Context: an optimization exercise on an open-source flow, tuned for small area. The choices shown serve that exercise and are no tape-out recipe. Function was checked by simulation only, so behaviour that the tests miss may differ from the original. The series may have gaps, and a smaller design here may also do less where the tests do not look. Power and IR drop assume default switching activity.

--- design/flow/design.v ---
module SEG_HEX
	(
		iDIG,							
		oHEX_D		
	);
input	  [3:0]   iDIG;				
output	  [6:0]	  oHEX_D;   
reg	  [6:0]	  oHEX_D;	
always @(iDIG) 
    begin
			case(iDIG)
			4'h0: oHEX_D <= 7'b1000000;  
			4'h1: oHEX_D <= 7'b1111001;  
			4'h2: oHEX_D <= 7'b0100100;  
			4'h3: oHEX_D <= 7'b0110000;  
			4'h4: oHEX_D <= 7'b0011001;  
			4'h5: oHEX_D <= 7'b0010010;  
			4'h6: oHEX_D <= 7'b0000010;  
			4'h7: oHEX_D <= 7'b1111000;  
			4'h8: oHEX_D <= 7'b0000000;  
			4'h9: oHEX_D <= 7'b0011000;  
			4'ha: oHEX_D <= 7'b0001000;  
			4'hb: oHEX_D <= 7'b0000011;  
			4'hc: oHEX_D <= 7'b1000110;  
			4'hd: oHEX_D <= 7'b0100001;  
			4'he: oHEX_D <= 7'b0000110;  
			4'hf: oHEX_D <= 7'b0001110;  
	     default: oHEX_D <= 7'b1000000;  
			endcase
		end
endmodule
module ir_edge
(
    input       CLOCK_50,
    input       rst_n,
    input       IRDA_RXD,
    output      ir_pos_O,
    output      ir_neg_O    
);
reg     ir_1d;
reg     ir_2d;
reg     ir_3d;
reg     ir_pos;
reg     ir_neg;
assign      ir_pos_O = ir_pos;
assign      ir_neg_O = ir_neg;
always @(posedge CLOCK_50 or negedge rst_n)begin     
    if(!rst_n)begin
        ir_1d <= 1'b0;
    end
    else begin
        ir_1d <= IRDA_RXD;
    end
end
always @(posedge CLOCK_50 or negedge rst_n)begin     
    if(!rst_n)begin
        ir_2d <= 1'b0;
    end
    else begin
        ir_2d <= ir_1d;
    end
end
always @(posedge CLOCK_50 or negedge rst_n)begin     
    if(!rst_n)begin
        ir_3d <= 1'b0;
    end
    else begin
        ir_3d <= ir_2d;
    end
end
always @(posedge CLOCK_50 or negedge rst_n)begin     
    if(!rst_n)begin
        ir_pos <= 1'b0;
    end
    else begin
        ir_pos <= ir_2d & !ir_3d;
    end
end
always @(posedge CLOCK_50 or negedge rst_n)begin     
    if(!rst_n)begin
        ir_neg <= 1'b0;
    end
    else begin
        ir_neg <= !ir_2d & ir_3d;
    end
end
endmodule 
module us_50_cnt
(
    input       CLOCK_50,
    input       rst_n,
    input       IRDA_RXD,
    output      pos_check_0_O,
    output      pos_check_1_O,
    output      neg_check_O,
    output      vaild_sig_0_O,
    output      vaild_sig_1_O
);
wire    ir_pos_50;
wire    ir_neg_50;
ir_edge ir_edge_inst_I
(
    .CLOCK_50(CLOCK_50),
    .rst_n(rst_n),
    .IRDA_RXD(IRDA_RXD),
    .ir_pos_O(ir_pos_50),
    .ir_neg_O(ir_neg_50)
);
reg     pos_check_0;
reg     pos_check_1;
reg     neg_check;
reg     vaild_sig_0;
reg     vaild_sig_1;
reg     [5:0]parity_np;
reg     [5:0]order_50us_p;
reg     [5:0]order_50us_n;
reg     [11:0]covert_50us_p;
reg     [11:0]covert_50us_n;
assign  pos_check_0_O = pos_check_0;
assign  pos_check_1_O = pos_check_1;
assign  neg_check_O   = neg_check;
assign  vaild_sig_0_O = vaild_sig_0;
assign  vaild_sig_1_O = vaild_sig_1;
always @(posedge CLOCK_50 or negedge rst_n)begin
    if(!rst_n)begin
        covert_50us_n <= 12'd0;
        order_50us_n <= 6'd0;
    end
    else begin
        casez({ir_neg_50, covert_50us_n})
            13'b1_????_????_????:begin
                covert_50us_n <= 12'd0;
                order_50us_n  <= 6'd0;
            end
            13'b0_1001_1100_0011:begin
                covert_50us_n  <= 12'd0;
                order_50us_n   <= order_50us_n + 6'd1;
            end
            13'b0_????_????_????:begin
                covert_50us_n <= covert_50us_n + 12'd1;
            end
            default:begin
                covert_50us_n <= covert_50us_n;
            end
        endcase
    end
end
always @(posedge CLOCK_50 or negedge rst_n)begin
    if(!rst_n)begin
        covert_50us_p <= 12'h0;
        order_50us_p <= 6'h0;
    end
    else begin
        casez({ir_neg_50, ir_pos_50, covert_50us_p})
            14'b1?_????_????_????:begin
                covert_50us_p <= 12'd0;
                order_50us_p  <= 6'd0;
            end
            14'b?1_????_????_????:begin
                covert_50us_p <= 12'd0;
                order_50us_p <= 6'd0;
            end
            14'b00_1001_1100_0011:begin
                covert_50us_p  <= 12'd0;
                order_50us_p   <= order_50us_p + 6'd1;
            end
            14'b00_????_????_????:begin
                covert_50us_p <= covert_50us_p + 12'd1;
            end
            default:begin
                covert_50us_p <= covert_50us_p;
            end
        endcase
    end
end
always @(posedge CLOCK_50 or negedge rst_n)begin
    if(!rst_n)begin
        parity_np <= 6'd0;
    end
    else begin
        if(ir_neg_50)begin
            parity_np <= 6'd0;
        end
        else begin    
            if(order_50us_n < order_50us_p)begin
                parity_np <= ~(order_50us_n - order_50us_p) + 6'd1;
            end
            else begin
                parity_np <= order_50us_n - order_50us_p;
            end
        end
    end
end
always @(posedge CLOCK_50 or negedge rst_n)begin  
    if(!rst_n)begin
        pos_check_0 <= 1'b0;
    end
    else begin
        if(order_50us_p > 6'h7 && order_50us_p < 6'hf)begin
            pos_check_0 <= 1'b1;
        end
        else begin
            pos_check_0 <= 1'b0;
        end
    end
end
always @(posedge CLOCK_50 or negedge rst_n)begin
    if(!rst_n)begin
        pos_check_1 <= 1'b0;
    end
    else begin
        if(order_50us_p > 6'h1d && order_50us_p < 6'h25)begin  
            pos_check_1 <= 1'b1;
        end
        else begin
            pos_check_1 <= 1'b0;
        end
    end
end
always @(posedge CLOCK_50 or negedge rst_n)begin  
    if(!rst_n)begin
        neg_check <= 1'b0;
    end
    else begin
        if(parity_np > 6'h7 && parity_np < 6'hf)begin
            neg_check <= 1'b1;
        end
        else begin
            neg_check <= 1'b0;
        end
    end
end
always @(posedge CLOCK_50 or negedge rst_n)begin
    if(!rst_n)begin
        vaild_sig_0 <= 1'b0;
    end
    else begin
        if(pos_check_0 && neg_check && ir_neg_50)begin
            vaild_sig_0 <= 1'b1;
        end
        else begin
            vaild_sig_0 <= 1'b0;
        end
    end
end
always @(posedge CLOCK_50 or negedge rst_n)begin
    if(!rst_n)begin
        vaild_sig_1 <= 1'b0;
    end
    else begin
        if(pos_check_1 && neg_check && ir_neg_50)begin
            vaild_sig_1 <= 1'b1;
        end
        else begin
            vaild_sig_1 <= 1'b0;
        end
    end
end
endmodule 
module us_500_cnt
(
    input       CLOCK_50,
    input       rst_n,
    input       IRDA_RXD,
    output      pos_check_O,
    output      neg_check_O,
    output      ir_neg_500_O
);
wire    ir_pos_500;
wire    ir_neg_500;
ir_edge ir_edge_inst_I
(
    .CLOCK_50(CLOCK_50),
    .rst_n(rst_n),
    .IRDA_RXD(IRDA_RXD),
    .ir_pos_O(ir_pos_500),
    .ir_neg_O(ir_neg_500)
);
reg     pos_check;
reg     neg_check;
reg     [4:0]parity_np;
reg     [4:0]order_500us_p;
reg     [4:0]order_500us_n;
reg     [15:0]covert_500us_p;
reg     [15:0]covert_500us_n;
assign  pos_check_O  = pos_check;
assign  neg_check_O  = neg_check;
assign  ir_neg_500_O = ir_neg_500;
always @(posedge CLOCK_50 or negedge rst_n)begin
    if (!rst_n) begin
       covert_500us_n   <= 16'd0;
       order_500us_n    <= 5'd0;
    end
    else begin
        casez({ir_neg_500, covert_500us_n})  
            17'b1_????_????_????_????:begin
                covert_500us_n <= 16'd0;
                order_500us_n  <= 5'd0;
            end
            17'b0_0110_0001_1010_0111:begin
                covert_500us_n  <= 16'd0;
                order_500us_n   <= order_500us_n + 5'd1;
            end
            17'b0_????_????_????_????:begin
                covert_500us_n <= covert_500us_n + 16'd1;
            end
            default:begin
                covert_500us_n <= covert_500us_n;
            end
        endcase
    end
end
always @(posedge CLOCK_50 or negedge rst_n)begin
    if (!rst_n) begin
       covert_500us_p   <= 16'd0;
       order_500us_p    <= 5'd0;
    end
    else begin
        casez({ir_neg_500, ir_pos_500, covert_500us_p})  
            18'b1?_????_????_????_????:begin    
                covert_500us_p <= 16'd0;
                order_500us_p  <= 5'd0;
            end
            18'b?1_????_????_????_????:begin 
                covert_500us_p <= 16'd0;
                order_500us_p  <= 5'd0;
            end
            18'b00_0110_0001_1010_0111:begin
                covert_500us_p  <= 16'd0;
                order_500us_p   <= order_500us_p + 5'd1;
            end
            18'b00_????_????_????_????:begin
                covert_500us_p <= covert_500us_p + 16'd1;
            end
            default:begin
                covert_500us_p <= covert_500us_p;
            end
        endcase
    end
end
always @(posedge CLOCK_50 or negedge rst_n)begin
    if(!rst_n)begin
        parity_np <= 5'd0;
    end
    else begin
        if(ir_neg_500)begin
            parity_np <= 5'd0;
        end
        else begin    
            if(order_500us_n < order_500us_p)begin
                parity_np <= ~(order_500us_n - order_500us_p) + 5'd1;
            end
            else begin
                parity_np <= order_500us_n - order_500us_p;
            end
        end
    end
end
always @(posedge CLOCK_50 or negedge rst_n)begin  
    if(!rst_n)begin
        neg_check <= 1'b0;
    end
    else begin
        if(parity_np > 5'h10 && parity_np < 5'h14)begin
            neg_check <= 1'b1;
        end
        else begin
            neg_check <= 1'b0;
        end
    end
end
always @(posedge CLOCK_50 or negedge rst_n)begin
    if(!rst_n)begin
        pos_check <= 1'b0;
    end
    else begin
        if(order_500us_p > 5'h6 && order_500us_p < 5'ha)begin  
            pos_check <= 1'b1;
        end
        else begin
            pos_check <= 1'b0;
        end
    end
end
endmodule 
module ir_leader_check
(
    input       CLOCK_50,
    input       rst_n,
    input       IRDA_RXD,
    output      ir_leader_check_O,
    output      ir_neg_ldr_O
);
wire    pos_check_ldr;
wire    neg_check_ldr;
wire    ir_neg_500_ldr;
us_500_cnt us_500_cnt_inst_I
(
    .CLOCK_50(CLOCK_50),
    .rst_n(rst_n),
    .IRDA_RXD(IRDA_RXD),
    .pos_check_O(pos_check_ldr),
    .neg_check_O(neg_check_ldr),
    .ir_neg_500_O(ir_neg_500_ldr)
);
reg     ir_leader_check;
assign  ir_leader_check_O = ir_leader_check;
assign  ir_neg_ldr_O      = ir_neg_500_ldr;
always @(posedge CLOCK_50 or negedge rst_n)begin
    if(!rst_n)begin
        ir_leader_check <= 1'b0;
    end
    else begin
        if(pos_check_ldr && neg_check_ldr && ir_neg_500_ldr)begin
            ir_leader_check <= 1'b1;
        end
        else begin
            ir_leader_check <= 1'b0;
        end
    end
end
endmodule 
module ir_rx
(
    input       CLOCK_50,
    input       rst_n,
    input       IRDA_RXD,
    output      [3:0]clu_O,
    output      [3:0]cll_O,
    output      [3:0]cru_O,
    output      [3:0]crl_O,
    output      [3:0]ku_O,
    output      [3:0]kl_O,
    output      [3:0]iku_O,
    output      [3:0]ikl_O,
    output      lead_flag_O,
    output      [5:0]vaild_cnt_O
);
wire    ir_leader_check_rx;
wire    ir_neg_rx;
wire    pos_check_0_rx;
wire    pos_check_1_rx;
wire    neg_check_rx;
wire    vaild_sig_0_rx;
wire    vaild_sig_1_rx;
ir_leader_check ir_leader_check_inst_I
(
    .CLOCK_50(CLOCK_50),
    .rst_n(rst_n),
    .IRDA_RXD(IRDA_RXD),
    .ir_leader_check_O(ir_leader_check_rx),
    .ir_neg_ldr_O(ir_neg_rx)
);
us_50_cnt us_50_cnt_inst_I
(
    .CLOCK_50(CLOCK_50),
    .rst_n(rst_n),
    .IRDA_RXD(IRDA_RXD),
    .pos_check_0_O(pos_check_0_rx),
    .pos_check_1_O(pos_check_1_rx),
    .neg_check_O(neg_check_rx),
    .vaild_sig_0_O(vaild_sig_0_rx),
    .vaild_sig_1_O(vaild_sig_1_rx)
);
reg     lead_flag;
reg     [24:0]lead_cnt;
reg     time_out;
reg     [7:0]vaild_cnt;
reg     end_sig;
reg     [7:0]custom_l;
reg     [7:0]custom_r;
reg     [7:0]key;
reg     [7:0]inv_key;
assign  cll_O = {custom_l[7], custom_l[6], custom_l[5], custom_l[4]};
assign  clu_O = {custom_l[3], custom_l[2], custom_l[1], custom_l[0]};
assign  crl_O = {custom_r[7], custom_r[6], custom_r[5], custom_r[4]};
assign  cru_O = {custom_r[3], custom_r[2], custom_r[1], custom_r[0]};
assign  kl_O  = {key[7], key[6], key[5], key[4]};
assign  ku_O  = {key[3], key[2], key[1], key[0]};
assign  ikl_O = {inv_key[7], inv_key[6], inv_key[5], inv_key[4]};
assign  iku_O = {inv_key[3], inv_key[2], inv_key[1], inv_key[0]};
assign  lead_flag_O = lead_flag;
assign  vaild_cnt_O = vaild_cnt;
always @(posedge CLOCK_50 or negedge rst_n)begin
    if(!rst_n)begin
        lead_flag <= 1'b0;
    end
    else begin
        case({ir_leader_check_rx, end_sig})
            2'b00:begin
                lead_flag <= lead_flag;
            end
            2'b10:begin
                lead_flag <= 1'b1;
            end
            2'b01:begin
                lead_flag <= 1'b0;
            end
            2'b11:begin
                lead_flag <= 1'b0;
            end
            default:begin
                lead_flag <= lead_flag;
            end
        endcase
    end
end
always @(posedge CLOCK_50 or negedge rst_n)begin
    if(!rst_n)begin
        vaild_cnt <= 8'h0;
    end
    else begin
        if(end_sig)begin
            vaild_cnt <= 8'h0;
        end
        else begin
            case({lead_flag, vaild_sig_0_rx, vaild_sig_1_rx})
                3'b101:begin
                    vaild_cnt <= vaild_cnt + 8'h1;
                end
                3'b110:begin
                    vaild_cnt <= vaild_cnt + 8'h1;
                end 
                3'b111:begin
                    vaild_cnt <= vaild_cnt + 8'h1;
                end
                default:begin
                    vaild_cnt <= vaild_cnt;
                end
            endcase
        end
    end
end
always @(posedge CLOCK_50 or negedge rst_n)begin
    if(!rst_n)begin
        end_sig <= 1'b0;
    end
    else begin
        if(time_out)begin
            end_sig <= 1'b1;
        end
        else begin
            case(vaild_cnt)
                6'h00:begin
                    end_sig <= 1'b0;
                end
                6'h20:begin
                    end_sig <= 1'b1;
                end
                default:begin
                    end_sig <= end_sig;
                end
            endcase 
        end
    end
end
always @(posedge CLOCK_50 or negedge rst_n)begin
    if(!rst_n)begin
        custom_l <= 8'd0;
        custom_r <= 8'd0;
        key <= 8'd0;
        inv_key <= 8'd0;
    end
    else begin
        if(ir_leader_check_rx)begin
            custom_l <= 8'd0;
            custom_r <= 8'd0;
            key <= 8'd0;
            inv_key <= 8'd0;     
        end
        else begin
            case(vaild_cnt)
                32'd0, 32'd1, 32'd2, 32'd3, 32'd4, 32'd5, 32'd6, 32'd7:begin
                    if(vaild_sig_1_rx)begin
                        custom_l[vaild_cnt] <= 1'b1;
                    end
                    else begin
                        custom_l[vaild_cnt] <= 1'b0;
                    end
                end
                32'd8, 32'd9, 32'd10, 32'd11, 32'd12, 32'd13, 32'd14, 32'd15:begin
                    if(vaild_sig_1_rx)begin
                        custom_r[vaild_cnt-8'd8] <= 1'b1;
                    end
                    else begin
                        custom_r[vaild_cnt-8'd8] <= custom_r[vaild_cnt-6'd8];
                    end
                end
                32'd16, 32'd17, 32'd18, 32'd19, 32'd20, 32'd21, 32'd22, 32'd23:begin
                    if(vaild_sig_1_rx)begin
                        key[vaild_cnt-8'd16] <= 1'b1;
                    end
                    else begin
                        key[vaild_cnt-8'd16] <= key[vaild_cnt-6'd16];
                    end
                end
                32'd24, 32'd25, 32'd26, 32'd27, 32'd28, 32'd29, 32'd30, 32'd31:begin
                    if(vaild_sig_1_rx)begin
                        inv_key[vaild_cnt-8'd24] <= 1'b1;
                    end
                    else begin
                        inv_key[vaild_cnt-8'd24] <= inv_key[vaild_cnt-6'd24];
                    end
                end
                default:begin
                    custom_l <= custom_l;
                    custom_r <= custom_r;
                    key <= key;
                    inv_key <= inv_key;
                end
            endcase
        end
    end
end
always @(posedge CLOCK_50 or negedge rst_n)begin
    if(!rst_n)begin
        lead_cnt <= 24'h0;
    end
    else begin
        if(lead_flag)begin
            lead_cnt <= lead_cnt + 24'h1;
        end
        else begin
            lead_cnt <= 24'h0;
        end
    end
end
always @(posedge CLOCK_50 or negedge rst_n)begin
    if(!rst_n)begin
        time_out <= 1'b0;       
    end
    else begin
        if(lead_cnt == 25'h2dc6c0)begin
            time_out <= 1'b1;
        end
        else begin
            time_out <= 1'b0;
        end
    end
end
endmodule 
module LCM_controller
(
    input       CLOCK_50,
    input       rst_n,
    input       IRDA_RXD,
    output reg  LCD_RS,
    output reg  LCD_RW,
    output reg  LCD_EN,
    output reg  [7:0]LCD_DATA,    
    output reg  LCD_ON,
    output reg  LCD_BLON,
    output      lead_flag_O,
    output      [5:0]vaild_cnt_O,
    output      [3:0]clu_O,
    output      [3:0]cll_O,
    output      [3:0]cru_O,
    output      [3:0]crl_O,
    output      [3:0]ku_O,
    output      [3:0]kl_O,
    output      [3:0]iku_O,
    output      [3:0]ikl_O,
    output      clear_sig_O
);
wire    [3:0]clu_lcm;
wire    [3:0]cll_lcm;
wire    [3:0]cru_lcm;
wire    [3:0]crl_lcm;
wire    [3:0]ku_lcm;
wire    [3:0]kl_lcm;
wire    [3:0]iku_lcm;
wire    [3:0]ikl_lcm;
wire    lead_flag_lcm;
wire    vaild_cnt_lcm;
ir_rx ir_rx_I
(
    .CLOCK_50(CLOCK_50),
    .rst_n(rst_n),
    .IRDA_RXD(IRDA_RXD),
    .clu_O(clu_lcm),
    .cll_O(cll_lcm),
    .cru_O(cru_lcm),
    .crl_O(crl_lcm),
    .ku_O(ku_lcm),
    .kl_O(kl_lcm),
    .iku_O(iku_lcm),
    .ikl_O(ikl_lcm),
    .lead_flag_O(lead_flag_lcm),
    .vaild_cnt_O(vaild_cnt_lcm)
);
reg     init_stage;
reg     ms_pos;
reg     [7:0]ms_cnt;
reg     [4:0]ns_cnt;
reg     [16:0]covert_ns2ms;
reg     clear_sig;
assign  lead_flag_O = lead_flag_lcm;
assign  vaild_cnt_O = vaild_cnt_lcm;
assign  clu_O = clu_lcm;
assign  cll_O = cll_lcm;
assign  cru_O = cru_lcm;
assign  crl_O = crl_lcm;
assign  ku_O  = ku_lcm;
assign  kl_O  = kl_lcm;
assign  iku_O = iku_lcm;
assign  ikl_O = ikl_lcm;
assign  clear_sig_O = clear_sig;
always @(posedge CLOCK_50 or negedge rst_n)begin
    if(!rst_n)begin
        LCD_RS      <= 1'b1;
        LCD_RW      <= 1'b0;
        LCD_EN      <= 1'b0;
        LCD_DATA    <= 8'd0;
        LCD_ON      <= 1'b1;
        LCD_BLON    <= 1'b1;
        ns_cnt      <= 5'd0;
    end
    else begin
        case(init_stage)
            1'b0:begin
                case(ms_cnt)
                    8'h11:begin
                        case(ns_cnt)                        
                            5'd0:begin                       
                                LCD_RS  <= 1'b0;
                                LCD_EN  <= 1'b0;
                                ns_cnt  <= ns_cnt + 5'd1;
                            end
                            5'd3:begin                       
                                LCD_EN  <= 1'b1;             
                                ns_cnt  <= ns_cnt + 5'd1;
                            end
                            5'd8:begin                       
                                LCD_DATA[7] <= 1'b0;
                                LCD_DATA[6] <= 1'b0;
                                LCD_DATA[5] <= 1'b1;
                                LCD_DATA[4] <= 1'b1;
                                LCD_DATA[3] <= 1'b0;
                                LCD_DATA[2] <= 1'b0;
                                LCD_DATA[1] <= 1'b0;
                                LCD_DATA[0] <= 1'b0;  
                                ns_cnt <= ns_cnt + 5'd1;
                            end
                            5'd16:begin                      
                                LCD_EN <= 1'b0;              
                                ns_cnt <= ns_cnt + 5'd1;     
                            end
                            5'd18:begin                      
                                LCD_RS          <= 1'b1;
                                ns_cnt <= ns_cnt + 5'd1;
                            end
                            5'd30:begin                     
                                ns_cnt <= ns_cnt;
                            end
                            default:begin
                                ns_cnt <= ns_cnt + 5'd1;
                            end
                        endcase
                    end
                    8'h1a:begin                            
                        case(ns_cnt)       
                            5'd0:begin                       
                                LCD_RS  <= 1'b0;
                                LCD_EN  <= 1'b0;
                                ns_cnt  <= ns_cnt + 5'd1;
                            end
                            5'd3:begin                       
                                LCD_EN  <= 1'b1;             
                                ns_cnt  <= ns_cnt + 5'd1;
                            end
                            5'd8:begin                       
                                LCD_DATA[7] <= 1'b0;
                                LCD_DATA[6] <= 1'b0;
                                LCD_DATA[5] <= 1'b1;
                                LCD_DATA[4] <= 1'b1;
                                LCD_DATA[3] <= 1'b0;
                                LCD_DATA[2] <= 1'b0;
                                LCD_DATA[1] <= 1'b0;
                                LCD_DATA[0] <= 1'b0;  
                                ns_cnt <= ns_cnt + 5'd1;
                            end
                            5'd16:begin                      
                                LCD_EN <= 1'b0;              
                                ns_cnt <= ns_cnt + 5'd1;
                            end
                            5'd18:begin                      
                                LCD_RS          <= 1'b1;
                                ns_cnt <= ns_cnt + 5'd1;
                            end
                            5'd30:begin                     
                                ns_cnt <= ns_cnt;
                            end
                            default:begin
                                ns_cnt <= ns_cnt + 5'd1;
                            end
                        endcase
                    end
                    8'h1c:begin
                        case(ns_cnt)                        
                            5'd0:begin                       
                                LCD_RS  <= 1'b0;
                                LCD_EN  <= 1'b0;
                                ns_cnt  <= ns_cnt + 5'd1;
                            end
                            5'd3:begin                       
                                LCD_EN  <= 1'b1;             
                                ns_cnt  <= ns_cnt + 5'd1;
                            end
                            5'd8:begin                       
                                LCD_DATA[7] <= 1'b0;
                                LCD_DATA[6] <= 1'b0;
                                LCD_DATA[5] <= 1'b1;
                                LCD_DATA[4] <= 1'b1;
                                LCD_DATA[3] <= 1'b0;
                                LCD_DATA[2] <= 1'b0;
                                LCD_DATA[1] <= 1'b0;
                                LCD_DATA[0] <= 1'b0;  
                                ns_cnt <= ns_cnt + 5'd1;
                            end
                            5'd16:begin                      
                                LCD_EN <= 1'b0;              
                                ns_cnt <= ns_cnt + 5'd1;
                            end
                            5'd18:begin                      
                                LCD_RS          <= 1'b1;
                                ns_cnt <= ns_cnt + 5'd1;
                            end
                            5'd30:begin                     
                                ns_cnt <= ns_cnt;
                            end
                            default:begin
                                ns_cnt <= ns_cnt + 5'd1;
                            end
                        endcase
                    end
                    8'h1e:begin
                       case(ns_cnt)                        
                            5'd0:begin                      
                                LCD_RS  <= 1'b0;
                                LCD_EN  <= 1'b0;
                                ns_cnt  <= ns_cnt + 5'd1;
                            end
                            5'd3:begin                       
                                LCD_EN  <= 1'b1;             
                                ns_cnt  <= ns_cnt + 5'd1;
                            end
                            5'd8:begin                       
                                LCD_DATA[7] <= 1'b0;
                                LCD_DATA[6] <= 1'b0;
                                LCD_DATA[5] <= 1'b1;
                                LCD_DATA[4] <= 1'b1;
                                LCD_DATA[3] <= 1'b1;
                                LCD_DATA[2] <= 1'b0;
                                LCD_DATA[1] <= 1'b0;
                                LCD_DATA[0] <= 1'b0;  
                                ns_cnt <= ns_cnt + 5'd1;
                            end
                            5'd16:begin                      
                                LCD_EN <= 1'b0;              
                                ns_cnt <= ns_cnt + 5'd1;
                            end
                            5'd18:begin                      
                                LCD_RS          <= 1'b1;
                                ns_cnt <= ns_cnt + 5'd1;
                            end
                            5'd30:begin                     
                                ns_cnt <= ns_cnt;
                            end
                            default:begin
                                ns_cnt <= ns_cnt + 5'd1;
                            end
                        endcase     
                    end
                    8'h20:begin
                        case(ns_cnt)                        
                            5'd0:begin                       
                                LCD_RS  <= 1'b0;
                                LCD_EN  <= 1'b0;
                                ns_cnt  <= ns_cnt + 5'd1;
                            end
                            5'd3:begin                       
                                LCD_EN  <= 1'b1;             
                                ns_cnt  <= ns_cnt + 5'd1;    
                            end
                            5'd8:begin                       
                                LCD_DATA[7] <= 1'b0;
                                LCD_DATA[6] <= 1'b0;
                                LCD_DATA[5] <= 1'b0;
                                LCD_DATA[4] <= 1'b0;
                                LCD_DATA[3] <= 1'b1;
                                LCD_DATA[2] <= 1'b0;
                                LCD_DATA[1] <= 1'b0;
                                LCD_DATA[0] <= 1'b0;  
                                ns_cnt <= ns_cnt + 5'd1;
                            end
                            5'd16:begin                      
                                LCD_EN <= 1'b0;              
                                ns_cnt <= ns_cnt + 5'd1;
                            end
                            5'd18:begin                      
                                LCD_RS          <= 1'b1;
                                ns_cnt <= ns_cnt + 5'd1;
                            end
                            5'd30:begin                     
                                ns_cnt <= ns_cnt;
                            end
                            default:begin
                                ns_cnt <= ns_cnt + 5'd1;
                            end
                        endcase   
                    end
                    8'h22:begin
                        case(ns_cnt)                       
                            5'd0:begin                       
                                LCD_RS  <= 1'b0;
                                LCD_EN  <= 1'b0;
                                ns_cnt  <= ns_cnt + 5'd1;
                            end
                            5'd3:begin                       
                                LCD_EN  <= 1'b1;             
                                ns_cnt  <= ns_cnt + 5'd1;    
                            end
                            5'd8:begin                       
                                LCD_DATA[7] <= 1'b0;
                                LCD_DATA[6] <= 1'b0;
                                LCD_DATA[5] <= 1'b0;
                                LCD_DATA[4] <= 1'b0;
                                LCD_DATA[3] <= 1'b0;
                                LCD_DATA[2] <= 1'b0;
                                LCD_DATA[1] <= 1'b0;
                                LCD_DATA[0] <= 1'b1;  
                                ns_cnt <= ns_cnt + 5'd1;
                            end
                            5'd16:begin                      
                                LCD_EN <= 1'b0;              
                                ns_cnt <= ns_cnt + 5'd1;
                            end
                            5'd18:begin                      
                                LCD_RS          <= 1'b1;
                                ns_cnt <= ns_cnt + 5'd1;
                            end
                            5'd30:begin                      
                                ns_cnt <= ns_cnt;
                            end
                            default:begin
                                ns_cnt <= ns_cnt + 5'd1;
                            end
                        endcase   
                    end
                    8'h24:begin
                        case(ns_cnt)                       
                            5'd0:begin                       
                                LCD_RS  <= 1'b0;
                                LCD_EN  <= 1'b0;
                                ns_cnt  <= ns_cnt + 5'd1;
                            end
                            5'd3:begin                       
                                LCD_EN  <= 1'b1;             
                                ns_cnt  <= ns_cnt + 5'd1;    
                            end
                            5'd8:begin                       
                                LCD_DATA[7] <= 1'b0;
                                LCD_DATA[6] <= 1'b0;
                                LCD_DATA[5] <= 1'b0;
                                LCD_DATA[4] <= 1'b0;
                                LCD_DATA[3] <= 1'b0;
                                LCD_DATA[2] <= 1'b1;
                                LCD_DATA[1] <= 1'b1;
                                LCD_DATA[0] <= 1'b0;  
                                ns_cnt <= ns_cnt + 5'd1;
                            end
                            5'd16:begin                      
                                LCD_EN <= 1'b0;              
                                ns_cnt <= ns_cnt + 5'd1;
                            end
                            5'd18:begin                      
                                LCD_RS          <= 1'b1;
                                ns_cnt <= ns_cnt + 5'd1;
                            end
                            5'd30:begin                      
                                ns_cnt <= ns_cnt;
                            end
                            default:begin
                                ns_cnt <= ns_cnt + 5'd1;
                            end
                        endcase   
                    end
                    default:begin
                        ns_cnt <= 5'd0;
                    end
                endcase    
            end
            1'b1:begin   
                case(ms_cnt)
                    8'h00:begin      
                        case(ns_cnt)                       
                            5'd0:begin                       
                                LCD_RS  <= 1'b0;
                                LCD_EN  <= 1'b0;
                                ns_cnt  <= ns_cnt + 5'd1;
                            end
                            5'd3:begin                       
                                LCD_EN  <= 1'b1;             
                                ns_cnt  <= ns_cnt + 5'd1;    
                            end
                            5'd8:begin                       
                                LCD_DATA[7] <= 1'b0;
                                LCD_DATA[6] <= 1'b0;
                                LCD_DATA[5] <= 1'b0;
                                LCD_DATA[4] <= 1'b0;
                                LCD_DATA[3] <= 1'b1;
                                LCD_DATA[2] <= 1'b1;
                                LCD_DATA[1] <= 1'b0;
                                LCD_DATA[0] <= 1'b0;  
                                ns_cnt <= ns_cnt + 5'd1;
                            end
                            5'd16:begin                      
                                LCD_EN <= 1'b0;              
                                ns_cnt <= ns_cnt + 5'd1;
                            end
                            5'd18:begin                      
                                LCD_RS          <= 1'b1;
                                ns_cnt <= ns_cnt + 5'd1;
                            end
                            5'd30:begin                      
                                ns_cnt <= ns_cnt;
                            end
                            default:begin
                                ns_cnt <= ns_cnt + 5'd1;
                            end
                        endcase
                    end
                    8'h02:begin      
                        case(ns_cnt)                       
                            5'd0:begin                       
                                LCD_RS  <= 1'b0;
                                LCD_EN  <= 1'b0;
                                ns_cnt  <= ns_cnt + 5'd1;
                            end
                            5'd3:begin                       
                                LCD_EN  <= 1'b1;             
                                ns_cnt  <= ns_cnt + 5'd1;    
                            end
                            5'd8:begin                       
                                LCD_DATA[7] <= 1'b1;
                                LCD_DATA[6] <= 1'b0;
                                LCD_DATA[5] <= 1'b0;
                                LCD_DATA[4] <= 1'b0;
                                LCD_DATA[3] <= 1'b0;
                                LCD_DATA[2] <= 1'b0;
                                LCD_DATA[1] <= 1'b1;
                                LCD_DATA[0] <= 1'b1;  
                                ns_cnt <= ns_cnt + 5'd1;
                            end
                            5'd16:begin                      
                                LCD_EN <= 1'b0;              
                                ns_cnt <= ns_cnt + 5'd1;
                            end
                            5'd18:begin                      
                                LCD_RS          <= 1'b1;
                                ns_cnt <= ns_cnt + 5'd1;
                            end
                            5'd30:begin                      
                                ns_cnt <= ns_cnt;
                            end
                            default:begin
                                ns_cnt <= ns_cnt + 5'd1;
                            end
                        endcase
                    end
                    8'h04:begin      
                        case(ns_cnt)                       
                            5'd0:begin                       
                                LCD_RS  <= 1'b1;
                                LCD_EN  <= 1'b0;
                                ns_cnt  <= ns_cnt + 5'd1;
                            end
                            5'd3:begin                       
                                LCD_EN  <= 1'b1;             
                                ns_cnt  <= ns_cnt + 5'd1;    
                            end
                            5'd8:begin                       
                                LCD_DATA <= 8'h49; 
                                ns_cnt <= ns_cnt + 5'd1;
                            end
                            5'd16:begin                      
                                LCD_EN <= 1'b0;              
                                ns_cnt <= ns_cnt + 5'd1;
                            end
                            5'd18:begin                      
                                LCD_RS          <= 1'b1;
                                ns_cnt <= ns_cnt + 5'd1;
                            end
                            5'd30:begin                      
                                ns_cnt <= ns_cnt;
                            end
                            default:begin
                                ns_cnt <= ns_cnt + 5'd1;
                            end
                        endcase
                    end
                    8'h06:begin      
                        case(ns_cnt)                       
                            5'd0:begin                       
                                LCD_RS  <= 1'b1;
                                LCD_EN  <= 1'b0;
                                ns_cnt  <= ns_cnt + 5'd1;
                            end
                            5'd3:begin                       
                                LCD_EN  <= 1'b1;             
                                ns_cnt  <= ns_cnt + 5'd1;    
                            end
                            5'd8:begin                       
                                LCD_DATA <= 8'h52; 
                                ns_cnt <= ns_cnt + 5'd1;
                            end
                            5'd16:begin                      
                                LCD_EN <= 1'b0;              
                                ns_cnt <= ns_cnt + 5'd1;
                            end
                            5'd18:begin                      
                                LCD_RS          <= 1'b1;
                                ns_cnt <= ns_cnt + 5'd1;
                            end
                            5'd30:begin                      
                                ns_cnt <= ns_cnt;
                            end
                            default:begin
                                ns_cnt <= ns_cnt + 5'd1;
                            end
                        endcase
                    end
                    8'h08:begin      
                        case(ns_cnt)                       
                            5'd0:begin                       
                                LCD_RS  <= 1'b1;
                                LCD_EN  <= 1'b0;
                                ns_cnt  <= ns_cnt + 5'd1;
                            end
                            5'd3:begin                       
                                LCD_EN  <= 1'b1;             
                                ns_cnt  <= ns_cnt + 5'd1;    
                            end
                            5'd8:begin                       
                                LCD_DATA <= 8'h20; 
                                ns_cnt <= ns_cnt + 5'd1;
                            end
                            5'd16:begin                      
                                LCD_EN <= 1'b0;              
                                ns_cnt <= ns_cnt + 5'd1;
                            end
                            5'd18:begin                      
                                LCD_RS          <= 1'b1;
                                ns_cnt <= ns_cnt + 5'd1;
                            end
                            5'd30:begin                      
                                ns_cnt <= ns_cnt;
                            end
                            default:begin
                                ns_cnt <= ns_cnt + 5'd1;
                            end
                        endcase
                    end
                    8'h0a:begin      
                        case(ns_cnt)                       
                            5'd0:begin                       
                                LCD_RS  <= 1'b1;
                                LCD_EN  <= 1'b0;
                                ns_cnt  <= ns_cnt + 5'd1;
                            end
                            5'd3:begin                       
                                LCD_EN  <= 1'b1;             
                                ns_cnt  <= ns_cnt + 5'd1;    
                            end
                            5'd8:begin                       
                                LCD_DATA <= 8'h44; 
                                ns_cnt <= ns_cnt + 5'd1;
                            end
                            5'd16:begin                      
                                LCD_EN <= 1'b0;              
                                ns_cnt <= ns_cnt + 5'd1;
                            end
                            5'd18:begin                      
                                LCD_RS          <= 1'b1;
                                ns_cnt <= ns_cnt + 5'd1;
                            end
                            5'd30:begin                      
                                ns_cnt <= ns_cnt;
                            end
                            default:begin
                                ns_cnt <= ns_cnt + 5'd1;
                            end
                        endcase
                    end
                    8'h0c:begin      
                        case(ns_cnt)                       
                            5'd0:begin                       
                                LCD_RS  <= 1'b1;
                                LCD_EN  <= 1'b0;
                                ns_cnt  <= ns_cnt + 5'd1;
                            end
                            5'd3:begin                       
                                LCD_EN  <= 1'b1;             
                                ns_cnt  <= ns_cnt + 5'd1;    
                            end
                            5'd8:begin                       
                                LCD_DATA <= 8'h45; 
                                ns_cnt <= ns_cnt + 5'd1;
                            end
                            5'd16:begin                      
                                LCD_EN <= 1'b0;              
                                ns_cnt <= ns_cnt + 5'd1;
                            end
                            5'd18:begin                      
                                LCD_RS          <= 1'b1;
                                ns_cnt <= ns_cnt + 5'd1;
                            end
                            5'd30:begin                      
                                ns_cnt <= ns_cnt;
                            end
                            default:begin
                                ns_cnt <= ns_cnt + 5'd1;
                            end
                        endcase
                    end
                    8'h0e:begin      
                        case(ns_cnt)                       
                            5'd0:begin                       
                                LCD_RS  <= 1'b1;
                                LCD_EN  <= 1'b0;
                                ns_cnt  <= ns_cnt + 5'd1;
                            end
                            5'd3:begin                       
                                LCD_EN  <= 1'b1;             
                                ns_cnt  <= ns_cnt + 5'd1;    
                            end
                            5'd8:begin                       
                                LCD_DATA <= 8'h43;  
                                ns_cnt <= ns_cnt + 5'd1;
                            end
                            5'd16:begin                      
                                LCD_EN <= 1'b0;              
                                ns_cnt <= ns_cnt + 5'd1;
                            end
                            5'd18:begin                      
                                LCD_RS          <= 1'b1;
                                ns_cnt <= ns_cnt + 5'd1;
                            end
                            5'd30:begin                      
                                ns_cnt <= ns_cnt;
                            end
                            default:begin
                                ns_cnt <= ns_cnt + 5'd1;
                            end
                        endcase
                    end
                    8'h10:begin      
                        case(ns_cnt)                       
                            5'd0:begin                       
                                LCD_RS  <= 1'b1;
                                LCD_EN  <= 1'b0;
                                ns_cnt  <= ns_cnt + 5'd1;
                            end
                            5'd3:begin                       
                                LCD_EN  <= 1'b1;             
                                ns_cnt  <= ns_cnt + 5'd1;    
                            end
                            5'd8:begin                       
                                LCD_DATA <= 8'h4F;  
                                ns_cnt <= ns_cnt + 5'd1;
                            end
                            5'd16:begin                      
                                LCD_EN <= 1'b0;              
                                ns_cnt <= ns_cnt + 5'd1;
                            end
                            5'd18:begin                      
                                LCD_RS          <= 1'b1;
                                ns_cnt <= ns_cnt + 5'd1;
                            end
                            5'd30:begin                      
                                ns_cnt <= ns_cnt;
                            end
                            default:begin
                                ns_cnt <= ns_cnt + 5'd1;
                            end
                        endcase
                    end
                    8'h12:begin      
                        case(ns_cnt)                       
                            5'd0:begin                       
                                LCD_RS  <= 1'b1;
                                LCD_EN  <= 1'b0;
                                ns_cnt  <= ns_cnt + 5'd1;
                            end
                            5'd3:begin                       
                                LCD_EN  <= 1'b1;             
                                ns_cnt  <= ns_cnt + 5'd1;    
                            end
                            5'd8:begin                       
                                LCD_DATA <= 8'h44; 
                                ns_cnt <= ns_cnt + 5'd1;
                            end
                            5'd16:begin                      
                                LCD_EN <= 1'b0;              
                                ns_cnt <= ns_cnt + 5'd1;
                            end
                            5'd18:begin                      
                                LCD_RS          <= 1'b1;
                                ns_cnt <= ns_cnt + 5'd1;
                            end
                            5'd30:begin                      
                                ns_cnt <= ns_cnt;
                            end
                            default:begin
                                ns_cnt <= ns_cnt + 5'd1;
                            end
                        endcase
                    end
                    8'h14:begin      
                        case(ns_cnt)                       
                            5'd0:begin                       
                                LCD_RS  <= 1'b1;
                                LCD_EN  <= 1'b0;
                                ns_cnt  <= ns_cnt + 5'd1;
                            end
                            5'd3:begin                       
                                LCD_EN  <= 1'b1;             
                                ns_cnt  <= ns_cnt + 5'd1;    
                            end
                            5'd8:begin                       
                                LCD_DATA <= 8'h45;  
                                ns_cnt <= ns_cnt + 5'd1;
                            end
                            5'd16:begin                      
                                LCD_EN <= 1'b0;              
                                ns_cnt <= ns_cnt + 5'd1;
                            end
                            5'd18:begin                      
                                LCD_RS          <= 1'b1;
                                ns_cnt <= ns_cnt + 5'd1;
                            end
                            5'd30:begin                      
                                ns_cnt <= ns_cnt;
                            end
                            default:begin
                                ns_cnt <= ns_cnt + 5'd1;
                            end
                        endcase
                    end
                    8'h16:begin      
                        case(ns_cnt)                       
                            5'd0:begin                       
                                LCD_RS  <= 1'b1;
                                LCD_EN  <= 1'b0;
                                ns_cnt  <= ns_cnt + 5'd1;
                            end
                            5'd3:begin                       
                                LCD_EN  <= 1'b1;             
                                ns_cnt  <= ns_cnt + 5'd1;    
                            end
                            5'd8:begin                       
                                LCD_DATA <= 8'h52;
                                ns_cnt <= ns_cnt + 5'd1;
                            end
                            5'd16:begin                      
                                LCD_EN <= 1'b0;              
                                ns_cnt <= ns_cnt + 5'd1;
                            end
                            5'd18:begin                      
                                LCD_RS          <= 1'b1;
                                ns_cnt <= ns_cnt + 5'd1;
                            end
                            5'd30:begin                      
                                ns_cnt <= ns_cnt;
                            end
                            default:begin
                                ns_cnt <= ns_cnt + 5'd1;
                            end
                        endcase
                    end
                    8'h18:begin      
                        case(ns_cnt)                       
                            5'd0:begin                       
                                LCD_RS  <= 1'b0;
                                LCD_EN  <= 1'b0;
                                ns_cnt  <= ns_cnt + 5'd1;
                            end
                            5'd3:begin                       
                                LCD_EN  <= 1'b1;             
                                ns_cnt  <= ns_cnt + 5'd1;    
                            end
                            5'd8:begin                       
                                LCD_DATA[7] <= 1'b1;
                                LCD_DATA[6] <= 1'b1;
                                LCD_DATA[5] <= 1'b0;
                                LCD_DATA[4] <= 1'b0;
                                LCD_DATA[3] <= 1'b0;
                                LCD_DATA[2] <= 1'b0;
                                LCD_DATA[1] <= 1'b1;
                                LCD_DATA[0] <= 1'b1;  
                                ns_cnt <= ns_cnt + 5'd1;
                            end
                            5'd16:begin                      
                                LCD_EN <= 1'b0;              
                                ns_cnt <= ns_cnt + 5'd1;
                            end
                            5'd18:begin                      
                                LCD_RS          <= 1'b1;
                                ns_cnt <= ns_cnt + 5'd1;
                            end
                            5'd30:begin                      
                                ns_cnt <= ns_cnt;
                            end
                            default:begin
                                ns_cnt <= ns_cnt + 5'd1;
                            end
                        endcase
                    end
                    8'h1a:begin      
                        case(ns_cnt)                       
                            5'd0:begin                       
                                LCD_RS  <= 1'b1;
                                LCD_EN  <= 1'b0;
                                ns_cnt  <= ns_cnt + 5'd1;
                            end
                            5'd3:begin                       
                                LCD_EN  <= 1'b1;             
                                ns_cnt  <= ns_cnt + 5'd1;    
                            end
                            5'd8:begin                       
                                case(clu_lcm)
                                    4'h0:begin
                                        LCD_DATA <= 8'h30;
                                        ns_cnt <= ns_cnt + 5'd1;
                                    end
                                    4'h1:begin
                                        LCD_DATA <= 8'h31;
                                        ns_cnt <= ns_cnt + 5'd1;
                                    end
                                    4'h2:begin
                                        LCD_DATA <= 8'h32;
                                        ns_cnt <= ns_cnt + 5'd1;
                                    end
                                    4'h3:begin
                                        LCD_DATA <= 8'h33;
                                        ns_cnt <= ns_cnt + 5'd1;
                                    end
                                    4'h4:begin
                                        LCD_DATA <= 8'h34;
                                        ns_cnt <= ns_cnt + 5'd1;
                                    end
                                    4'h5:begin
                                        LCD_DATA <= 8'h35;
                                        ns_cnt <= ns_cnt + 5'd1;
                                    end
                                    4'h6:begin
                                        LCD_DATA <= 8'h36;
                                        ns_cnt <= ns_cnt + 5'd1;
                                    end
                                    4'h7:begin
                                        LCD_DATA <= 8'h37;
                                        ns_cnt <= ns_cnt + 5'd1;
                                    end
                                    4'h8:begin
                                        LCD_DATA <= 8'h38;
                                        ns_cnt <= ns_cnt + 5'd1;
                                    end
                                    4'h9:begin
                                        LCD_DATA <= 8'h39;
                                        ns_cnt <= ns_cnt + 5'd1;
                                    end
                                    4'ha:begin
                                        LCD_DATA <= 8'h41;
                                        ns_cnt <= ns_cnt + 5'd1;
                                    end
                                    4'hb:begin
                                        LCD_DATA <= 8'h42;
                                        ns_cnt <= ns_cnt + 5'd1;
                                    end
                                    4'hc:begin
                                        LCD_DATA <= 8'h43;
                                        ns_cnt <= ns_cnt + 5'd1;
                                    end
                                    4'hd:begin
                                        LCD_DATA <= 8'h44;
                                        ns_cnt <= ns_cnt + 5'd1;
                                    end
                                    4'he:begin
                                        LCD_DATA <= 8'h45;
                                        ns_cnt <= ns_cnt + 5'd1;
                                    end
                                    4'hf:begin
                                        LCD_DATA <= 8'h46;
                                        ns_cnt <= ns_cnt + 5'd1;
                                    end
                                    default:begin
                                        LCD_DATA <= 8'h30;
                                        ns_cnt <= ns_cnt + 5'd1;
                                    end
                                endcase
                            end
                            5'd16:begin                      
                                LCD_EN <= 1'b0;              
                                ns_cnt <= ns_cnt + 5'd1;
                            end
                            5'd18:begin                      
                                LCD_RS          <= 1'b1;
                                ns_cnt <= ns_cnt + 5'd1;
                            end
                            5'd30:begin                      
                                ns_cnt <= ns_cnt;
                            end
                            default:begin
                                ns_cnt <= ns_cnt + 5'd1;
                            end
                        endcase
                    end
                    8'h1c:begin      
                        case(ns_cnt)                       
                            5'd0:begin                       
                                LCD_RS  <= 1'b1;
                                LCD_EN  <= 1'b0;
                                ns_cnt  <= ns_cnt + 5'd1;
                            end
                            5'd3:begin                       
                                LCD_EN  <= 1'b1;             
                                ns_cnt  <= ns_cnt + 5'd1;    
                            end
                            5'd8:begin                       
                                case(cll_lcm)
                                    4'h0:begin
                                        LCD_DATA <= 8'h30;
                                        ns_cnt <= ns_cnt + 5'd1;
                                    end
                                    4'h1:begin
                                        LCD_DATA <= 8'h31;
                                        ns_cnt <= ns_cnt + 5'd1;
                                    end
                                    4'h2:begin
                                        LCD_DATA <= 8'h32;
                                        ns_cnt <= ns_cnt + 5'd1;
                                    end
                                    4'h3:begin
                                        LCD_DATA <= 8'h33;
                                        ns_cnt <= ns_cnt + 5'd1;
                                    end
                                    4'h4:begin
                                        LCD_DATA <= 8'h34;
                                        ns_cnt <= ns_cnt + 5'd1;
                                    end
                                    4'h5:begin
                                        LCD_DATA <= 8'h35;
                                        ns_cnt <= ns_cnt + 5'd1;
                                    end
                                    4'h6:begin
                                        LCD_DATA <= 8'h36;
                                        ns_cnt <= ns_cnt + 5'd1;
                                    end
                                    4'h7:begin
                                        LCD_DATA <= 8'h37;
                                        ns_cnt <= ns_cnt + 5'd1;
                                    end
                                    4'h8:begin
                                        LCD_DATA <= 8'h38;
                                        ns_cnt <= ns_cnt + 5'd1;
                                    end
                                    4'h9:begin
                                        LCD_DATA <= 8'h39;
                                        ns_cnt <= ns_cnt + 5'd1;
                                    end
                                    4'ha:begin
                                        LCD_DATA <= 8'h41;
                                        ns_cnt <= ns_cnt + 5'd1;
                                    end
                                    4'hb:begin
                                        LCD_DATA <= 8'h42;
                                        ns_cnt <= ns_cnt + 5'd1;
                                    end
                                    4'hc:begin
                                        LCD_DATA <= 8'h43;
                                        ns_cnt <= ns_cnt + 5'd1;
                                    end
                                    4'hd:begin
                                        LCD_DATA <= 8'h44;
                                        ns_cnt <= ns_cnt + 5'd1;
                                    end
                                    4'he:begin
                                        LCD_DATA <= 8'h45;
                                        ns_cnt <= ns_cnt + 5'd1;
                                    end
                                    4'hf:begin
                                        LCD_DATA <= 8'h46;
                                        ns_cnt <= ns_cnt + 5'd1;
                                    end
                                    default:begin
                                        LCD_DATA <= 8'h30;
                                        ns_cnt <= ns_cnt + 5'd1;
                                    end
                                endcase
                            end
                            5'd16:begin                      
                                LCD_EN <= 1'b0;              
                                ns_cnt <= ns_cnt + 5'd1;
                            end
                            5'd18:begin                      
                                LCD_RS          <= 1'b1;
                                ns_cnt <= ns_cnt + 5'd1;
                            end
                            5'd30:begin                      
                                ns_cnt <= ns_cnt;
                            end
                            default:begin
                                ns_cnt <= ns_cnt + 5'd1;
                            end
                        endcase
                    end
                    8'h1e:begin      
                        case(ns_cnt)                       
                            5'd0:begin                       
                                LCD_RS  <= 1'b1;
                                LCD_EN  <= 1'b0;
                                ns_cnt  <= ns_cnt + 5'd1;
                            end
                            5'd3:begin                       
                                LCD_EN  <= 1'b1;             
                                ns_cnt  <= ns_cnt + 5'd1;    
                            end
                            5'd8:begin                       
                                LCD_DATA <= 8'h2d;
                                ns_cnt <= ns_cnt + 5'd1;
                            end
                            5'd16:begin                      
                                LCD_EN <= 1'b0;              
                                ns_cnt <= ns_cnt + 5'd1;
                            end
                            5'd18:begin                      
                                LCD_RS          <= 1'b1;
                                ns_cnt <= ns_cnt + 5'd1;
                            end
                            5'd30:begin                      
                                ns_cnt <= ns_cnt;
                            end
                            default:begin
                                ns_cnt <= ns_cnt + 5'd1;
                            end
                        endcase
                    end
                    8'h20:begin      
                        case(ns_cnt)                       
                            5'd0:begin                       
                                LCD_RS  <= 1'b1;
                                LCD_EN  <= 1'b0;
                                ns_cnt  <= ns_cnt + 5'd1;
                            end
                            5'd3:begin                       
                                LCD_EN  <= 1'b1;             
                                ns_cnt  <= ns_cnt + 5'd1;    
                            end
                            5'd8:begin                       
                                case(cru_lcm)
                                    4'h0:begin
                                        LCD_DATA <= 8'h30;
                                        ns_cnt <= ns_cnt + 5'd1;
                                    end
                                    4'h1:begin
                                        LCD_DATA <= 8'h31;
                                        ns_cnt <= ns_cnt + 5'd1;
                                    end
                                    4'h2:begin
                                        LCD_DATA <= 8'h32;
                                        ns_cnt <= ns_cnt + 5'd1;
                                    end
                                    4'h3:begin
                                        LCD_DATA <= 8'h33;
                                        ns_cnt <= ns_cnt + 5'd1;
                                    end
                                    4'h4:begin
                                        LCD_DATA <= 8'h34;
                                        ns_cnt <= ns_cnt + 5'd1;
                                    end
                                    4'h5:begin
                                        LCD_DATA <= 8'h35;
                                        ns_cnt <= ns_cnt + 5'd1;
                                    end
                                    4'h6:begin
                                        LCD_DATA <= 8'h36;
                                        ns_cnt <= ns_cnt + 5'd1;
                                    end
                                    4'h7:begin
                                        LCD_DATA <= 8'h37;
                                        ns_cnt <= ns_cnt + 5'd1;
                                    end
                                    4'h8:begin
                                        LCD_DATA <= 8'h38;
                                        ns_cnt <= ns_cnt + 5'd1;
                                    end
                                    4'h9:begin
                                        LCD_DATA <= 8'h39;
                                        ns_cnt <= ns_cnt + 5'd1;
                                    end
                                    4'ha:begin
                                        LCD_DATA <= 8'h41;
                                        ns_cnt <= ns_cnt + 5'd1;
                                    end
                                    4'hb:begin
                                        LCD_DATA <= 8'h42;
                                        ns_cnt <= ns_cnt + 5'd1;
                                    end
                                    4'hc:begin
                                        LCD_DATA <= 8'h43;
                                        ns_cnt <= ns_cnt + 5'd1;
                                    end
                                    4'hd:begin
                                        LCD_DATA <= 8'h44;
                                        ns_cnt <= ns_cnt + 5'd1;
                                    end
                                    4'he:begin
                                        LCD_DATA <= 8'h45;
                                        ns_cnt <= ns_cnt + 5'd1;
                                    end
                                    4'hf:begin
                                        LCD_DATA <= 8'h46;
                                        ns_cnt <= ns_cnt + 5'd1;
                                    end
                                    default:begin
                                        LCD_DATA <= 8'h30;
                                        ns_cnt <= ns_cnt + 5'd1;
                                    end
                                endcase
                            end
                            5'd16:begin                      
                                LCD_EN <= 1'b0;              
                                ns_cnt <= ns_cnt + 5'd1;
                            end
                            5'd18:begin                      
                                LCD_RS          <= 1'b1;
                                ns_cnt <= ns_cnt + 5'd1;
                            end
                            5'd30:begin                      
                                ns_cnt <= ns_cnt;
                            end
                            default:begin
                                ns_cnt <= ns_cnt + 5'd1;
                            end
                        endcase
                    end
                    8'h22:begin      
                        case(ns_cnt)                       
                            5'd0:begin                       
                                LCD_RS  <= 1'b1;
                                LCD_EN  <= 1'b0;
                                ns_cnt  <= ns_cnt + 5'd1;
                            end
                            5'd3:begin                       
                                LCD_EN  <= 1'b1;             
                                ns_cnt  <= ns_cnt + 5'd1;    
                            end
                            5'd8:begin                       
                                case(crl_lcm)
                                    4'h0:begin
                                        LCD_DATA <= 8'h30;
                                        ns_cnt <= ns_cnt + 5'd1;
                                    end
                                    4'h1:begin
                                        LCD_DATA <= 8'h31;
                                        ns_cnt <= ns_cnt + 5'd1;
                                    end
                                    4'h2:begin
                                        LCD_DATA <= 8'h32;
                                        ns_cnt <= ns_cnt + 5'd1;
                                    end
                                    4'h3:begin
                                        LCD_DATA <= 8'h33;
                                        ns_cnt <= ns_cnt + 5'd1;
                                    end
                                    4'h4:begin
                                        LCD_DATA <= 8'h34;
                                        ns_cnt <= ns_cnt + 5'd1;
                                    end
                                    4'h5:begin
                                        LCD_DATA <= 8'h35;
                                        ns_cnt <= ns_cnt + 5'd1;
                                    end
                                    4'h6:begin
                                        LCD_DATA <= 8'h36;
                                        ns_cnt <= ns_cnt + 5'd1;
                                    end
                                    4'h7:begin
                                        LCD_DATA <= 8'h37;
                                        ns_cnt <= ns_cnt + 5'd1;
                                    end
                                    4'h8:begin
                                        LCD_DATA <= 8'h38;
                                        ns_cnt <= ns_cnt + 5'd1;
                                    end
                                    4'h9:begin
                                        LCD_DATA <= 8'h39;
                                        ns_cnt <= ns_cnt + 5'd1;
                                    end
                                    4'ha:begin
                                        LCD_DATA <= 8'h41;
                                        ns_cnt <= ns_cnt + 5'd1;
                                    end
                                    4'hb:begin
                                        LCD_DATA <= 8'h42;
                                        ns_cnt <= ns_cnt + 5'd1;
                                    end
                                    4'hc:begin
                                        LCD_DATA <= 8'h43;
                                        ns_cnt <= ns_cnt + 5'd1;
                                    end
                                    4'hd:begin
                                        LCD_DATA <= 8'h44;
                                        ns_cnt <= ns_cnt + 5'd1;
                                    end
                                    4'he:begin
                                        LCD_DATA <= 8'h45;
                                        ns_cnt <= ns_cnt + 5'd1;
                                    end
                                    4'hf:begin
                                        LCD_DATA <= 8'h46;
                                        ns_cnt <= ns_cnt + 5'd1;
                                    end
                                    default:begin
                                        LCD_DATA <= 8'h30;
                                        ns_cnt <= ns_cnt + 5'd1;
                                    end
                                endcase
                            end
                            5'd16:begin                      
                                LCD_EN <= 1'b0;              
                                ns_cnt <= ns_cnt + 5'd1;
                            end
                            5'd18:begin                      
                                LCD_RS          <= 1'b1;
                                ns_cnt <= ns_cnt + 5'd1;
                            end
                            5'd30:begin                      
                                ns_cnt <= ns_cnt;
                            end
                            default:begin
                                ns_cnt <= ns_cnt + 5'd1;
                            end
								endcase
                    end
                    8'h24:begin      
                        case(ns_cnt)                       
                            5'd0:begin                       
                                LCD_RS  <= 1'b1;
                                LCD_EN  <= 1'b0;
                                ns_cnt  <= ns_cnt + 5'd1;
                            end
                            5'd3:begin                       
                                LCD_EN  <= 1'b1;             
                                ns_cnt  <= ns_cnt + 5'd1;    
                            end
                            5'd8:begin                       
                                LCD_DATA <= 8'h2d;
                                ns_cnt <= ns_cnt + 5'd1;
                            end
                            5'd16:begin                      
                                LCD_EN <= 1'b0;              
                                ns_cnt <= ns_cnt + 5'd1;
                            end
                            5'd18:begin                      
                                LCD_RS          <= 1'b1;
                                ns_cnt <= ns_cnt + 5'd1;
                            end
                            5'd30:begin                      
                                ns_cnt <= ns_cnt;
                            end
                            default:begin
                                ns_cnt <= ns_cnt + 5'd1;
                            end
                        endcase
                    end
                    8'h26:begin      
                        case(ns_cnt)                       
                            5'd0:begin                       
                                LCD_RS  <= 1'b1;
                                LCD_EN  <= 1'b0;
                                ns_cnt  <= ns_cnt + 5'd1;
                            end
                            5'd3:begin                       
                                LCD_EN  <= 1'b1;             
                                ns_cnt  <= ns_cnt + 5'd1;    
                            end
                            5'd8:begin                       
                                case(ku_lcm)
                                    4'h0:begin
                                        LCD_DATA <= 8'h30;
                                        ns_cnt <= ns_cnt + 5'd1;
                                    end
                                    4'h1:begin
                                        LCD_DATA <= 8'h31;
                                        ns_cnt <= ns_cnt + 5'd1;
                                    end
                                    4'h2:begin
                                        LCD_DATA <= 8'h32;
                                        ns_cnt <= ns_cnt + 5'd1;
                                    end
                                    4'h3:begin
                                        LCD_DATA <= 8'h33;
                                        ns_cnt <= ns_cnt + 5'd1;
                                    end
                                    4'h4:begin
                                        LCD_DATA <= 8'h34;
                                        ns_cnt <= ns_cnt + 5'd1;
                                    end
                                    4'h5:begin
                                        LCD_DATA <= 8'h35;
                                        ns_cnt <= ns_cnt + 5'd1;
                                    end
                                    4'h6:begin
                                        LCD_DATA <= 8'h36;
                                        ns_cnt <= ns_cnt + 5'd1;
                                    end
                                    4'h7:begin
                                        LCD_DATA <= 8'h37;
                                        ns_cnt <= ns_cnt + 5'd1;
                                    end
                                    4'h8:begin
                                        LCD_DATA <= 8'h38;
                                        ns_cnt <= ns_cnt + 5'd1;
                                    end
                                    4'h9:begin
                                        LCD_DATA <= 8'h39;
                                        ns_cnt <= ns_cnt + 5'd1;
                                    end
                                    4'ha:begin
                                        LCD_DATA <= 8'h41;
                                        ns_cnt <= ns_cnt + 5'd1;
                                    end
                                    4'hb:begin
                                        LCD_DATA <= 8'h42;
                                        ns_cnt <= ns_cnt + 5'd1;
                                    end
                                    4'hc:begin
                                        LCD_DATA <= 8'h43;
                                        ns_cnt <= ns_cnt + 5'd1;
                                    end
                                    4'hd:begin
                                        LCD_DATA <= 8'h44;
                                        ns_cnt <= ns_cnt + 5'd1;
                                    end
                                    4'he:begin
                                        LCD_DATA <= 8'h45;
                                        ns_cnt <= ns_cnt + 5'd1;
                                    end
                                    4'hf:begin
                                        LCD_DATA <= 8'h46;
                                        ns_cnt <= ns_cnt + 5'd1;
                                    end
                                    default:begin
                                        LCD_DATA <= 8'h30;
                                        ns_cnt <= ns_cnt + 5'd1;
                                    end
                                endcase
                            end
                            5'd16:begin                      
                                LCD_EN <= 1'b0;              
                                ns_cnt <= ns_cnt + 5'd1;
                            end
                            5'd18:begin                      
                                LCD_RS          <= 1'b1;
                                ns_cnt <= ns_cnt + 5'd1;
                            end
                            5'd30:begin                      
                                ns_cnt <= ns_cnt;
                            end
                            default:begin
                                ns_cnt <= ns_cnt + 5'd1;
                            end
                        endcase
                    end
                    8'h28:begin      
                        case(ns_cnt)                       
                            5'd0:begin                       
                                LCD_RS  <= 1'b1;
                                LCD_EN  <= 1'b0;
                                ns_cnt  <= ns_cnt + 5'd1;
                            end
                            5'd3:begin                       
                                LCD_EN  <= 1'b1;             
                                ns_cnt  <= ns_cnt + 5'd1;    
                            end
                            5'd8:begin                       
                                case(kl_lcm)
                                    4'h0:begin
                                        LCD_DATA <= 8'h30;
                                        ns_cnt <= ns_cnt + 5'd1;
                                    end
                                    4'h1:begin
                                        LCD_DATA <= 8'h31;
                                        ns_cnt <= ns_cnt + 5'd1;
                                    end
                                    4'h2:begin
                                        LCD_DATA <= 8'h32;
                                        ns_cnt <= ns_cnt + 5'd1;
                                    end
                                    4'h3:begin
                                        LCD_DATA <= 8'h33;
                                        ns_cnt <= ns_cnt + 5'd1;
                                    end
                                    4'h4:begin
                                        LCD_DATA <= 8'h34;
                                        ns_cnt <= ns_cnt + 5'd1;
                                    end
                                    4'h5:begin
                                        LCD_DATA <= 8'h35;
                                        ns_cnt <= ns_cnt + 5'd1;
                                    end
                                    4'h6:begin
                                        LCD_DATA <= 8'h36;
                                        ns_cnt <= ns_cnt + 5'd1;
                                    end
                                    4'h7:begin
                                        LCD_DATA <= 8'h37;
                                        ns_cnt <= ns_cnt + 5'd1;
                                    end
                                    4'h8:begin
                                        LCD_DATA <= 8'h38;
                                        ns_cnt <= ns_cnt + 5'd1;
                                    end
                                    4'h9:begin
                                        LCD_DATA <= 8'h39;
                                        ns_cnt <= ns_cnt + 5'd1;
                                    end
                                    4'ha:begin
                                        LCD_DATA <= 8'h41;
                                        ns_cnt <= ns_cnt + 5'd1;
                                    end
                                    4'hb:begin
                                        LCD_DATA <= 8'h42;
                                        ns_cnt <= ns_cnt + 5'd1;
                                    end
                                    4'hc:begin
                                        LCD_DATA <= 8'h43;
                                        ns_cnt <= ns_cnt + 5'd1;
                                    end
                                    4'hd:begin
                                        LCD_DATA <= 8'h44;
                                        ns_cnt <= ns_cnt + 5'd1;
                                    end
                                    4'he:begin
                                        LCD_DATA <= 8'h45;
                                        ns_cnt <= ns_cnt + 5'd1;
                                    end
                                    4'hf:begin
                                        LCD_DATA <= 8'h46;
                                        ns_cnt <= ns_cnt + 5'd1;
                                    end
                                    default:begin
                                        LCD_DATA <= 8'h30;
                                        ns_cnt <= ns_cnt + 5'd1;
                                    end
                                endcase
                            end
                            5'd16:begin                      
                                LCD_EN <= 1'b0;              
                                ns_cnt <= ns_cnt + 5'd1;
                            end
                            5'd18:begin                      
                                LCD_RS          <= 1'b1;
                                ns_cnt <= ns_cnt + 5'd1;
                            end
                            5'd30:begin                      
                                ns_cnt <= ns_cnt;
                            end
                            default:begin
                                ns_cnt <= ns_cnt + 5'd1;
                            end
                        endcase
                    end
                    8'h2a:begin      
                        case(ns_cnt)                       
                            5'd0:begin                       
                                LCD_RS  <= 1'b1;
                                LCD_EN  <= 1'b0;
                                ns_cnt  <= ns_cnt + 5'd1;
                            end
                            5'd3:begin                       
                                LCD_EN  <= 1'b1;             
                                ns_cnt  <= ns_cnt + 5'd1;    
                            end
                            5'd8:begin                       
                                LCD_DATA <= 8'h2d;
                                ns_cnt <= ns_cnt + 5'd1;
                            end
                            5'd16:begin                      
                                LCD_EN <= 1'b0;              
                                ns_cnt <= ns_cnt + 5'd1;
                            end
                            5'd18:begin                      
                                LCD_RS          <= 1'b1;
                                ns_cnt <= ns_cnt + 5'd1;
                            end
                            5'd30:begin                      
                                ns_cnt <= ns_cnt;
                            end
                            default:begin
                                ns_cnt <= ns_cnt + 5'd1;
                            end
                        endcase
                    end
                    8'h2c:begin      
                        case(ns_cnt)                       
                            5'd0:begin                       
                                LCD_RS  <= 1'b1;
                                LCD_EN  <= 1'b0;
                                ns_cnt  <= ns_cnt + 5'd1;
                            end
                            5'd3:begin                       
                                LCD_EN  <= 1'b1;             
                                ns_cnt  <= ns_cnt + 5'd1;    
                            end
                            5'd8:begin                       
                                case(iku_lcm)
                                    4'h0:begin
                                        LCD_DATA <= 8'h30;
                                        ns_cnt <= ns_cnt + 5'd1;
                                    end
                                    4'h1:begin
                                        LCD_DATA <= 8'h31;
                                        ns_cnt <= ns_cnt + 5'd1;
                                    end
                                    4'h2:begin
                                        LCD_DATA <= 8'h32;
                                        ns_cnt <= ns_cnt + 5'd1;
                                    end
                                    4'h3:begin
                                        LCD_DATA <= 8'h33;
                                        ns_cnt <= ns_cnt + 5'd1;
                                    end
                                    4'h4:begin
                                        LCD_DATA <= 8'h34;
                                        ns_cnt <= ns_cnt + 5'd1;
                                    end
                                    4'h5:begin
                                        LCD_DATA <= 8'h35;
                                        ns_cnt <= ns_cnt + 5'd1;
                                    end
                                    4'h6:begin
                                        LCD_DATA <= 8'h36;
                                        ns_cnt <= ns_cnt + 5'd1;
                                    end
                                    4'h7:begin
                                        LCD_DATA <= 8'h37;
                                        ns_cnt <= ns_cnt + 5'd1;
                                    end
                                    4'h8:begin
                                        LCD_DATA <= 8'h38;
                                        ns_cnt <= ns_cnt + 5'd1;
                                    end
                                    4'h9:begin
                                        LCD_DATA <= 8'h39;
                                        ns_cnt <= ns_cnt + 5'd1;
                                    end
                                    4'ha:begin
                                        LCD_DATA <= 8'h41;
                                        ns_cnt <= ns_cnt + 5'd1;
                                    end
                                    4'hb:begin
                                        LCD_DATA <= 8'h42;
                                        ns_cnt <= ns_cnt + 5'd1;
                                    end
                                    4'hc:begin
                                        LCD_DATA <= 8'h43;
                                        ns_cnt <= ns_cnt + 5'd1;
                                    end
                                    4'hd:begin
                                        LCD_DATA <= 8'h44;
                                        ns_cnt <= ns_cnt + 5'd1;
                                    end
                                    4'he:begin
                                        LCD_DATA <= 8'h45;
                                        ns_cnt <= ns_cnt + 5'd1;
                                    end
                                    4'hf:begin
                                        LCD_DATA <= 8'h46;
                                        ns_cnt <= ns_cnt + 5'd1;
                                    end
                                    default:begin
                                        LCD_DATA <= 8'h30;
                                        ns_cnt <= ns_cnt + 5'd1;
                                    end
                                endcase
                            end
                            5'd16:begin                      
                                LCD_EN <= 1'b0;              
                                ns_cnt <= ns_cnt + 5'd1;
                            end
                            5'd18:begin                      
                                LCD_RS          <= 1'b1;
                                ns_cnt <= ns_cnt + 5'd1;
                            end
                            5'd30:begin                      
                                ns_cnt <= ns_cnt;
                            end
                            default:begin
                                ns_cnt <= ns_cnt + 5'd1;
                            end
                        endcase
                    end
                    8'h2e:begin      
                        case(ns_cnt)                       
                            5'd0:begin                       
                                LCD_RS  <= 1'b1;
                                LCD_EN  <= 1'b0;
                                ns_cnt  <= ns_cnt + 5'd1;
                            end
                            5'd3:begin                       
                                LCD_EN  <= 1'b1;             
                                ns_cnt  <= ns_cnt + 5'd1;    
                            end
                            5'd8:begin                       
                                case(ikl_lcm)
                                    4'h0:begin
                                        LCD_DATA <= 8'h30;
                                        ns_cnt <= ns_cnt + 5'd1;
                                    end
                                    4'h1:begin
                                        LCD_DATA <= 8'h31;
                                        ns_cnt <= ns_cnt + 5'd1;
                                    end
                                    4'h2:begin
                                        LCD_DATA <= 8'h32;
                                        ns_cnt <= ns_cnt + 5'd1;
                                    end
                                    4'h3:begin
                                        LCD_DATA <= 8'h33;
                                        ns_cnt <= ns_cnt + 5'd1;
                                    end
                                    4'h4:begin
                                        LCD_DATA <= 8'h34;
                                        ns_cnt <= ns_cnt + 5'd1;
                                    end
                                    4'h5:begin
                                        LCD_DATA <= 8'h35;
                                        ns_cnt <= ns_cnt + 5'd1;
                                    end
                                    4'h6:begin
                                        LCD_DATA <= 8'h36;
                                        ns_cnt <= ns_cnt + 5'd1;
                                    end
                                    4'h7:begin
                                        LCD_DATA <= 8'h37;
                                        ns_cnt <= ns_cnt + 5'd1;
                                    end
                                    4'h8:begin
                                        LCD_DATA <= 8'h38;
                                        ns_cnt <= ns_cnt + 5'd1;
                                    end
                                    4'h9:begin
                                        LCD_DATA <= 8'h39;
                                        ns_cnt <= ns_cnt + 5'd1;
                                    end
                                    4'ha:begin
                                        LCD_DATA <= 8'h41;
                                        ns_cnt <= ns_cnt + 5'd1;
                                    end
                                    4'hb:begin
                                        LCD_DATA <= 8'h42;
                                        ns_cnt <= ns_cnt + 5'd1;
                                    end
                                    4'hc:begin
                                        LCD_DATA <= 8'h43;
                                        ns_cnt <= ns_cnt + 5'd1;
                                    end
                                    4'hd:begin
                                        LCD_DATA <= 8'h44;
                                        ns_cnt <= ns_cnt + 5'd1;
                                    end
                                    4'he:begin
                                        LCD_DATA <= 8'h45;
                                        ns_cnt <= ns_cnt + 5'd1;
                                    end
                                    4'hf:begin
                                        LCD_DATA <= 8'h46;
                                        ns_cnt <= ns_cnt + 5'd1;
                                    end
                                    default:begin
                                        LCD_DATA <= 8'h30;
                                        ns_cnt <= ns_cnt + 5'd1;
                                    end
                                endcase
                            end
                            5'd16:begin                      
                                LCD_EN <= 1'b0;              
                                ns_cnt <= ns_cnt + 5'd1;
                            end
                            5'd18:begin                      
                                LCD_RS          <= 1'b1;
                                ns_cnt <= ns_cnt + 5'd1;
                            end
                            5'd30:begin                      
                                ns_cnt <= ns_cnt;
                            end
                            default:begin
                                ns_cnt <= ns_cnt + 5'd1;
                            end
                        endcase
                    end
                    default:begin
                        ns_cnt <= 5'd0;
                    end
                endcase
            end
        endcase
    end
end
always @(posedge CLOCK_50 or negedge rst_n)begin
    if(!rst_n)begin
        covert_ns2ms <= 17'd0;
    end
    else begin
        if(covert_ns2ms == 17'd50_000)begin
            covert_ns2ms <= 17'd0;
        end
        else begin
            covert_ns2ms <= covert_ns2ms + 17'd1;
        end
    end
end
always @(posedge CLOCK_50 or negedge rst_n)begin
    if(!rst_n)begin
        ms_pos <= 1'b0;
    end
    else begin
        if(covert_ns2ms == 17'd50_000)begin
            ms_pos <= 1'b1;
        end
        else begin
            ms_pos <= 1'b0;
        end
    end
end
always @(posedge CLOCK_50 or negedge rst_n)begin
    if(!rst_n)begin
        init_stage  <= 1'b0;
        ms_cnt <= 5'd0;
    end
    else begin
        if(ms_pos)begin
            ms_cnt <= ms_cnt + 5'd1;
        end
        else begin
            if(init_stage)begin
                case(ms_cnt)
                    8'hff:begin
                        ms_cnt <= 8'h0;
                    end
                    default:begin
                        ms_cnt <= ms_cnt;
                    end
                endcase
            end
            else begin
                case(ms_cnt)
                    8'h26:begin
                        ms_cnt <= 8'h0;
                        init_stage  <= 1'b1;
                    end
                    default:begin
                        ms_cnt <= ms_cnt;
                    end
                endcase
            end 
        end
    end
end
always @(posedge CLOCK_50 or negedge rst_n)begin
    if(!rst_n)begin
        clear_sig <= 1'b0;
    end
    else begin
        if(ms_cnt > 8'h2e && ms_cnt < 8'hff)begin
            clear_sig <= 1'b1;
        end
        else begin
            clear_sig <= 1'b0;
        end
    end
end
endmodule 
module lab3
(
    input       CLOCK_50,
    input       rst_n,
    input       IRDA_RXD,
    output      LCD_RS,
    output      LCD_RW,
    output      LCD_EN,
    output      [7:0]LCD_DATA,    
    output      LCD_ON,
    output      LCD_BLON,
    output      [7:0]LEDG,
    output      [6:0]HEX0,
    output      [6:0]HEX1,
    output      [6:0]HEX2,
    output      [6:0]HEX3,
    output      [6:0]HEX4,
    output      [6:0]HEX5,
    output      [6:0]HEX6,
    output      [6:0]HEX7,
    output      [3:0]KEY
);
wire    lead_flag_top;
wire    [5:0]vaild_cnt_top;
wire    [3:0]clu_top;
wire    [3:0]cll_top;
wire    [3:0]cru_top;
wire    [3:0]crl_top;
wire    [3:0]ku_top;
wire    [3:0]kl_top;
wire    [3:0]iku_top;
wire    [3:0]ikl_top;
wire    clear_sig_top;
LCM_controller LCM_controller_inst_I
(
    .CLOCK_50(CLOCK_50),
    .rst_n(rst_n),
    .IRDA_RXD(IRDA_RXD),
    .LCD_RS(LCD_RS),
    .LCD_RW(LCD_RW),
    .LCD_EN(LCD_EN),
    .LCD_DATA(LCD_DATA),    
    .LCD_ON(LCD_ON),
    .LCD_BLON(LCD_BLON),
    .lead_flag_O(lead_flag_top),
    .vaild_cnt_O(vaild_cnt_top),
    .clu_O(clu_top),
    .cll_O(cll_top),
    .cru_O(cru_top),
    .crl_O(crl_top),
    .ku_O(ku_top),
    .kl_O(kl_top),
    .iku_O(iku_top),
    .ikl_O(ikl_top),
    .clear_sig_O(clear_sig_top)
);
assign  LEDG[0] = lead_flag_top;
assign  LEDG[1] = clear_sig_top;
assign  KEY[0]  = rst_n;
assign  LEDG[7:2] = 6'b0;
assign  KEY[3:1]  = 3'b0;
SEG_HEX l0  (clu_top, HEX7);
SEG_HEX l1  (cll_top, HEX6);
SEG_HEX l2  (cru_top, HEX5);
SEG_HEX l3  (crl_top, HEX4);
SEG_HEX l4  (ku_top, HEX3);
SEG_HEX l5  (kl_top, HEX2);
SEG_HEX l6  (iku_top, HEX1);
SEG_HEX l7  (ikl_top, HEX0);
endmodule 
--- design/flow/config.mk ---
export PLATFORM = sky130hd
export DESIGN_NAME = lab3
export DESIGN_NICKNAME = lab3
export VERILOG_FILES = /design/flow/design.v
export SDC_FILE = /design/flow/constraint.sdc
export NUM_CORES = 4
export LEC_CHECK = 0
export CAP_MARGIN = 20
export CORE_MARGIN = 2
export CORE_UTILIZATION = 40
export SLEW_MARGIN = 20
--- design/flow/run.sh ---
#!/bin/bash
# synth_recipe.tcl (not shown) runs the flow's synth.tcl, then flattens the netlist and writes it again
# the make line also repeats each setting of config.mk as NAME=value (left out here)
make -C /OpenROAD-flow-scripts/flow DESIGN_CONFIG=/design/flow/config.mk WORK_HOME=/design/flow/orfs CLKGATE_MAP_FILE= SYNTH_SCRIPT=/design/flow/synth_recipe.tcl finish
--- design/flow/constraint.sdc ---
create_clock -name core_clock -period 20.0 [get_ports {CLOCK_50}]
set_input_delay 4.0000 -clock core_clock [delete_from_list [all_inputs] [get_ports {CLOCK_50}]]
set_output_delay 4.0000 -clock core_clock [all_outputs]
set_load 0.01 [all_outputs]
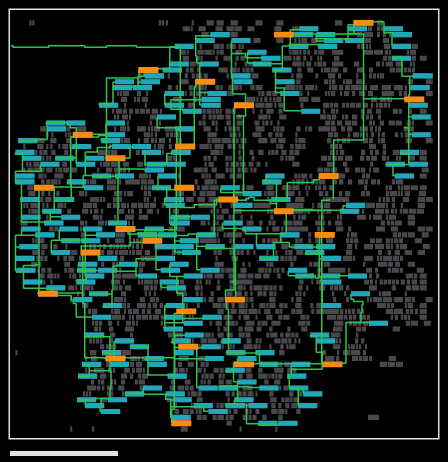
Figure 1: run 1, routed clock nets over the placement.
Bar = 50 um.
[cyan] flip-flops | count: 213
[green] clock wires | length: 3350 um
[orange] clock drivers | count: 26
routed clock nets	27
Power Clock: 0.000503 W
power share of the clock group: 0.512

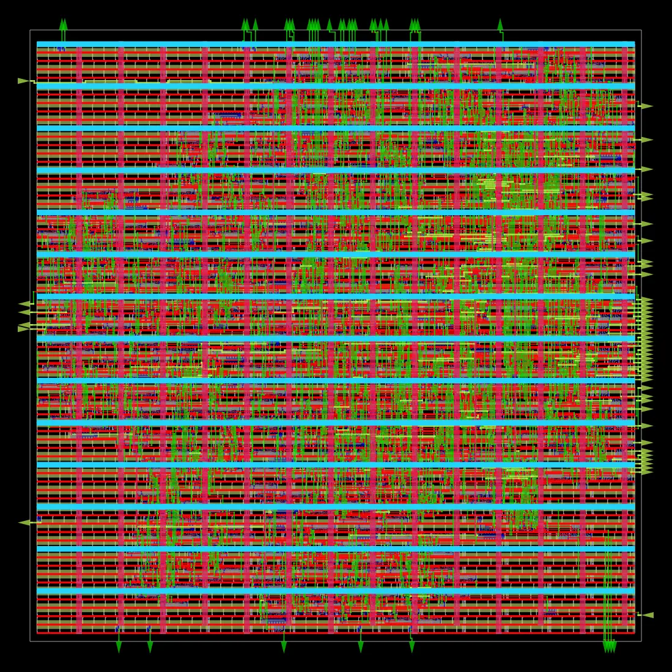
Figure 2: run 1, full-chip view from the flow's report step.
Finished Core Util: 0.458
final instance area: 16800 um2
total I/O pin count: 84
WL final: 36600 um

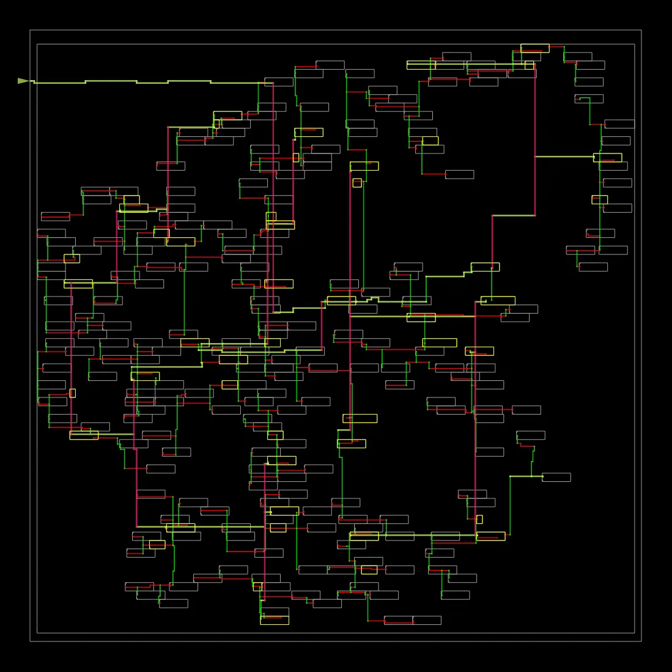
Figure 3: run 1, the clock network.
Sinks on Clock Net: 213
Worst Skew: 0.0133 ns

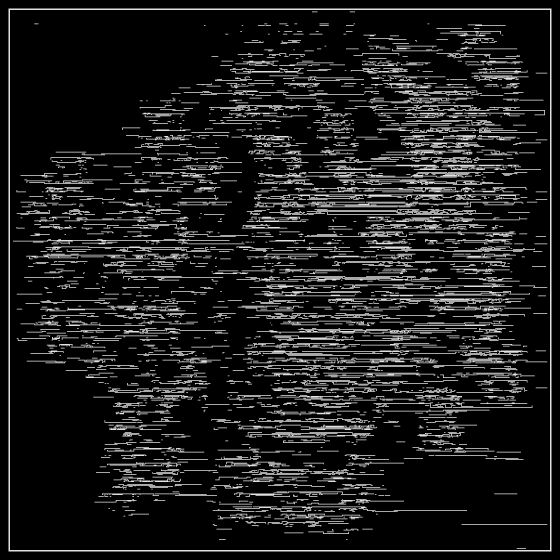
Figure 4: run 1, M1 wires.
nets with wire on the layer	1698
longest straight run	66.5 um
share of all routed wire	47%
wire length on this layer	17300 um
main direction	horizontal
via count: 12600
grt met1 use: 0.262

## run 1: final timing paths
check / endpoint / slack, ns / cells after the start
worst min register to register: register / 0.35 / 0
worst max register to register: LCM_controller_inst_I.ir_rx_I.key[6] / 16.55 / 9
min in group asynchronous: LCM_controller_inst_I.ir_rx_I.lead_cnt[7] / 3.33 / 1
worst max-delay path: KEY[0] / 11.03 / 2
max in group asynchronous: LCM_controller_inst_I.clear_sig / 15.41 / 2
worst min-delay path: register / 0.35 / 0
## run 1: final cells by class
class | count | share of cell area
Clock buffer | 37 | 0.0476
Timing Repair Buffer | 77 | 0.0459
Inverter | 83 | 0.0185
Multi-Input combinational cell | 1367 | 0.528
Clock inverter | 11 | 0.00839
Tap cell | 468 | 0.0348
Sequential cell | 213 | 0.316
## run 1: power by group through the flow
stage,sequential (W),combinational (W),clock (W)
after floorplan,0.000454,0.0000207,0
after global placement,0.000456,0.0000322,0
after detailed placement,0.000456,0.0000323,0
after CTS,0.000448,0.0000328,0.000517
after global routing,0.000450,0.0000371,0.000536
final,0.000448,0.0000316,0.000503
## run 1: kinds of logic after synthesis
kind of cell    count (synthesis)  share of synthesized area
buf+inv                       189                     0.0542
mux                            50                     0.0385
xor+xnor                      127                     0.0741
flops                         213                      0.355
compound gates                381                      0.163
other cells                     2                   0.000500
simple gates                  698                      0.231
fa+ha+maj                      99                     0.0835
## run 1: layer usage
| layer | vias up | GRT usage | routed length [um] |
|---|---|---|---|
| li1 | 6208 | - | - |
| met1 | 6036 | 0.262 | 17300 |
| met2 | 268 | 0.310 | 17000 |
| met3 | 43 | 0.0227 | 1570 |
| met4 | 0 | 0.0418 | 714 |
| met5 | - | 0 | 0 |
## run 1: cells in the final DEF (no fill, tap or decap), types with 28 or more instances in the layout
cell,instances
clkdlybuf4s50_1,70
and3_1,28
nand2_1,157
inv_1,80
ha_1,97
mux2i_1,42
nor3_1,34
xor2_1,56
xnor2_1,71
nor2_1,203
nand3_1,92
o21ai_0,109
a21oi_1,82
dfrtp_1,212
## run 1: stage by stage
step                      instances  setup WS (ns)  total power (W)  utilization
after floorplan                1769          11.88         0.000475            -
after global placement         2208          10.99         0.000488        0.432
after detailed placement       2208          10.99         0.000488        0.432
after CTS                      2256          11.00         0.000998        0.458
after global routing           2256          10.94          0.00102        0.458
final                          2256          11.03         0.000983        0.458
==> impl_results.md, run 1 <==
- Fin crit period: roughly 9.0 ns
- Critical Path RT: approximately 16 ns
- Synth async-reset ratio: 1.00
- Status: timing/DRC/antenna clean
- Fin crit share: 0.449
- H-tree levels: 1
- Worst-path cell chain: buf_8 -> clkdlybuf4s50_1
- Post-synth top cells: dfrtp_1 (212), nor2_1 (203), nand2_1 (157), o21ai_0 (109), ha_1 (97)
- Layout area overhead: 12.2%
- Netlist Area Pre-Place: 15000 um2
- Postcts setup bufs: 0
- Least-Margin Pin Slew: approximately 1.0 ns
- Antenna diodes: 0
- Number of setup violations in the final report: 0
- Slew margin rel.: 0.315
- Top cells by area, synth: dfrtp_1 (35%), ha_1 (8.1%), nor2_1 (5.1%)
- Clock transition at the registers of the reported paths: 0.06 ns
- Seq pwr share: 0.456
- RSZ-0062 raised after global routing: false
- R2R Path Start: LCM_controller_inst_I.ir_rx_I.vaild_cnt[1]
- Max-cap violations: 0
- Area after DPL: 15900 um2
- Post-synth top area cell: dfrtp_1
- Initial antenna violation count: 0
- Int Pwr: between 0.0007 and 0.0008 W
- Vias in the first global route: ~12000
- Yosys cell types: 86
- CP top delay family: buffers and inverters
- Fmax: 111 MHz
- Leakage: just under 7 nW
- Max-slew violations: 0
- First-pass GRT wire length: slightly above 60000 um
- Hold slack final: 0.348 ns
- Number of flops mapped to enable cells by yosys: 0
- Nets: roughly 1900
- CP Max Fanout: 48
==> run 2: a larger rewrite; changed files in full <==
==> design/flow/design.v <==
module SEG_HEX
	(
		iDIG,							
		oHEX_D		
	);
input	  [3:0]   iDIG;				
output	  [6:0]	  oHEX_D;   
reg	  [6:0]	  oHEX_D;	
always @(iDIG) 
    begin
			case(iDIG)
			4'h0: oHEX_D <= 7'b1000000;  
			4'h1: oHEX_D <= 7'b1111001;  
			4'h2: oHEX_D <= 7'b0100100;  
			4'h3: oHEX_D <= 7'b0110000;  
			4'h4: oHEX_D <= 7'b0011001;  
			4'h5: oHEX_D <= 7'b0010010;  
			4'h6: oHEX_D <= 7'b0000010;  
			4'h7: oHEX_D <= 7'b1111000;  
			4'h8: oHEX_D <= 7'b0000000;  
			4'h9: oHEX_D <= 7'b0011000;  
			4'ha: oHEX_D <= 7'b0001000;  
			4'hb: oHEX_D <= 7'b0000011;  
			4'hc: oHEX_D <= 7'b1000110;  
			4'hd: oHEX_D <= 7'b0100001;  
			4'he: oHEX_D <= 7'b0000110;  
			4'hf: oHEX_D <= 7'b0001110;  
	     default: oHEX_D <= 7'b1000000;  
			endcase
		end
endmodule
module ir_edge
(
    input       CLOCK_50,
    input       rst_n,
    input       IRDA_RXD,
    output      ir_pos_O,
    output      ir_neg_O
);
reg     ir_1d, ir_2d, ir_3d, ir_4d;
always @(posedge CLOCK_50 or negedge rst_n)begin
    if(!rst_n)begin
        ir_1d <= 1'b0;
        ir_2d <= 1'b0;
        ir_3d <= 1'b0;
        ir_4d <= 1'b0;
    end
    else begin
        ir_1d <= IRDA_RXD;
        ir_2d <= ir_1d;
        ir_3d <= ir_2d;
        ir_4d <= ir_3d;
    end
end
assign  ir_pos_O =  ir_3d & ~ir_4d;
assign  ir_neg_O = ~ir_3d &  ir_4d;
endmodule
module us_50_cnt
(
    input       CLOCK_50,
    input       rst_n,
    input       clr,
    output      [5:0]o50_O,
    output      [4:0]o500_O
);
reg     [11:0]fine;
reg     [3:0]dec;
reg     [4:0]o500;
wire    fine_end = (fine == 12'h206);    
wire    dec_end  = (dec == 4'd9);
always @(posedge CLOCK_50 or negedge rst_n)begin
    if(!rst_n)begin
        fine <= 12'd0;
        dec  <= 4'd0;
        o500 <= 5'd0;
    end
    else begin
        if(clr || fine_end)
            fine <= 12'd0;
        else
            fine <= {fine[10:0], ~(fine[11] ^ fine[5] ^ fine[3] ^ fine[0])};
        if(clr)begin
            dec  <= 4'd0;
            o500 <= 5'd0;
        end
        else if(fine_end)begin
            dec  <= dec_end ? 4'd0 : dec + 4'd1;
            if(dec_end)
                o500 <= o500 + 5'd1;
        end
    end
end
assign  o50_O  = {o500, 3'b000} + {o500, 1'b0} + {2'b00, dec};
assign  o500_O = o500;
endmodule
module us_500_cnt #(parameter W = 6)
(
    input       [W-1:0]a,
    input       [W-1:0]b,
    output      [W-1:0]d
);
assign  d = (a < b) ? (b - a) : (a - b);
endmodule
module ir_leader_check
(
    input       CLOCK_50,
    input       rst_n,
    input       IRDA_RXD,
    output reg  ldr_O,
    output      vs0_O,
    output reg  vs1_O
);
wire    pos, neg;
ir_edge ir_edge_inst_I
(
    .CLOCK_50(CLOCK_50),
    .rst_n(rst_n),
    .IRDA_RXD(IRDA_RXD),
    .ir_pos_O(pos),
    .ir_neg_O(neg)
);
wire    [5:0]on50, op50;
wire    [4:0]on500, op500;
us_50_cnt cnt_n
(
    .CLOCK_50(CLOCK_50),
    .rst_n(rst_n),
    .clr(neg),
    .o50_O(on50),
    .o500_O(on500)
);
us_50_cnt cnt_p
(
    .CLOCK_50(CLOCK_50),
    .rst_n(rst_n),
    .clr(neg | pos),
    .o50_O(op50),
    .o500_O(op500)
);
wire    [6:0]s50  = {1'b0, on50} - {1'b0, op50};
wire    [5:0]s500 = {1'b0, on500} - {1'b0, op500};
reg     r50, r500, p0, p1, p500;
always @(*)begin
    case(s50)        
        7'd8, 7'd9, 7'd10, 7'd11, 7'd12, 7'd13, 7'd14,
        7'd114, 7'd115, 7'd116, 7'd117, 7'd118, 7'd119, 7'd120: r50 = 1'b1;
        default: r50 = 1'b0;
    endcase
    case(s500)       
        6'd17, 6'd18, 6'd19, 6'd45, 6'd46, 6'd47: r500 = 1'b1;
        default: r500 = 1'b0;
    endcase
    case(op50)
        6'd8, 6'd9, 6'd10, 6'd11, 6'd12, 6'd13, 6'd14: p0 = 1'b1;
        default: p0 = 1'b0;
    endcase
    case(op50)
        6'd30, 6'd31, 6'd32, 6'd33, 6'd34, 6'd35, 6'd36: p1 = 1'b1;
        default: p1 = 1'b0;
    endcase
    case(op500)
        5'd7, 5'd8, 5'd9: p500 = 1'b1;
        default: p500 = 1'b0;
    endcase
end
reg     pr50, w0, w1, pr500, w500, vs0;
always @(posedge CLOCK_50)begin
    pr50  <= ~neg & r50;
    w0    <= pr50 & p0;
    w1    <= pr50 & p1;
    pr500 <= ~neg & r500;
    w500  <= pr500 & p500;
    vs0   <= w0 & neg;
end
assign  vs0_O = vs0;
always @(posedge CLOCK_50 or negedge rst_n)begin
    if(!rst_n)begin
        ldr_O <= 1'b0;
        vs1_O <= 1'b0;
    end
    else begin
        ldr_O <= w500 & neg;
        vs1_O <= w1 & neg;
    end
end
endmodule
module ir_rx
(
    input       CLOCK_50,
    input       rst_n,
    input       IRDA_RXD,
    output      [31:0]data_O,
    output      lead_flag_O
);
wire    ldr, vs0, vs1;
ir_leader_check ir_leader_check_inst_I
(
    .CLOCK_50(CLOCK_50),
    .rst_n(rst_n),
    .IRDA_RXD(IRDA_RXD),
    .ldr_O(ldr),
    .vs0_O(vs0),
    .vs1_O(vs1)
);
reg     lead_flag;
reg     [5:0]vaild_cnt;      
reg     [31:0]data;          
reg     [21:0]lead_cnt;
reg     time_out;
reg     end_sig;
assign  data_O = data;
assign  lead_flag_O = lead_flag;
always @(posedge CLOCK_50)begin
    lead_cnt <= lead_flag ? {lead_cnt[20:0], ~(lead_cnt[21] ^ lead_cnt[20])} : 22'd0;
    time_out <= (lead_cnt == 22'h1341a8);
    if(time_out || vaild_cnt == 6'h20)
        end_sig <= 1'b1;
    else if(vaild_cnt == 6'h00)
        end_sig <= 1'b0;
end
always @(posedge CLOCK_50 or negedge rst_n)begin
    if(!rst_n)begin
        lead_flag <= 1'b0;
        vaild_cnt <= 6'd0;
    end
    else begin
        if(end_sig)
            lead_flag <= 1'b0;
        else if(ldr)
            lead_flag <= 1'b1;
        if(end_sig)
            vaild_cnt <= 6'd0;
        else if(lead_flag && (vs0 || vs1))
            vaild_cnt <= vaild_cnt + 6'd1;
    end
end
integer i;
always @(posedge CLOCK_50 or negedge rst_n)begin
    if(!rst_n)begin
        data <= 32'd0;
    end
    else begin
        for(i = 0; i < 32; i = i + 1)begin
            if(ldr)
                data[i] <= 1'b0;
            else if(vaild_cnt == i)begin
                if(i < 8)
                    data[i] <= vs1;
                else if(vs1)
                    data[i] <= 1'b1;
            end
        end
    end
end
endmodule
module LCM_controller
(
    input       CLOCK_50,
    input       rst_n,
    input       [31:0]data_I,
    output      LCD_RS,
    output      LCD_RW,
    output      LCD_EN,
    output reg  [7:0]LCD_DATA,
    output      LCD_ON,
    output      LCD_BLON,
    output      clear_sig_O
);
reg     init_stage;
reg     [7:0]ms_cnt;
reg     [16:0]covert_ns2ms;
wire    ms_end = (covert_ns2ms == 17'd50_000);
wire    lo = (covert_ns2ms[16:5] == 12'd0);
wire    [4:0]t = covert_ns2ms[4:0];
wire    c01 = lo & (t[4:1] == 4'd0);         
wire    c1 = c01 & t[0];
always @(posedge CLOCK_50 or negedge rst_n)begin
    if(!rst_n)begin
        covert_ns2ms <= 17'd0;
        init_stage <= 1'b0;
        ms_cnt <= 8'd0;
    end
    else begin
        covert_ns2ms <= ms_end ? 17'd0 : covert_ns2ms + 17'd1;
        if(ms_end)
            ms_cnt <= ms_cnt + 8'd1;
        else if(c1)begin
            if(init_stage)begin
                if(ms_cnt == 8'hff)
                    ms_cnt <= 8'h0;
            end
            else if(ms_cnt == 8'h26)begin
                ms_cnt <= 8'h0;
                init_stage <= 1'b1;
            end
        end
    end
end
wire    s0 = init_stage & (ms_cnt == 8'h00);
reg     active, cmd;
always @(*)begin
    if(init_stage)begin
        active = ~ms_cnt[0] & (ms_cnt[7:6] == 2'b00) & ~(ms_cnt[5] & ms_cnt[4]);
        cmd    = (ms_cnt == 8'h00) | (ms_cnt == 8'h02) | (ms_cnt == 8'h18);
    end
    else begin
        case(ms_cnt)
            8'h11, 8'h1a, 8'h1c, 8'h1e, 8'h20, 8'h22, 8'h24: active = 1'b1;
            default: active = 1'b0;
        endcase
        cmd = 1'b1;
    end
end
reg     rs_win, en_win;
always @(*)begin
    case({s0, t})
        6'd2, 6'd3, 6'd4, 6'd5, 6'd6, 6'd7, 6'd8, 6'd9, 6'd10,
        6'd11, 6'd12, 6'd13, 6'd14, 6'd15, 6'd16, 6'd17, 6'd18, 6'd19,
        6'd35, 6'd36, 6'd37, 6'd38, 6'd39, 6'd40, 6'd41, 6'd42, 6'd43,
        6'd44, 6'd45, 6'd46, 6'd47, 6'd48, 6'd49, 6'd50, 6'd51, 6'd52: rs_win = 1'b1;
        default: rs_win = 1'b0;
    endcase
    case({s0, t})
        6'd5, 6'd6, 6'd7, 6'd8, 6'd9, 6'd10, 6'd11, 6'd12, 6'd13,
        6'd14, 6'd15, 6'd16, 6'd17,
        6'd38, 6'd39, 6'd40, 6'd41, 6'd42, 6'd43, 6'd44, 6'd45, 6'd46,
        6'd47, 6'd48, 6'd49, 6'd50: en_win = 1'b1;
        default: en_win = 1'b0;
    endcase
end
wire    wr     = active & lo & (s0 ? (t == 5'd10) : (t == 5'd9));
assign  LCD_RS = ~(active & cmd & lo & rs_win);
assign  LCD_EN = active & lo & en_win;
assign  LCD_RW = 1'b0;
assign  LCD_ON = 1'b1;
assign  LCD_BLON = 1'b1;
wire    ge30 = (ms_cnt[7:6] != 2'b00) | (ms_cnt[5] & ms_cnt[4]);
assign  clear_sig_O = c01 ? ge30
                          : ((ge30 | (ms_cnt == 8'h2f)) & (ms_cnt != 8'hff));
reg     [3:0]nib;
always @(*)begin
    case(ms_cnt[4:1])
        4'hd: nib = data_I[3:0];
        4'he: nib = data_I[7:4];
        4'h0: nib = data_I[11:8];
        4'h1: nib = data_I[15:12];
        4'h3: nib = data_I[19:16];
        4'h4: nib = data_I[23:20];
        4'h6: nib = data_I[27:24];
        4'h7: nib = data_I[31:28];
        default: nib = 4'h0;
    endcase
end
reg     [7:0]hex;
always @(*)begin
    case(nib)
        4'ha: hex = 8'h41;
        4'hb: hex = 8'h42;
        4'hc: hex = 8'h43;
        4'hd: hex = 8'h44;
        4'he: hex = 8'h45;
        4'hf: hex = 8'h46;
        default: hex = {4'h3, nib};
    endcase
end
reg     [7:0]val;
always @(*)begin
    if(!init_stage)begin
        case(ms_cnt[3:0])
            4'he:    val = 8'h38;    
            4'h0:    val = 8'h08;    
            4'h2:    val = 8'h01;    
            4'h4:    val = 8'h06;    
            default: val = 8'h30;    
        endcase
    end
    else begin
        case(ms_cnt[5:1])
            5'd0:  val = 8'h0c;
            5'd1:  val = 8'h83;
            5'd2:  val = 8'h49;
            5'd3:  val = 8'h52;
            5'd4:  val = 8'h20;
            5'd5:  val = 8'h44;
            5'd6:  val = 8'h45;
            5'd7:  val = 8'h43;
            5'd8:  val = 8'h4f;
            5'd9:  val = 8'h44;
            5'd10: val = 8'h45;
            5'd11: val = 8'h52;
            5'd12: val = 8'hc3;
            5'd15, 5'd18, 5'd21: val = 8'h2d;
            default: val = hex;
        endcase
    end
end
always @(posedge CLOCK_50 or negedge rst_n)begin
    if(!rst_n)
        LCD_DATA <= 8'd0;
    else if(wr)
        LCD_DATA <= val;
end
endmodule
module lab3
(
    input       CLOCK_50,
    input       rst_n,
    input       IRDA_RXD,
    output      LCD_RS,
    output      LCD_RW,
    output      LCD_EN,
    output      [7:0]LCD_DATA,    
    output      LCD_ON,
    output      LCD_BLON,
    output      [7:0]LEDG,
    output      [6:0]HEX0,
    output      [6:0]HEX1,
    output      [6:0]HEX2,
    output      [6:0]HEX3,
    output      [6:0]HEX4,
    output      [6:0]HEX5,
    output      [6:0]HEX6,
    output      [6:0]HEX7,
    output      [3:0]KEY
);
wire    [31:0]data;
wire    lead_flag;
wire    clear_sig;
ir_rx ir_rx_I
(
    .CLOCK_50(CLOCK_50),
    .rst_n(rst_n),
    .IRDA_RXD(IRDA_RXD),
    .data_O(data),
    .lead_flag_O(lead_flag)
);
LCM_controller LCM_controller_inst_I
(
    .CLOCK_50(CLOCK_50),
    .rst_n(rst_n),
    .data_I(data),
    .LCD_RS(LCD_RS),
    .LCD_RW(LCD_RW),
    .LCD_EN(LCD_EN),
    .LCD_DATA(LCD_DATA),
    .LCD_ON(LCD_ON),
    .LCD_BLON(LCD_BLON),
    .clear_sig_O(clear_sig)
);
assign  LEDG[0] = lead_flag;
assign  LEDG[1] = clear_sig;
assign  KEY[0]  = rst_n;
assign  LEDG[7:2] = 6'b0;
assign  KEY[3:1]  = 3'b0;
SEG_HEX l0  (data[3:0],   HEX7);
SEG_HEX l1  (data[7:4],   HEX6);
SEG_HEX l2  (data[11:8],  HEX5);
SEG_HEX l3  (data[15:12], HEX4);
SEG_HEX l4  (data[19:16], HEX3);
SEG_HEX l5  (data[23:20], HEX2);
SEG_HEX l6  (data[27:24], HEX1);
SEG_HEX l7  (data[31:28], HEX0);
endmodule
==> run 2 against run 1 <==
Compared with the run above: power shrank 25%; die area shrank 33%; global-route usage shrank 0.98 points; cell area shrank 32%; count of clock-buffer cells in the layout shrank 20; first-iteration DRC count shrank 38%; register-to-register slack lost 0.25 ns; hold slack gained 0.0083 ns; fmax grew 0.32%; still clean on timing, DRC and antenna; sequential share of layout area grew 0.080 points; via count shrank 37%; critical path type unchanged.
==> impl_results.md, run 2 <==
- Status: timing/DRC/antenna clean
- Slew margin rel.: 0.401 (+0.0854)
- Top Registers: ir_rx_I.data (32), ir_rx_I.lead_cnt (22), LCM_controller_inst_I.covert_ns2ms (17)
- Top cells by area, synth: dfrtp_1 (30%), ha_1 (11%), dfxtp_1 (6.0%)
- Nets: 1257 (-33%)
- Synth async-reset ratio: 0.801 (-0.199)
- DRC violations left: 0
- Max-cap violations: 0 (unchanged)
- Commonest non-fill, non-tap cell in the layout: dfrtp_1
- Power share of the clock group: 0.448 (-0.064)
- Clock transition at the registers of the reported paths: 0.07 ns (about the same)
- Max-slew violations: 0 (unchanged)
- Hold depth: 0 (unchanged)
- Max incr delay on CP: approximately 0.61 ns
- Post-synth top area cell: dfrtp_1
- Fmax: 112 MHz (+0.32%)
- Hold slack final: 0.356 ns (+0.00825 ns)
- Int Pwr: 0.000532 W (-30%)
- Seq pwr share: 0.437 (-0.019)
- Netlist Area Pre-Place: 9970 um2 (-34%)
- Yosys cell types: 75 (-13%)
- Initial antenna violation count: 1 (+1)
- Commonest cells after routing, fill and taps aside: dfrtp_1 (120), nor2_1 (99), nand2_1 (98)
- R2r setup slk: 16.30 ns (-0.25 ns)
- CP top delay family: buffers and inverters
- Total I/O pin count: 84 (unchanged)
- H-tree levels: 4 (+3)
- First-pass GRT wire length: 37900 um (-38%)
- Least-Margin Pin Slew: 0.891 ns (-0.110 ns)
- Critical Path RT: 16.00 ns (about the same)
- FP Rows: 57
- Sinks on Clock Net: 151 (-29%)
- Postcts setup bufs: 0 (unchanged)
- Vias in the first global route: 7498 (-36%)
- RR Endpoint: ir_rx_I.ir_leader_check_inst_I.pr50
- Worst-path cell chain: buf_4 -> clkdlybuf4s50_1
- R2R Path Start: ir_rx_I.ir_leader_check_inst_I.cnt_p.o500[0]
- Critical path depth: 2 (unchanged)
- Overall power: 0.000737 W (-25%)
- Grt ovf: 0
- CP Max Fanout: 27 (-44%)
- RSZ-0062 raised after global routing: false
- Fin crit period: 8.95 ns (-0.0284 ns)
- Reg2reg path depth: 9 (unchanged)
- Number of flops mapped to enable cells by yosys: 0 (unchanged)
- Post-synth top cells: dfrtp_1 (121), nor2_1 (99), nand2_1 (98), ha_1 (84), o21ai_0 (77)
- Number of setup violations in the final report: 0 (unchanged)
[run 2: cell count changes in the layout (fill, tap and decap cells not counted), sizes merged, moves of 28 or more]
cell | before | now
o21ai | 112 | 80
nand2 | 158 | 98
dfxtp | 0 | 30
a21oi | 84 | 48
nor2 | 203 | 100
dfrtp | 212 | 121
xor2 | 56 | 17
xnor2 | 71 | 30
nand3 | 92 | 48
and2 | 24 | 52
[run 2: metrics by stage]
stage          instance area (um2)  utilization  setup WS (ns)  std cells
3_5_place_dp                 10800        0.444          11.02       1469
3_3_place_gp                 10800        0.444          11.01       1469
6_report                     11400        0.469          11.05       1502
2_1_floorplan                10000            -          11.88       1142
4_1_cts                      11400        0.469          11.01       1501
5_1_grt                      11400        0.469          10.96       1501
[run 2: cells by family (layout without fill, tap and decap cells)]
kind of cell	count (synthesis)	after routing	synth area share
adders and majority gates	90	90	0.117
DFF	151	151	0.364
other	2	13	0.000753
AOI/OAI and AO/OA	228	228	0.147
buffers and inverters	134	169	0.0580
xor gates and xnor gates	47	47	0.0413
muxes	37	37	0.0378
and+or+nand+nor	443	443	0.234
[run 2: worst max path at each step]
stage | from | endpoint | slack [ns]
after floorplan | rst_n | KEY[0] | 11.88
after global placement | rst_n | KEY[0] | 11.01
after detailed placement | rst_n | KEY[0] | 11.02
after CTS | rst_n | KEY[0] | 11.01
after global routing | rst_n | KEY[0] | 10.96
final | rst_n | KEY[0] | 11.05
[run 2: area by class of cell]
cell class / count / share of cell area
Inverter: 60 / 0.0197
Tap cell: 324 / 0.0354
Clock buffer: 17 / 0.0372
Clock inverter: 15 / 0.0163
Antenna cell: 1 / 0.000219
Multi-Input combinational cell: 857 / 0.508
Sequential cell: 151 / 0.317
Timing Repair Buffer: 77 / 0.0658
[run 2: metal layers]
metal / up-vias / routed length (um) / global-route usage
met5: - / 0 / 0
met4: 0 / 312 / 0.0511
met3: 25 / 934 / 0.0324
met2: 154 / 10300 / 0.280
met1: 3785 / 11000 / 0.249
li1: 3982 / - / -
[run 2: power by group through the flow]
stage / Sequential, W / Clock (W) / Combinational (W)
after floorplan: 0.000325 / 0 / 0.0000671
after global placement: 0.000328 / 0 / 0.0000820
after detailed placement: 0.000328 / 0 / 0.0000839
after CTS: 0.000322 / 0.000337 / 0.0000848
after global routing: 0.000323 / 0.000351 / 0.0000958
final: 0.000322 / 0.000330 / 0.0000843
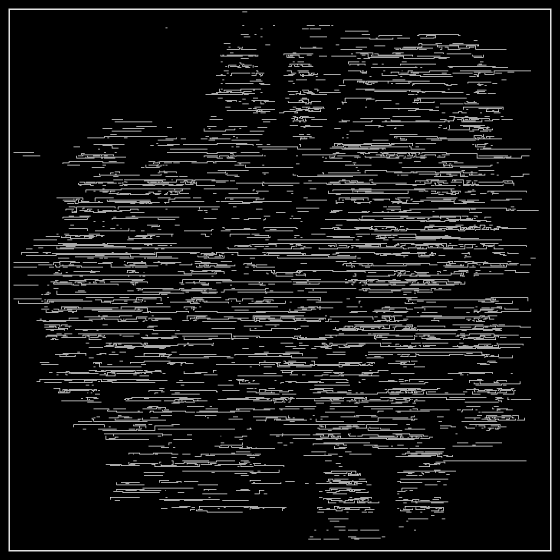
Figure 5: run 2, M1 wires.
nets with wire on the layer	1105
longest straight run	49.2 um
wire length on this layer	11000 um
main direction	horizontal
grt met1 use: 0.249
WL final: 22600 um
via count: 7946

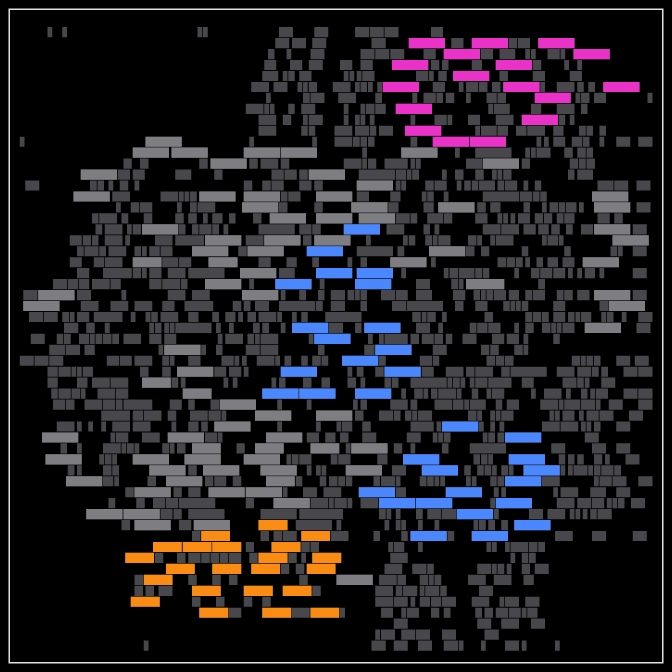
Figure 6: run 2, sequential cells colored by netlist name.
color	signal	flops
blue	ir_rx_I.data	32
orange	ir_rx_I.lead_cnt	22
magenta	LCM_controller_inst_I.covert_ns2ms	17
not colored	80
flip-flop and latch area: 3630 um2
fraction of area in registers: 0.317
Finished Core Util: 0.469
P_seq: 0.000322 W

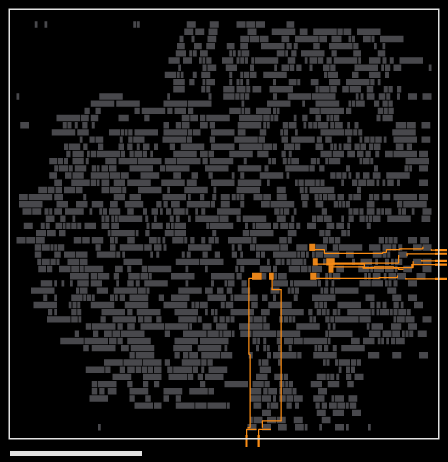
Figure 7: run 2, port wiring.
Bar = 50 um.
color	port	direction	end cells	buffers	wire
orange	HEX2	output	7	7	356 um
port buffer count: 71

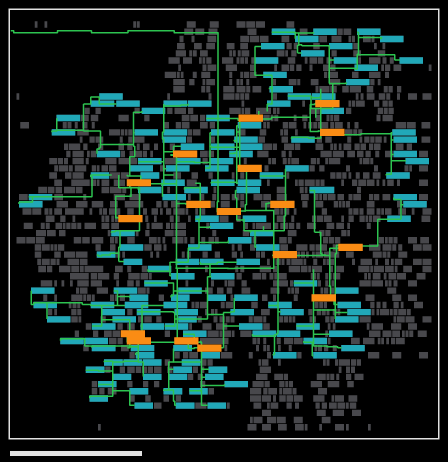
Figure 8: run 2, routed clock nets over the placement.
Bar = 50 um.
[green] clock wires | length: 2080 um
[cyan] flip-flops | count: 151
[orange] clock drivers | count: 17
routed clock nets	18
Worst-Skew Late Latency: 0.43 ns
Power Clock: 0.000330 W

## Run 3: what changed since run 2
--- a/design/flow/design.v
+++ b/design/flow/design.v
@@ -67,7 +67,7 @@
 reg     [3:0]dec;
 reg     [4:0]o500;
 wire    fine_end = (fine == 12'h206);    
-wire    dec_end  = (dec == 4'd9);
+wire    dec_end  = dec[3] & dec[0];         
 always @(posedge CLOCK_50 or negedge rst_n)begin
     if(!rst_n)begin
         fine <= 12'd0;
@@ -213,7 +213,7 @@
 always @(posedge CLOCK_50)begin
     lead_cnt <= lead_flag ? {lead_cnt[20:0], ~(lead_cnt[21] ^ lead_cnt[20])} : 22'd0;
     time_out <= (lead_cnt == 22'h1341a8);
-    if(time_out || vaild_cnt == 6'h20)
+    if(time_out || (vaild_cnt[5] & ~vaild_cnt[0]))    
         end_sig <= 1'b1;
     else if(vaild_cnt == 6'h00)
         end_sig <= 1'b0;
@@ -268,15 +268,15 @@
 );
 reg     init_stage;
 reg     [7:0]ms_cnt;
-reg     [16:0]covert_ns2ms;
-wire    ms_end = (covert_ns2ms == 17'd50_000);
-wire    lo = (covert_ns2ms[16:5] == 12'd0);
+reg     [15:0]covert_ns2ms;
+wire    ms_end = &{covert_ns2ms[15:14], covert_ns2ms[9:8], covert_ns2ms[6], covert_ns2ms[4]};
+wire    lo = (covert_ns2ms[15:5] == 11'd0);
 wire    [4:0]t = covert_ns2ms[4:0];
 wire    c01 = lo & (t[4:1] == 4'd0);         
 wire    c1 = c01 & t[0];
 always @(posedge CLOCK_50 or negedge rst_n)begin
     if(!rst_n)begin
-        covert_ns2ms <= 17'd0;
+        covert_ns2ms <= 16'd0;
         init_stage <= 1'b0;
         ms_cnt <= 8'd0;
     end
==> design/flow/flow/run.sh (new file) <==
#!/bin/bash
# Own layout flow: the standard flow (standard.sh), with two changes to
# synthesis and one to placement:
#  - synthesis skips ORFS's full/half-adder extraction (ADDER_MAP_FILE empty)
#    and maps with an area-oriented ABC script (flow/abc_area.script, used
#    through a copy of ORFS's scripts folder that differs only in that file);
#  - port buffers use sky130_fd_sc_hd__buf_1.
# Every other step is standard.sh unchanged. Each step's output goes to its
# own log file in the work folder.
set -euo pipefail
W=$(pwd)
rm -rf "$W/scripts_area"
cp -rp "$FLOW_HOME/scripts" "$W/scripts_area"
cp "$W/flow/abc_area.script" "$W/scripts_area/abc_area.script"
bash standard.sh SCRIPTS_DIR="$W/scripts_area" ABC_AREA=1 ADDER_MAP_FILE= synth > "$W/synth.log" 2>&1
bash standard.sh "BUFFER_PORTS_ARGS=-buffer_cell sky130_fd_sc_hd__buf_1" finish > "$W/layout.log" 2>&1
==> design/flow/flow/abc_area.script (new file) <==
strash
&get -n
&st
&deepsyn -T 60
&dch -f
&nf -R 1000 -p
&put
==> design/flow/standard.sh (new file) <==
#!/bin/bash
# synth_recipe.tcl (not shown) runs the flow's synth.tcl, then flattens the netlist and writes it again
# the make line also repeats each setting of config.mk as NAME=value (left out here)
make -C /OpenROAD-flow-scripts/flow DESIGN_CONFIG=/design/flow/config.mk WORK_HOME=/design/flow/orfs CLKGATE_MAP_FILE= SYNTH_SCRIPT=/design/flow/synth_recipe.tcl "${@:-finish}"
--- a/design/flow/config.mk
+++ b/design/flow/config.mk
@@ -8,4 +8,5 @@
 export CAP_MARGIN = 20
 export CORE_MARGIN = 2
 export CORE_UTILIZATION = 40
+export CTS_BUF_LIST = sky130_fd_sc_hd__clkbuf_8
 export SLEW_MARGIN = 20
removed: design/flow/run.sh
==> run 3 against run 2 <==
Compared with the run above: die area fell by 21%; first-iteration DRC count decreased by 8.9%; sequential cell count decreased by 1; wire length is 21% lower; combinational power fell by 77%; hold slack improved by 0.0075 ns; synthesized area down 21%; count of clock-buffer cells in the layout is the same; highest routed layer unchanged; largest cell class unchanged; clock power is 27% lower; critical path depth did not move.
==> impl_results.md, run 3 <==
- CP Launch Point: rst_n
- Postcts setup bufs: 0 (unchanged)
- Yosys cell types: 55 (-27%)
- FP Rows: 51 (-11%)
- Worst-path cell chain: clkbuf_4 -> buf_1
- DP Cell Count: 1241 (-16%)
- Slew margin rel.: 0.266 (-0.135)
- Critical Path RT: 16.00 ns (about the same)
- CP top delay family: buffers and inverters
- Post-synth top area cell: dfrtp_1
- Total I/O pin count: 84 (unchanged)
- CP Max Fanout: 42 (+56%)
- Critical path depth: 2 (unchanged)
- Grt ovf: 0 (unchanged)
- H-tree levels: 4 (unchanged)
- Setup crit end: KEY[0]
- Max-slew violations: 0 (unchanged)
- Initial antenna violation count: 0 (-1)
- Top cells by area, synth: dfrtp_1 (38%), dfxtp_1 (7.7%), a21oi_1 (5.5%)
- Antenna diodes: 0 (-1)
- Least-Margin Pin Slew: 1.07 ns (+0.183 ns)
- Synth async-reset ratio: 0.800 (-0.00132)
- Status: timing/DRC/antenna clean
- Reg2reg path depth: 15 (+6)
- Clock transition at the registers of the reported paths: 0.08 ns (about the same)
- Sinks on Clock Net: 150 (-0.66%)
- Placement Setup Slack: 11.23 ns (+0.208 ns)
- Max incr delay on CP: 0.48 ns (-0.13 ns)
- Top Registers: ir_rx_I.data (32), ir_rx_I.lead_cnt (22), LCM_controller_inst_I.covert_ns2ms (16)
- Post-synth top cells: dfrtp_1 (120), nor2_1 (96), nand2_1 (91), a21oi_1 (86), o21ai_0 (52)
- Vias in the first global route: 6246 (-17%)
- Commonest non-fill, non-tap cell in the layout: dfrtp_1
- Port buffer count: 71 (unchanged)
- Netlist Area Pre-Place: 7840 um2 (-21%)
- Number of flops mapped to enable cells by yosys: 0 (unchanged)
- TritonCTS buffer count: 17
- PnR worst setup slack: 11.29 ns (+0.235 ns)
- First-pass GRT wire length: 30100 um (-21%)
- Commonest cells after routing, fill and taps aside: dfrtp_1 (120), nor2_1 (96), nand2_1 (91)
- Finished Core Util: 0.456 (-0.0132)
-- run 3: logic make-up after synthesis --
family,after synthesis,share of synthesized area
simple gates,400,0.259
compound gates,246,0.190
flops,150,0.459
buf+inv,58,0.0349
xor+xnor,45,0.0502
mux,4,0.00510
other cells,2,0.000957
fa+ha+maj,1,0.00128
-- run 3: worst min-delay path by stage --
stage          endpoint  startpoint  cells after the start
2_1_floorplan  register    register                      0
3_3_place_gp   register    register                      0
3_5_place_dp   register    register                      0
4_1_cts        register    register                      0
5_1_grt        register    register                      0
6_report       register    register                      0
-- run 3: final cells by class --
cell class,instances,area (um2)
Fill cell,1940,10500
Clock inverter,15,178
Multi-Input combinational cell,708,4000
Clock buffer,17,234
Sequential cell,150,3600
Inverter,43,161
Timing Repair Buffer,75,300
Tap cell,265,332
-- run 3: routing by layer --
layer,up-vias,GRT usage,part of all wire
met5,-,0,0
met4,0,0.0459,0.0089
met3,13,0.0374,0.044
met2,153,0.289,0.46
met1,3255,0.246,0.49
li1,3395,-,-
-- run 3: power breakdown --
| group | switching, W | internal [W] | total [W] |
|---|---|---|---|
| clock | 0.000118 | 0.000124 | 0.000242 |
| combinational | 0.0000127 | 0.00000700 | 0.0000198 |
| sequential | 0.00000397 | 0.000308 | 0.000312 |
-- run 3: through the flow --
step	instance area, um2	hold WS, ns
final	8810	0.364
after global routing	8810	0.374
after CTS	8810	0.367
after detailed placement	8400	0.346
after global placement	8400	0.333
after floorplan	7880	0.331
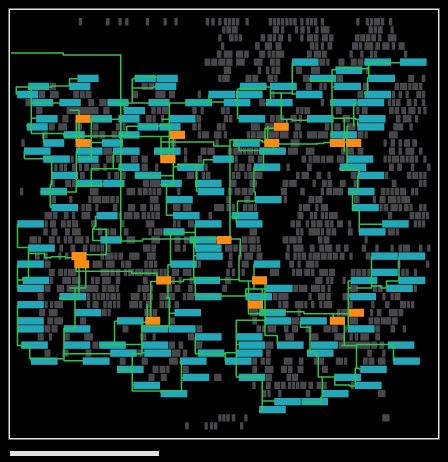
Figure 9: run 3, routed clock nets over the placement.
Bar = 50 um.
[orange] clock drivers | count: 17
[cyan] flip-flops | count: 150
[green] clock wires | length: 1870 um
routed clock nets	18
flops lie	widely spread
Power Clock: 0.000242 W
Worst-Skew Late Latency: 0.44 ns
power share of the clock group: 0.422
Worst Skew: 0.00948 ns

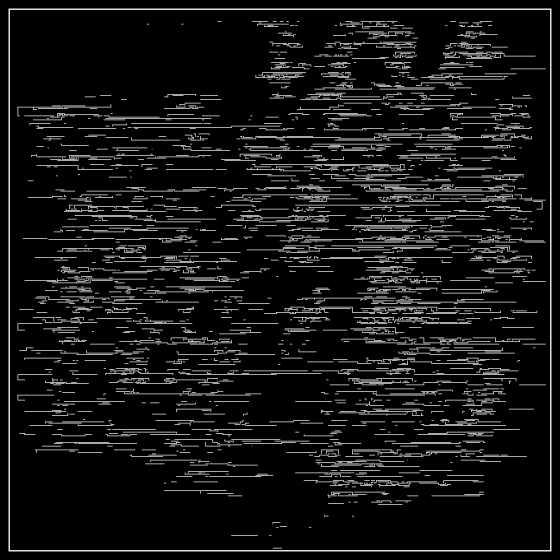
Figure 10: run 3, M1 wires.
longest straight run	38.6 um
share of all routed wire	49%
nets with wire on the layer	919
wire length on this layer	8700 um
main direction	horizontal
WL final: 17900 um
grt met1 use: 0.246
via count: 6816

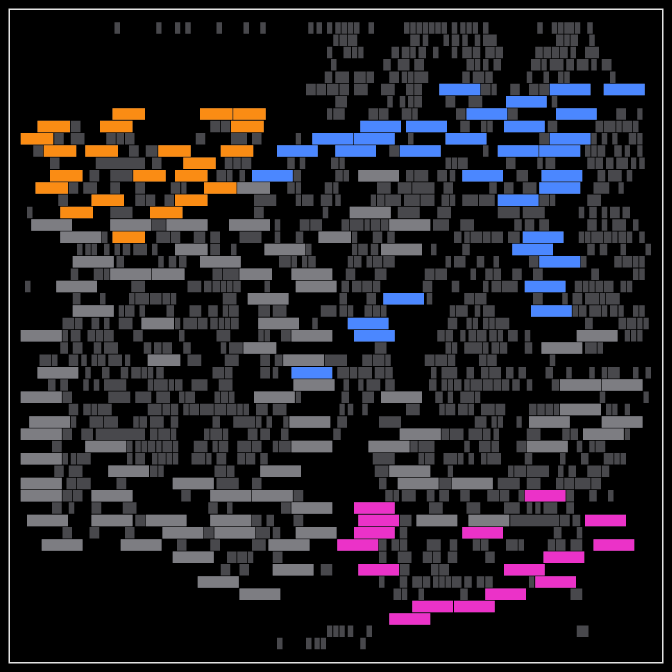
Figure 11: run 3, sequential cells colored by netlist name.
color	signal	flops
magenta	LCM_controller_inst_I.covert_ns2ms	16
blue	ir_rx_I.data	32
orange	ir_rx_I.lead_cnt	22
fraction of area in registers: 0.409
flip-flop and latch area: 3600 um2
P_seq: 0.000312 W

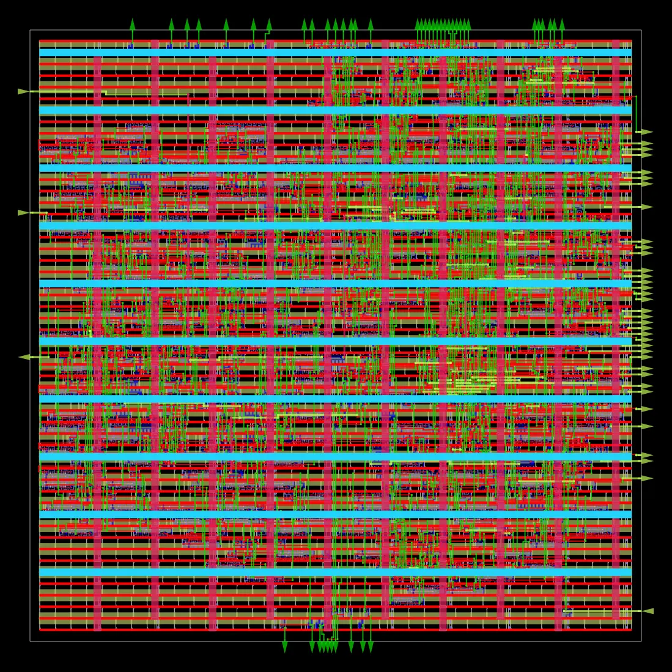
Figure 12: run 3, full-chip view from the flow's report step.
final instance area: 8810 um2
final std cells w/o fill: 1273
width of the die: 144 um

## Run 4: what changed since run 3
--- a/design/flow/design.v
+++ b/design/flow/design.v
@@ -66,7 +66,7 @@
 reg     [11:0]fine;
 reg     [3:0]dec;
 reg     [4:0]o500;
-wire    fine_end = (fine == 12'h206);    
+wire    fine_end = (fine == 12'h1fd);    
 wire    dec_end  = dec[3] & dec[0];         
 always @(posedge CLOCK_50 or negedge rst_n)begin
     if(!rst_n)begin
@@ -78,7 +78,7 @@
         if(clr || fine_end)
             fine <= 12'd0;
         else
-            fine <= {fine[10:0], ~(fine[11] ^ fine[5] ^ fine[3] ^ fine[0])};
+            fine <= {~fine[10:0], ~(fine[11] ^ fine[5] ^ fine[3] ^ fine[0])};
         if(clr)begin
             dec  <= 4'd0;
             o500 <= 5'd0;
@@ -206,13 +206,12 @@
 reg     [5:0]vaild_cnt;      
 reg     [31:0]data;          
 reg     [21:0]lead_cnt;
-reg     time_out;
+wire    time_out = (lead_cnt == 22'h227ecf);
 reg     end_sig;
 assign  data_O = data;
 assign  lead_flag_O = lead_flag;
 always @(posedge CLOCK_50)begin
-    lead_cnt <= lead_flag ? {lead_cnt[20:0], ~(lead_cnt[21] ^ lead_cnt[20])} : 22'd0;
-    time_out <= (lead_cnt == 22'h1341a8);
+    lead_cnt <= lead_flag ? {~lead_cnt[20:0], ~(lead_cnt[21] ^ lead_cnt[20])} : 22'd0;
     if(time_out || (vaild_cnt[5] & ~vaild_cnt[0]))    
         end_sig <= 1'b1;
     else if(vaild_cnt == 6'h00)
==> design/flow/flow/run.sh (replaced) <==
#!/bin/bash
# Own layout flow: the standard flow (standard.sh) with these changes.
#  Synthesis: ORFS's full/half-adder extraction is skipped (ADDER_MAP_FILE
#  empty) and ABC maps with an area script. Four area scripts (flow/abc_*.script: deepsyn with fixed seeds and step limits)
#  are tried, each in its own copy of ORFS's scripts folder that differs
#  only in abc_area.script and its own ORFS work folder; the run with the
#  smallest synthesised cell area becomes the layout's synthesis.
#  Placement: port buffers are sky130_fd_sc_hd__buf_1.
#  CTS: clkbuf_8 buffers (as config.mk), without dummy loads.
# Every step is otherwise standard.sh's. Each tool run logs to its own file
# in the work folder (synth_<x>.log, layout.log).
set -euo pipefail
W=$(pwd)
VARIANTS="s1 s2 s3 d1"
for v in $VARIANTS; do
  rm -rf "$W/scripts_$v" "$W/orfs_$v"
  cp -rp "$FLOW_HOME/scripts" "$W/scripts_$v"
  cp "$W/flow/abc_$v.script" "$W/scripts_$v/abc_area.script"
  sed "s#$W/orfs#$W/orfs_$v#g" "$W/standard.sh" > "$W/standard_$v.sh"
  bash "$W/standard_$v.sh" SCRIPTS_DIR="$W/scripts_$v" ABC_AREA=1 ADDER_MAP_FILE= synth > "$W/synth_$v.log" 2>&1 &
done
wait
best=""
best_area=""
for v in $VARIANTS; do
  stat="$W/orfs_$v/reports/sky130hd/lab3/base/synth_stat.txt"
  [[ -f "$stat" && -f "$W/orfs_$v/results/sky130hd/lab3/base/1_synth.odb" ]] || continue
  a=$(grep "Chip area for module" "$stat" | tail -1 | awk '{print $NF}')
  echo "variant $v: synthesised area $a" >> "$W/synth_choice.log"
  if [[ -z "$best" ]] || awk -v a="$a" -v b="$best_area" 'BEGIN{exit !(a < b)}'; then
    best=$v; best_area=$a
  fi
done
echo "chosen: $best ($best_area)" >> "$W/synth_choice.log"
rm -rf "$W/orfs"
mv "$W/orfs_$best" "$W/orfs"
bash standard.sh "BUFFER_PORTS_ARGS=-buffer_cell sky130_fd_sc_hd__buf_1" \
  "CTS_ARGS=-sink_clustering_enable -repair_clock_nets -buf_list sky130_fd_sc_hd__clkbuf_8 -dont_use_dummy_load" \
  finish > "$W/layout.log" 2>&1
==> design/flow/flow/abc_d1.script (new file) <==
strash
&get -n
&st
&deepsyn -T 900 -J 300 -S 1
&dch -f
&nf -R 1000 -p
&put
==> design/flow/flow/abc_s1.script (new file) <==
strash
&get -n
&st
&deepsyn -T 900 -J 300 -S 1
&put
dch -f
map -a
&get -n
&dch -f
&nf -R 1000 -p
&put
==> design/flow/flow/abc_s2.script (new file) <==
strash
&get -n
&st
&deepsyn -T 900 -J 300 -S 2
&put
dch -f
map -a
&get -n
&dch -f
&nf -R 1000 -p
&put
==> design/flow/flow/abc_s3.script (new file) <==
strash
&get -n
&st
&deepsyn -T 900 -J 300 -S 3
&put
dch -f
map -a
&get -n
&dch -f
&nf -R 1000 -p
&put
removed: design/flow/flow/abc_area.script
==> run 4 against run 3 <==
Compared with the run above: register-to-register slack better by 0.21 ns; wire length decreased by 5.7%; largest power group unchanged; synthesized cell count decreased by 1.2%; combinational power grew 17%; count of clock-buffer cells in the layout unchanged; synthesized area fell by 2.7%; via count is 5.5% lower.
==> impl_results.md, run 4 <==
- Critical path depth: 2 (unchanged)
- Met2 Usage GRT: 0.271 (-0.0187)
- M1 wire length: 8270 um (-4.9%)
- Grt ovf: 0 (unchanged)
- CP Max Fanout: 54 (+29%)
- Hold slack final: 0.357 ns (-0.00633 ns)
- Status: timing/DRC/antenna clean
- Int Pwr: 0.000395 W (-10%)
- Initial antenna violation count: 0 (unchanged)
- Vias in the first global route: 5860 (-6.2%)
- Top power group: registers
- Antenna diodes: 0 (unchanged)
- Sw frac: 0.228 (-0.00592)
- Netlist Area Pre-Place: 7630 um2 (-2.7%)
==> run 4: changes by cell type after synthesis, moves of 9 or more <==
cell and change:
nor2_1 +68, a21o_1 -11, and2_0 -27, nand2_1 -32
xnor2_1 -18, nor2b_1 +10, nor3_1 +18, xor2_1 +13
a21oi_1 -9, o21ai_0 -10
==> run 4: area by class of cell <==
class	count	area, um2
tap	234	293
clock buffer	17	234
inverter	42	158
multi-input combinational	699	3810
fill	1889	10300
timing repair buffer	75	300
sequential	149	3580
==> run 4: cell families (layout without fill, tap and decap cells) <==
family / Yosys count / after routing / share of synthesized area
simple gates: 427 / 427 / 0.271
compound gates: 215 / 215 / 0.170
flops: 149 / 149 / 0.470
buf+inv: 57 / 134 / 0.0354
xor+xnor: 40 / 40 / 0.0459
mux: 4 / 4 / 0.00541
other cells: 2 / 12 / 0.000984
fa+ha+maj: 1 / 1 / 0.00131
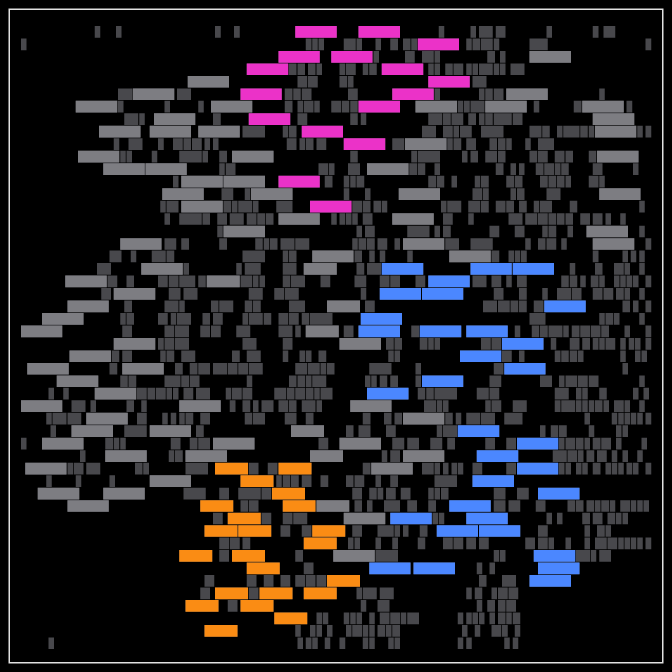
Figure 13: run 4, sequential cells colored by netlist name.
color	signal	flops
orange	ir_rx_I.lead_cnt	22
blue	ir_rx_I.data	32
magenta	LCM_controller_inst_I.covert_ns2ms	16
flip-flop and latch area: 3580 um2
Finished Core Util: 0.448
fraction of area in registers: 0.427
P_seq: 0.000318 W

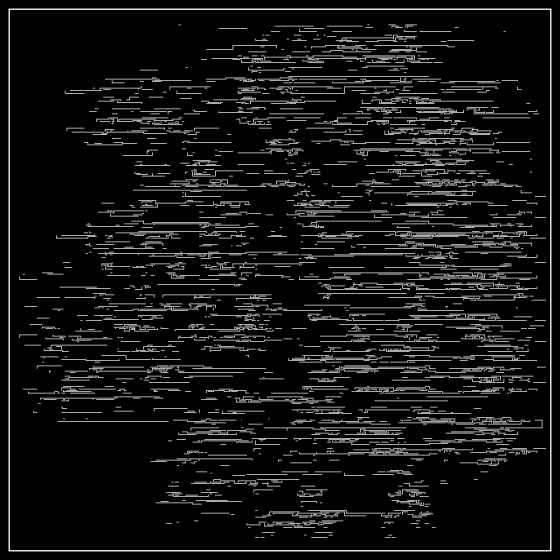
Figure 14: run 4, M1 wires.
share of all routed wire	49%
wire length on this layer	8270 um
longest straight run	38.9 um
nets with wire on the layer	907
main direction	horizontal
grt met1 use: 0.238
via count: 6443
WL final: 16800 um

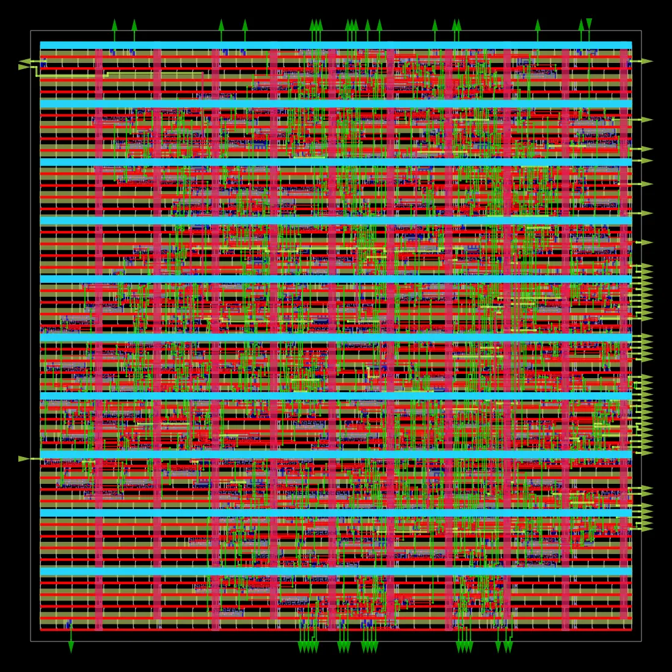
Figure 15: run 4, full-chip view from the flow's report step.
width of the die: 142 um
die extent in y: 142 um
FP Rows: 50
final std cells w/o fill: 1216

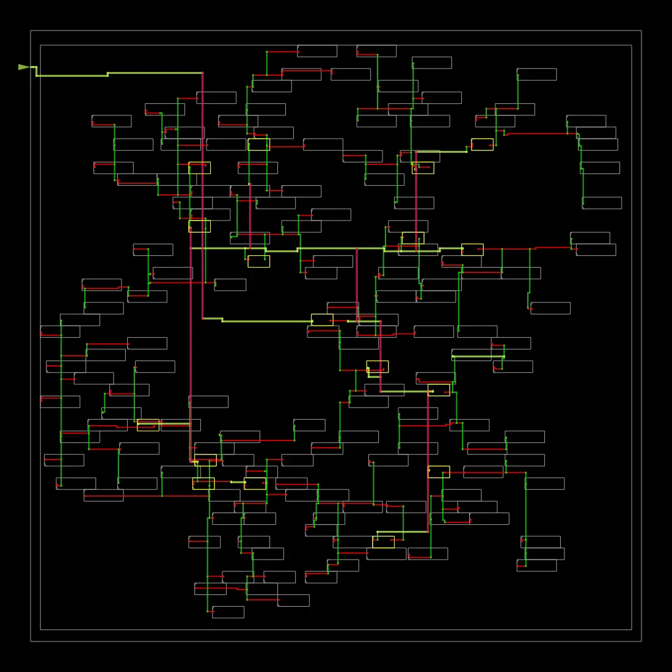
Figure 16: run 4, the clock network.
Sinks on Clock Net: 149
Power Clock: 0.000171 W
TritonCTS buffer count: 17
flip-flop and latch count: 149


==> notes/layouts.md <==
Pictures saved along the way, in no particular order.

Port wiring.
Bar = 50 um.
image #1
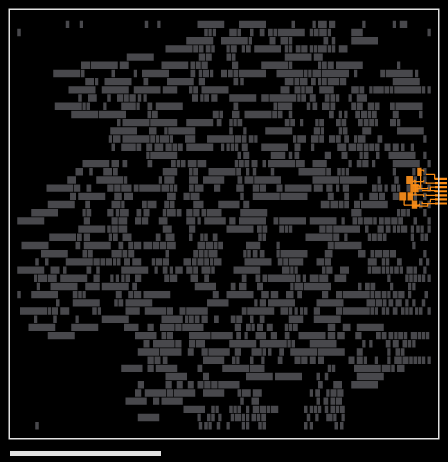
image #2
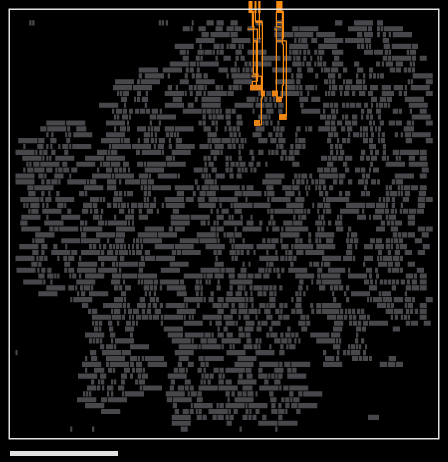
| picture | from |
|---|---|
| image #1 | run 4 |
| image #2 | run 1 |
- largest die: image #2
- most cells: image #2

[re-timing with driven ports]
In the flow no input, the clock included, has a driving cell. The finished layouts below were timed again as built, in two steps.
Step 1, drivers: a clkbuf_16 drives CLOCK_50 and a buf_2 each remaining input, both assumed.
Step 2 moves the port delays by t, midway between the first and last clock arrival at a register: inputs arrive t later, outputs are due t later. That takes back most of the time a late clock gives input paths.
Slacks: no drivers / after step 1 / after step 2; pairs: no drivers / after step 1.
| run | t, ns | slack for setup (ns) | worst data-port slew with drivers (ns) |
|---|---|---|---|
| run 1 | 0.609 | 11.026 / 10.962 / 10.962 | 0.06 |
| run 2 | 0.473 | 11.054 / 10.973 / 10.973 | 0.08 |
| run 3 | 0.475 | 11.290 / 11.259 / 11.259 | 0.03 |
| run 4 | 0.474 | 11.170 / 11.148 / 11.148 | 0.03 |
After both steps setup and hold are still met in every run listed. The setup slack of run 2, which loses most, moves by -0.081 ns with the drivers and by -0.081 ns with both steps.
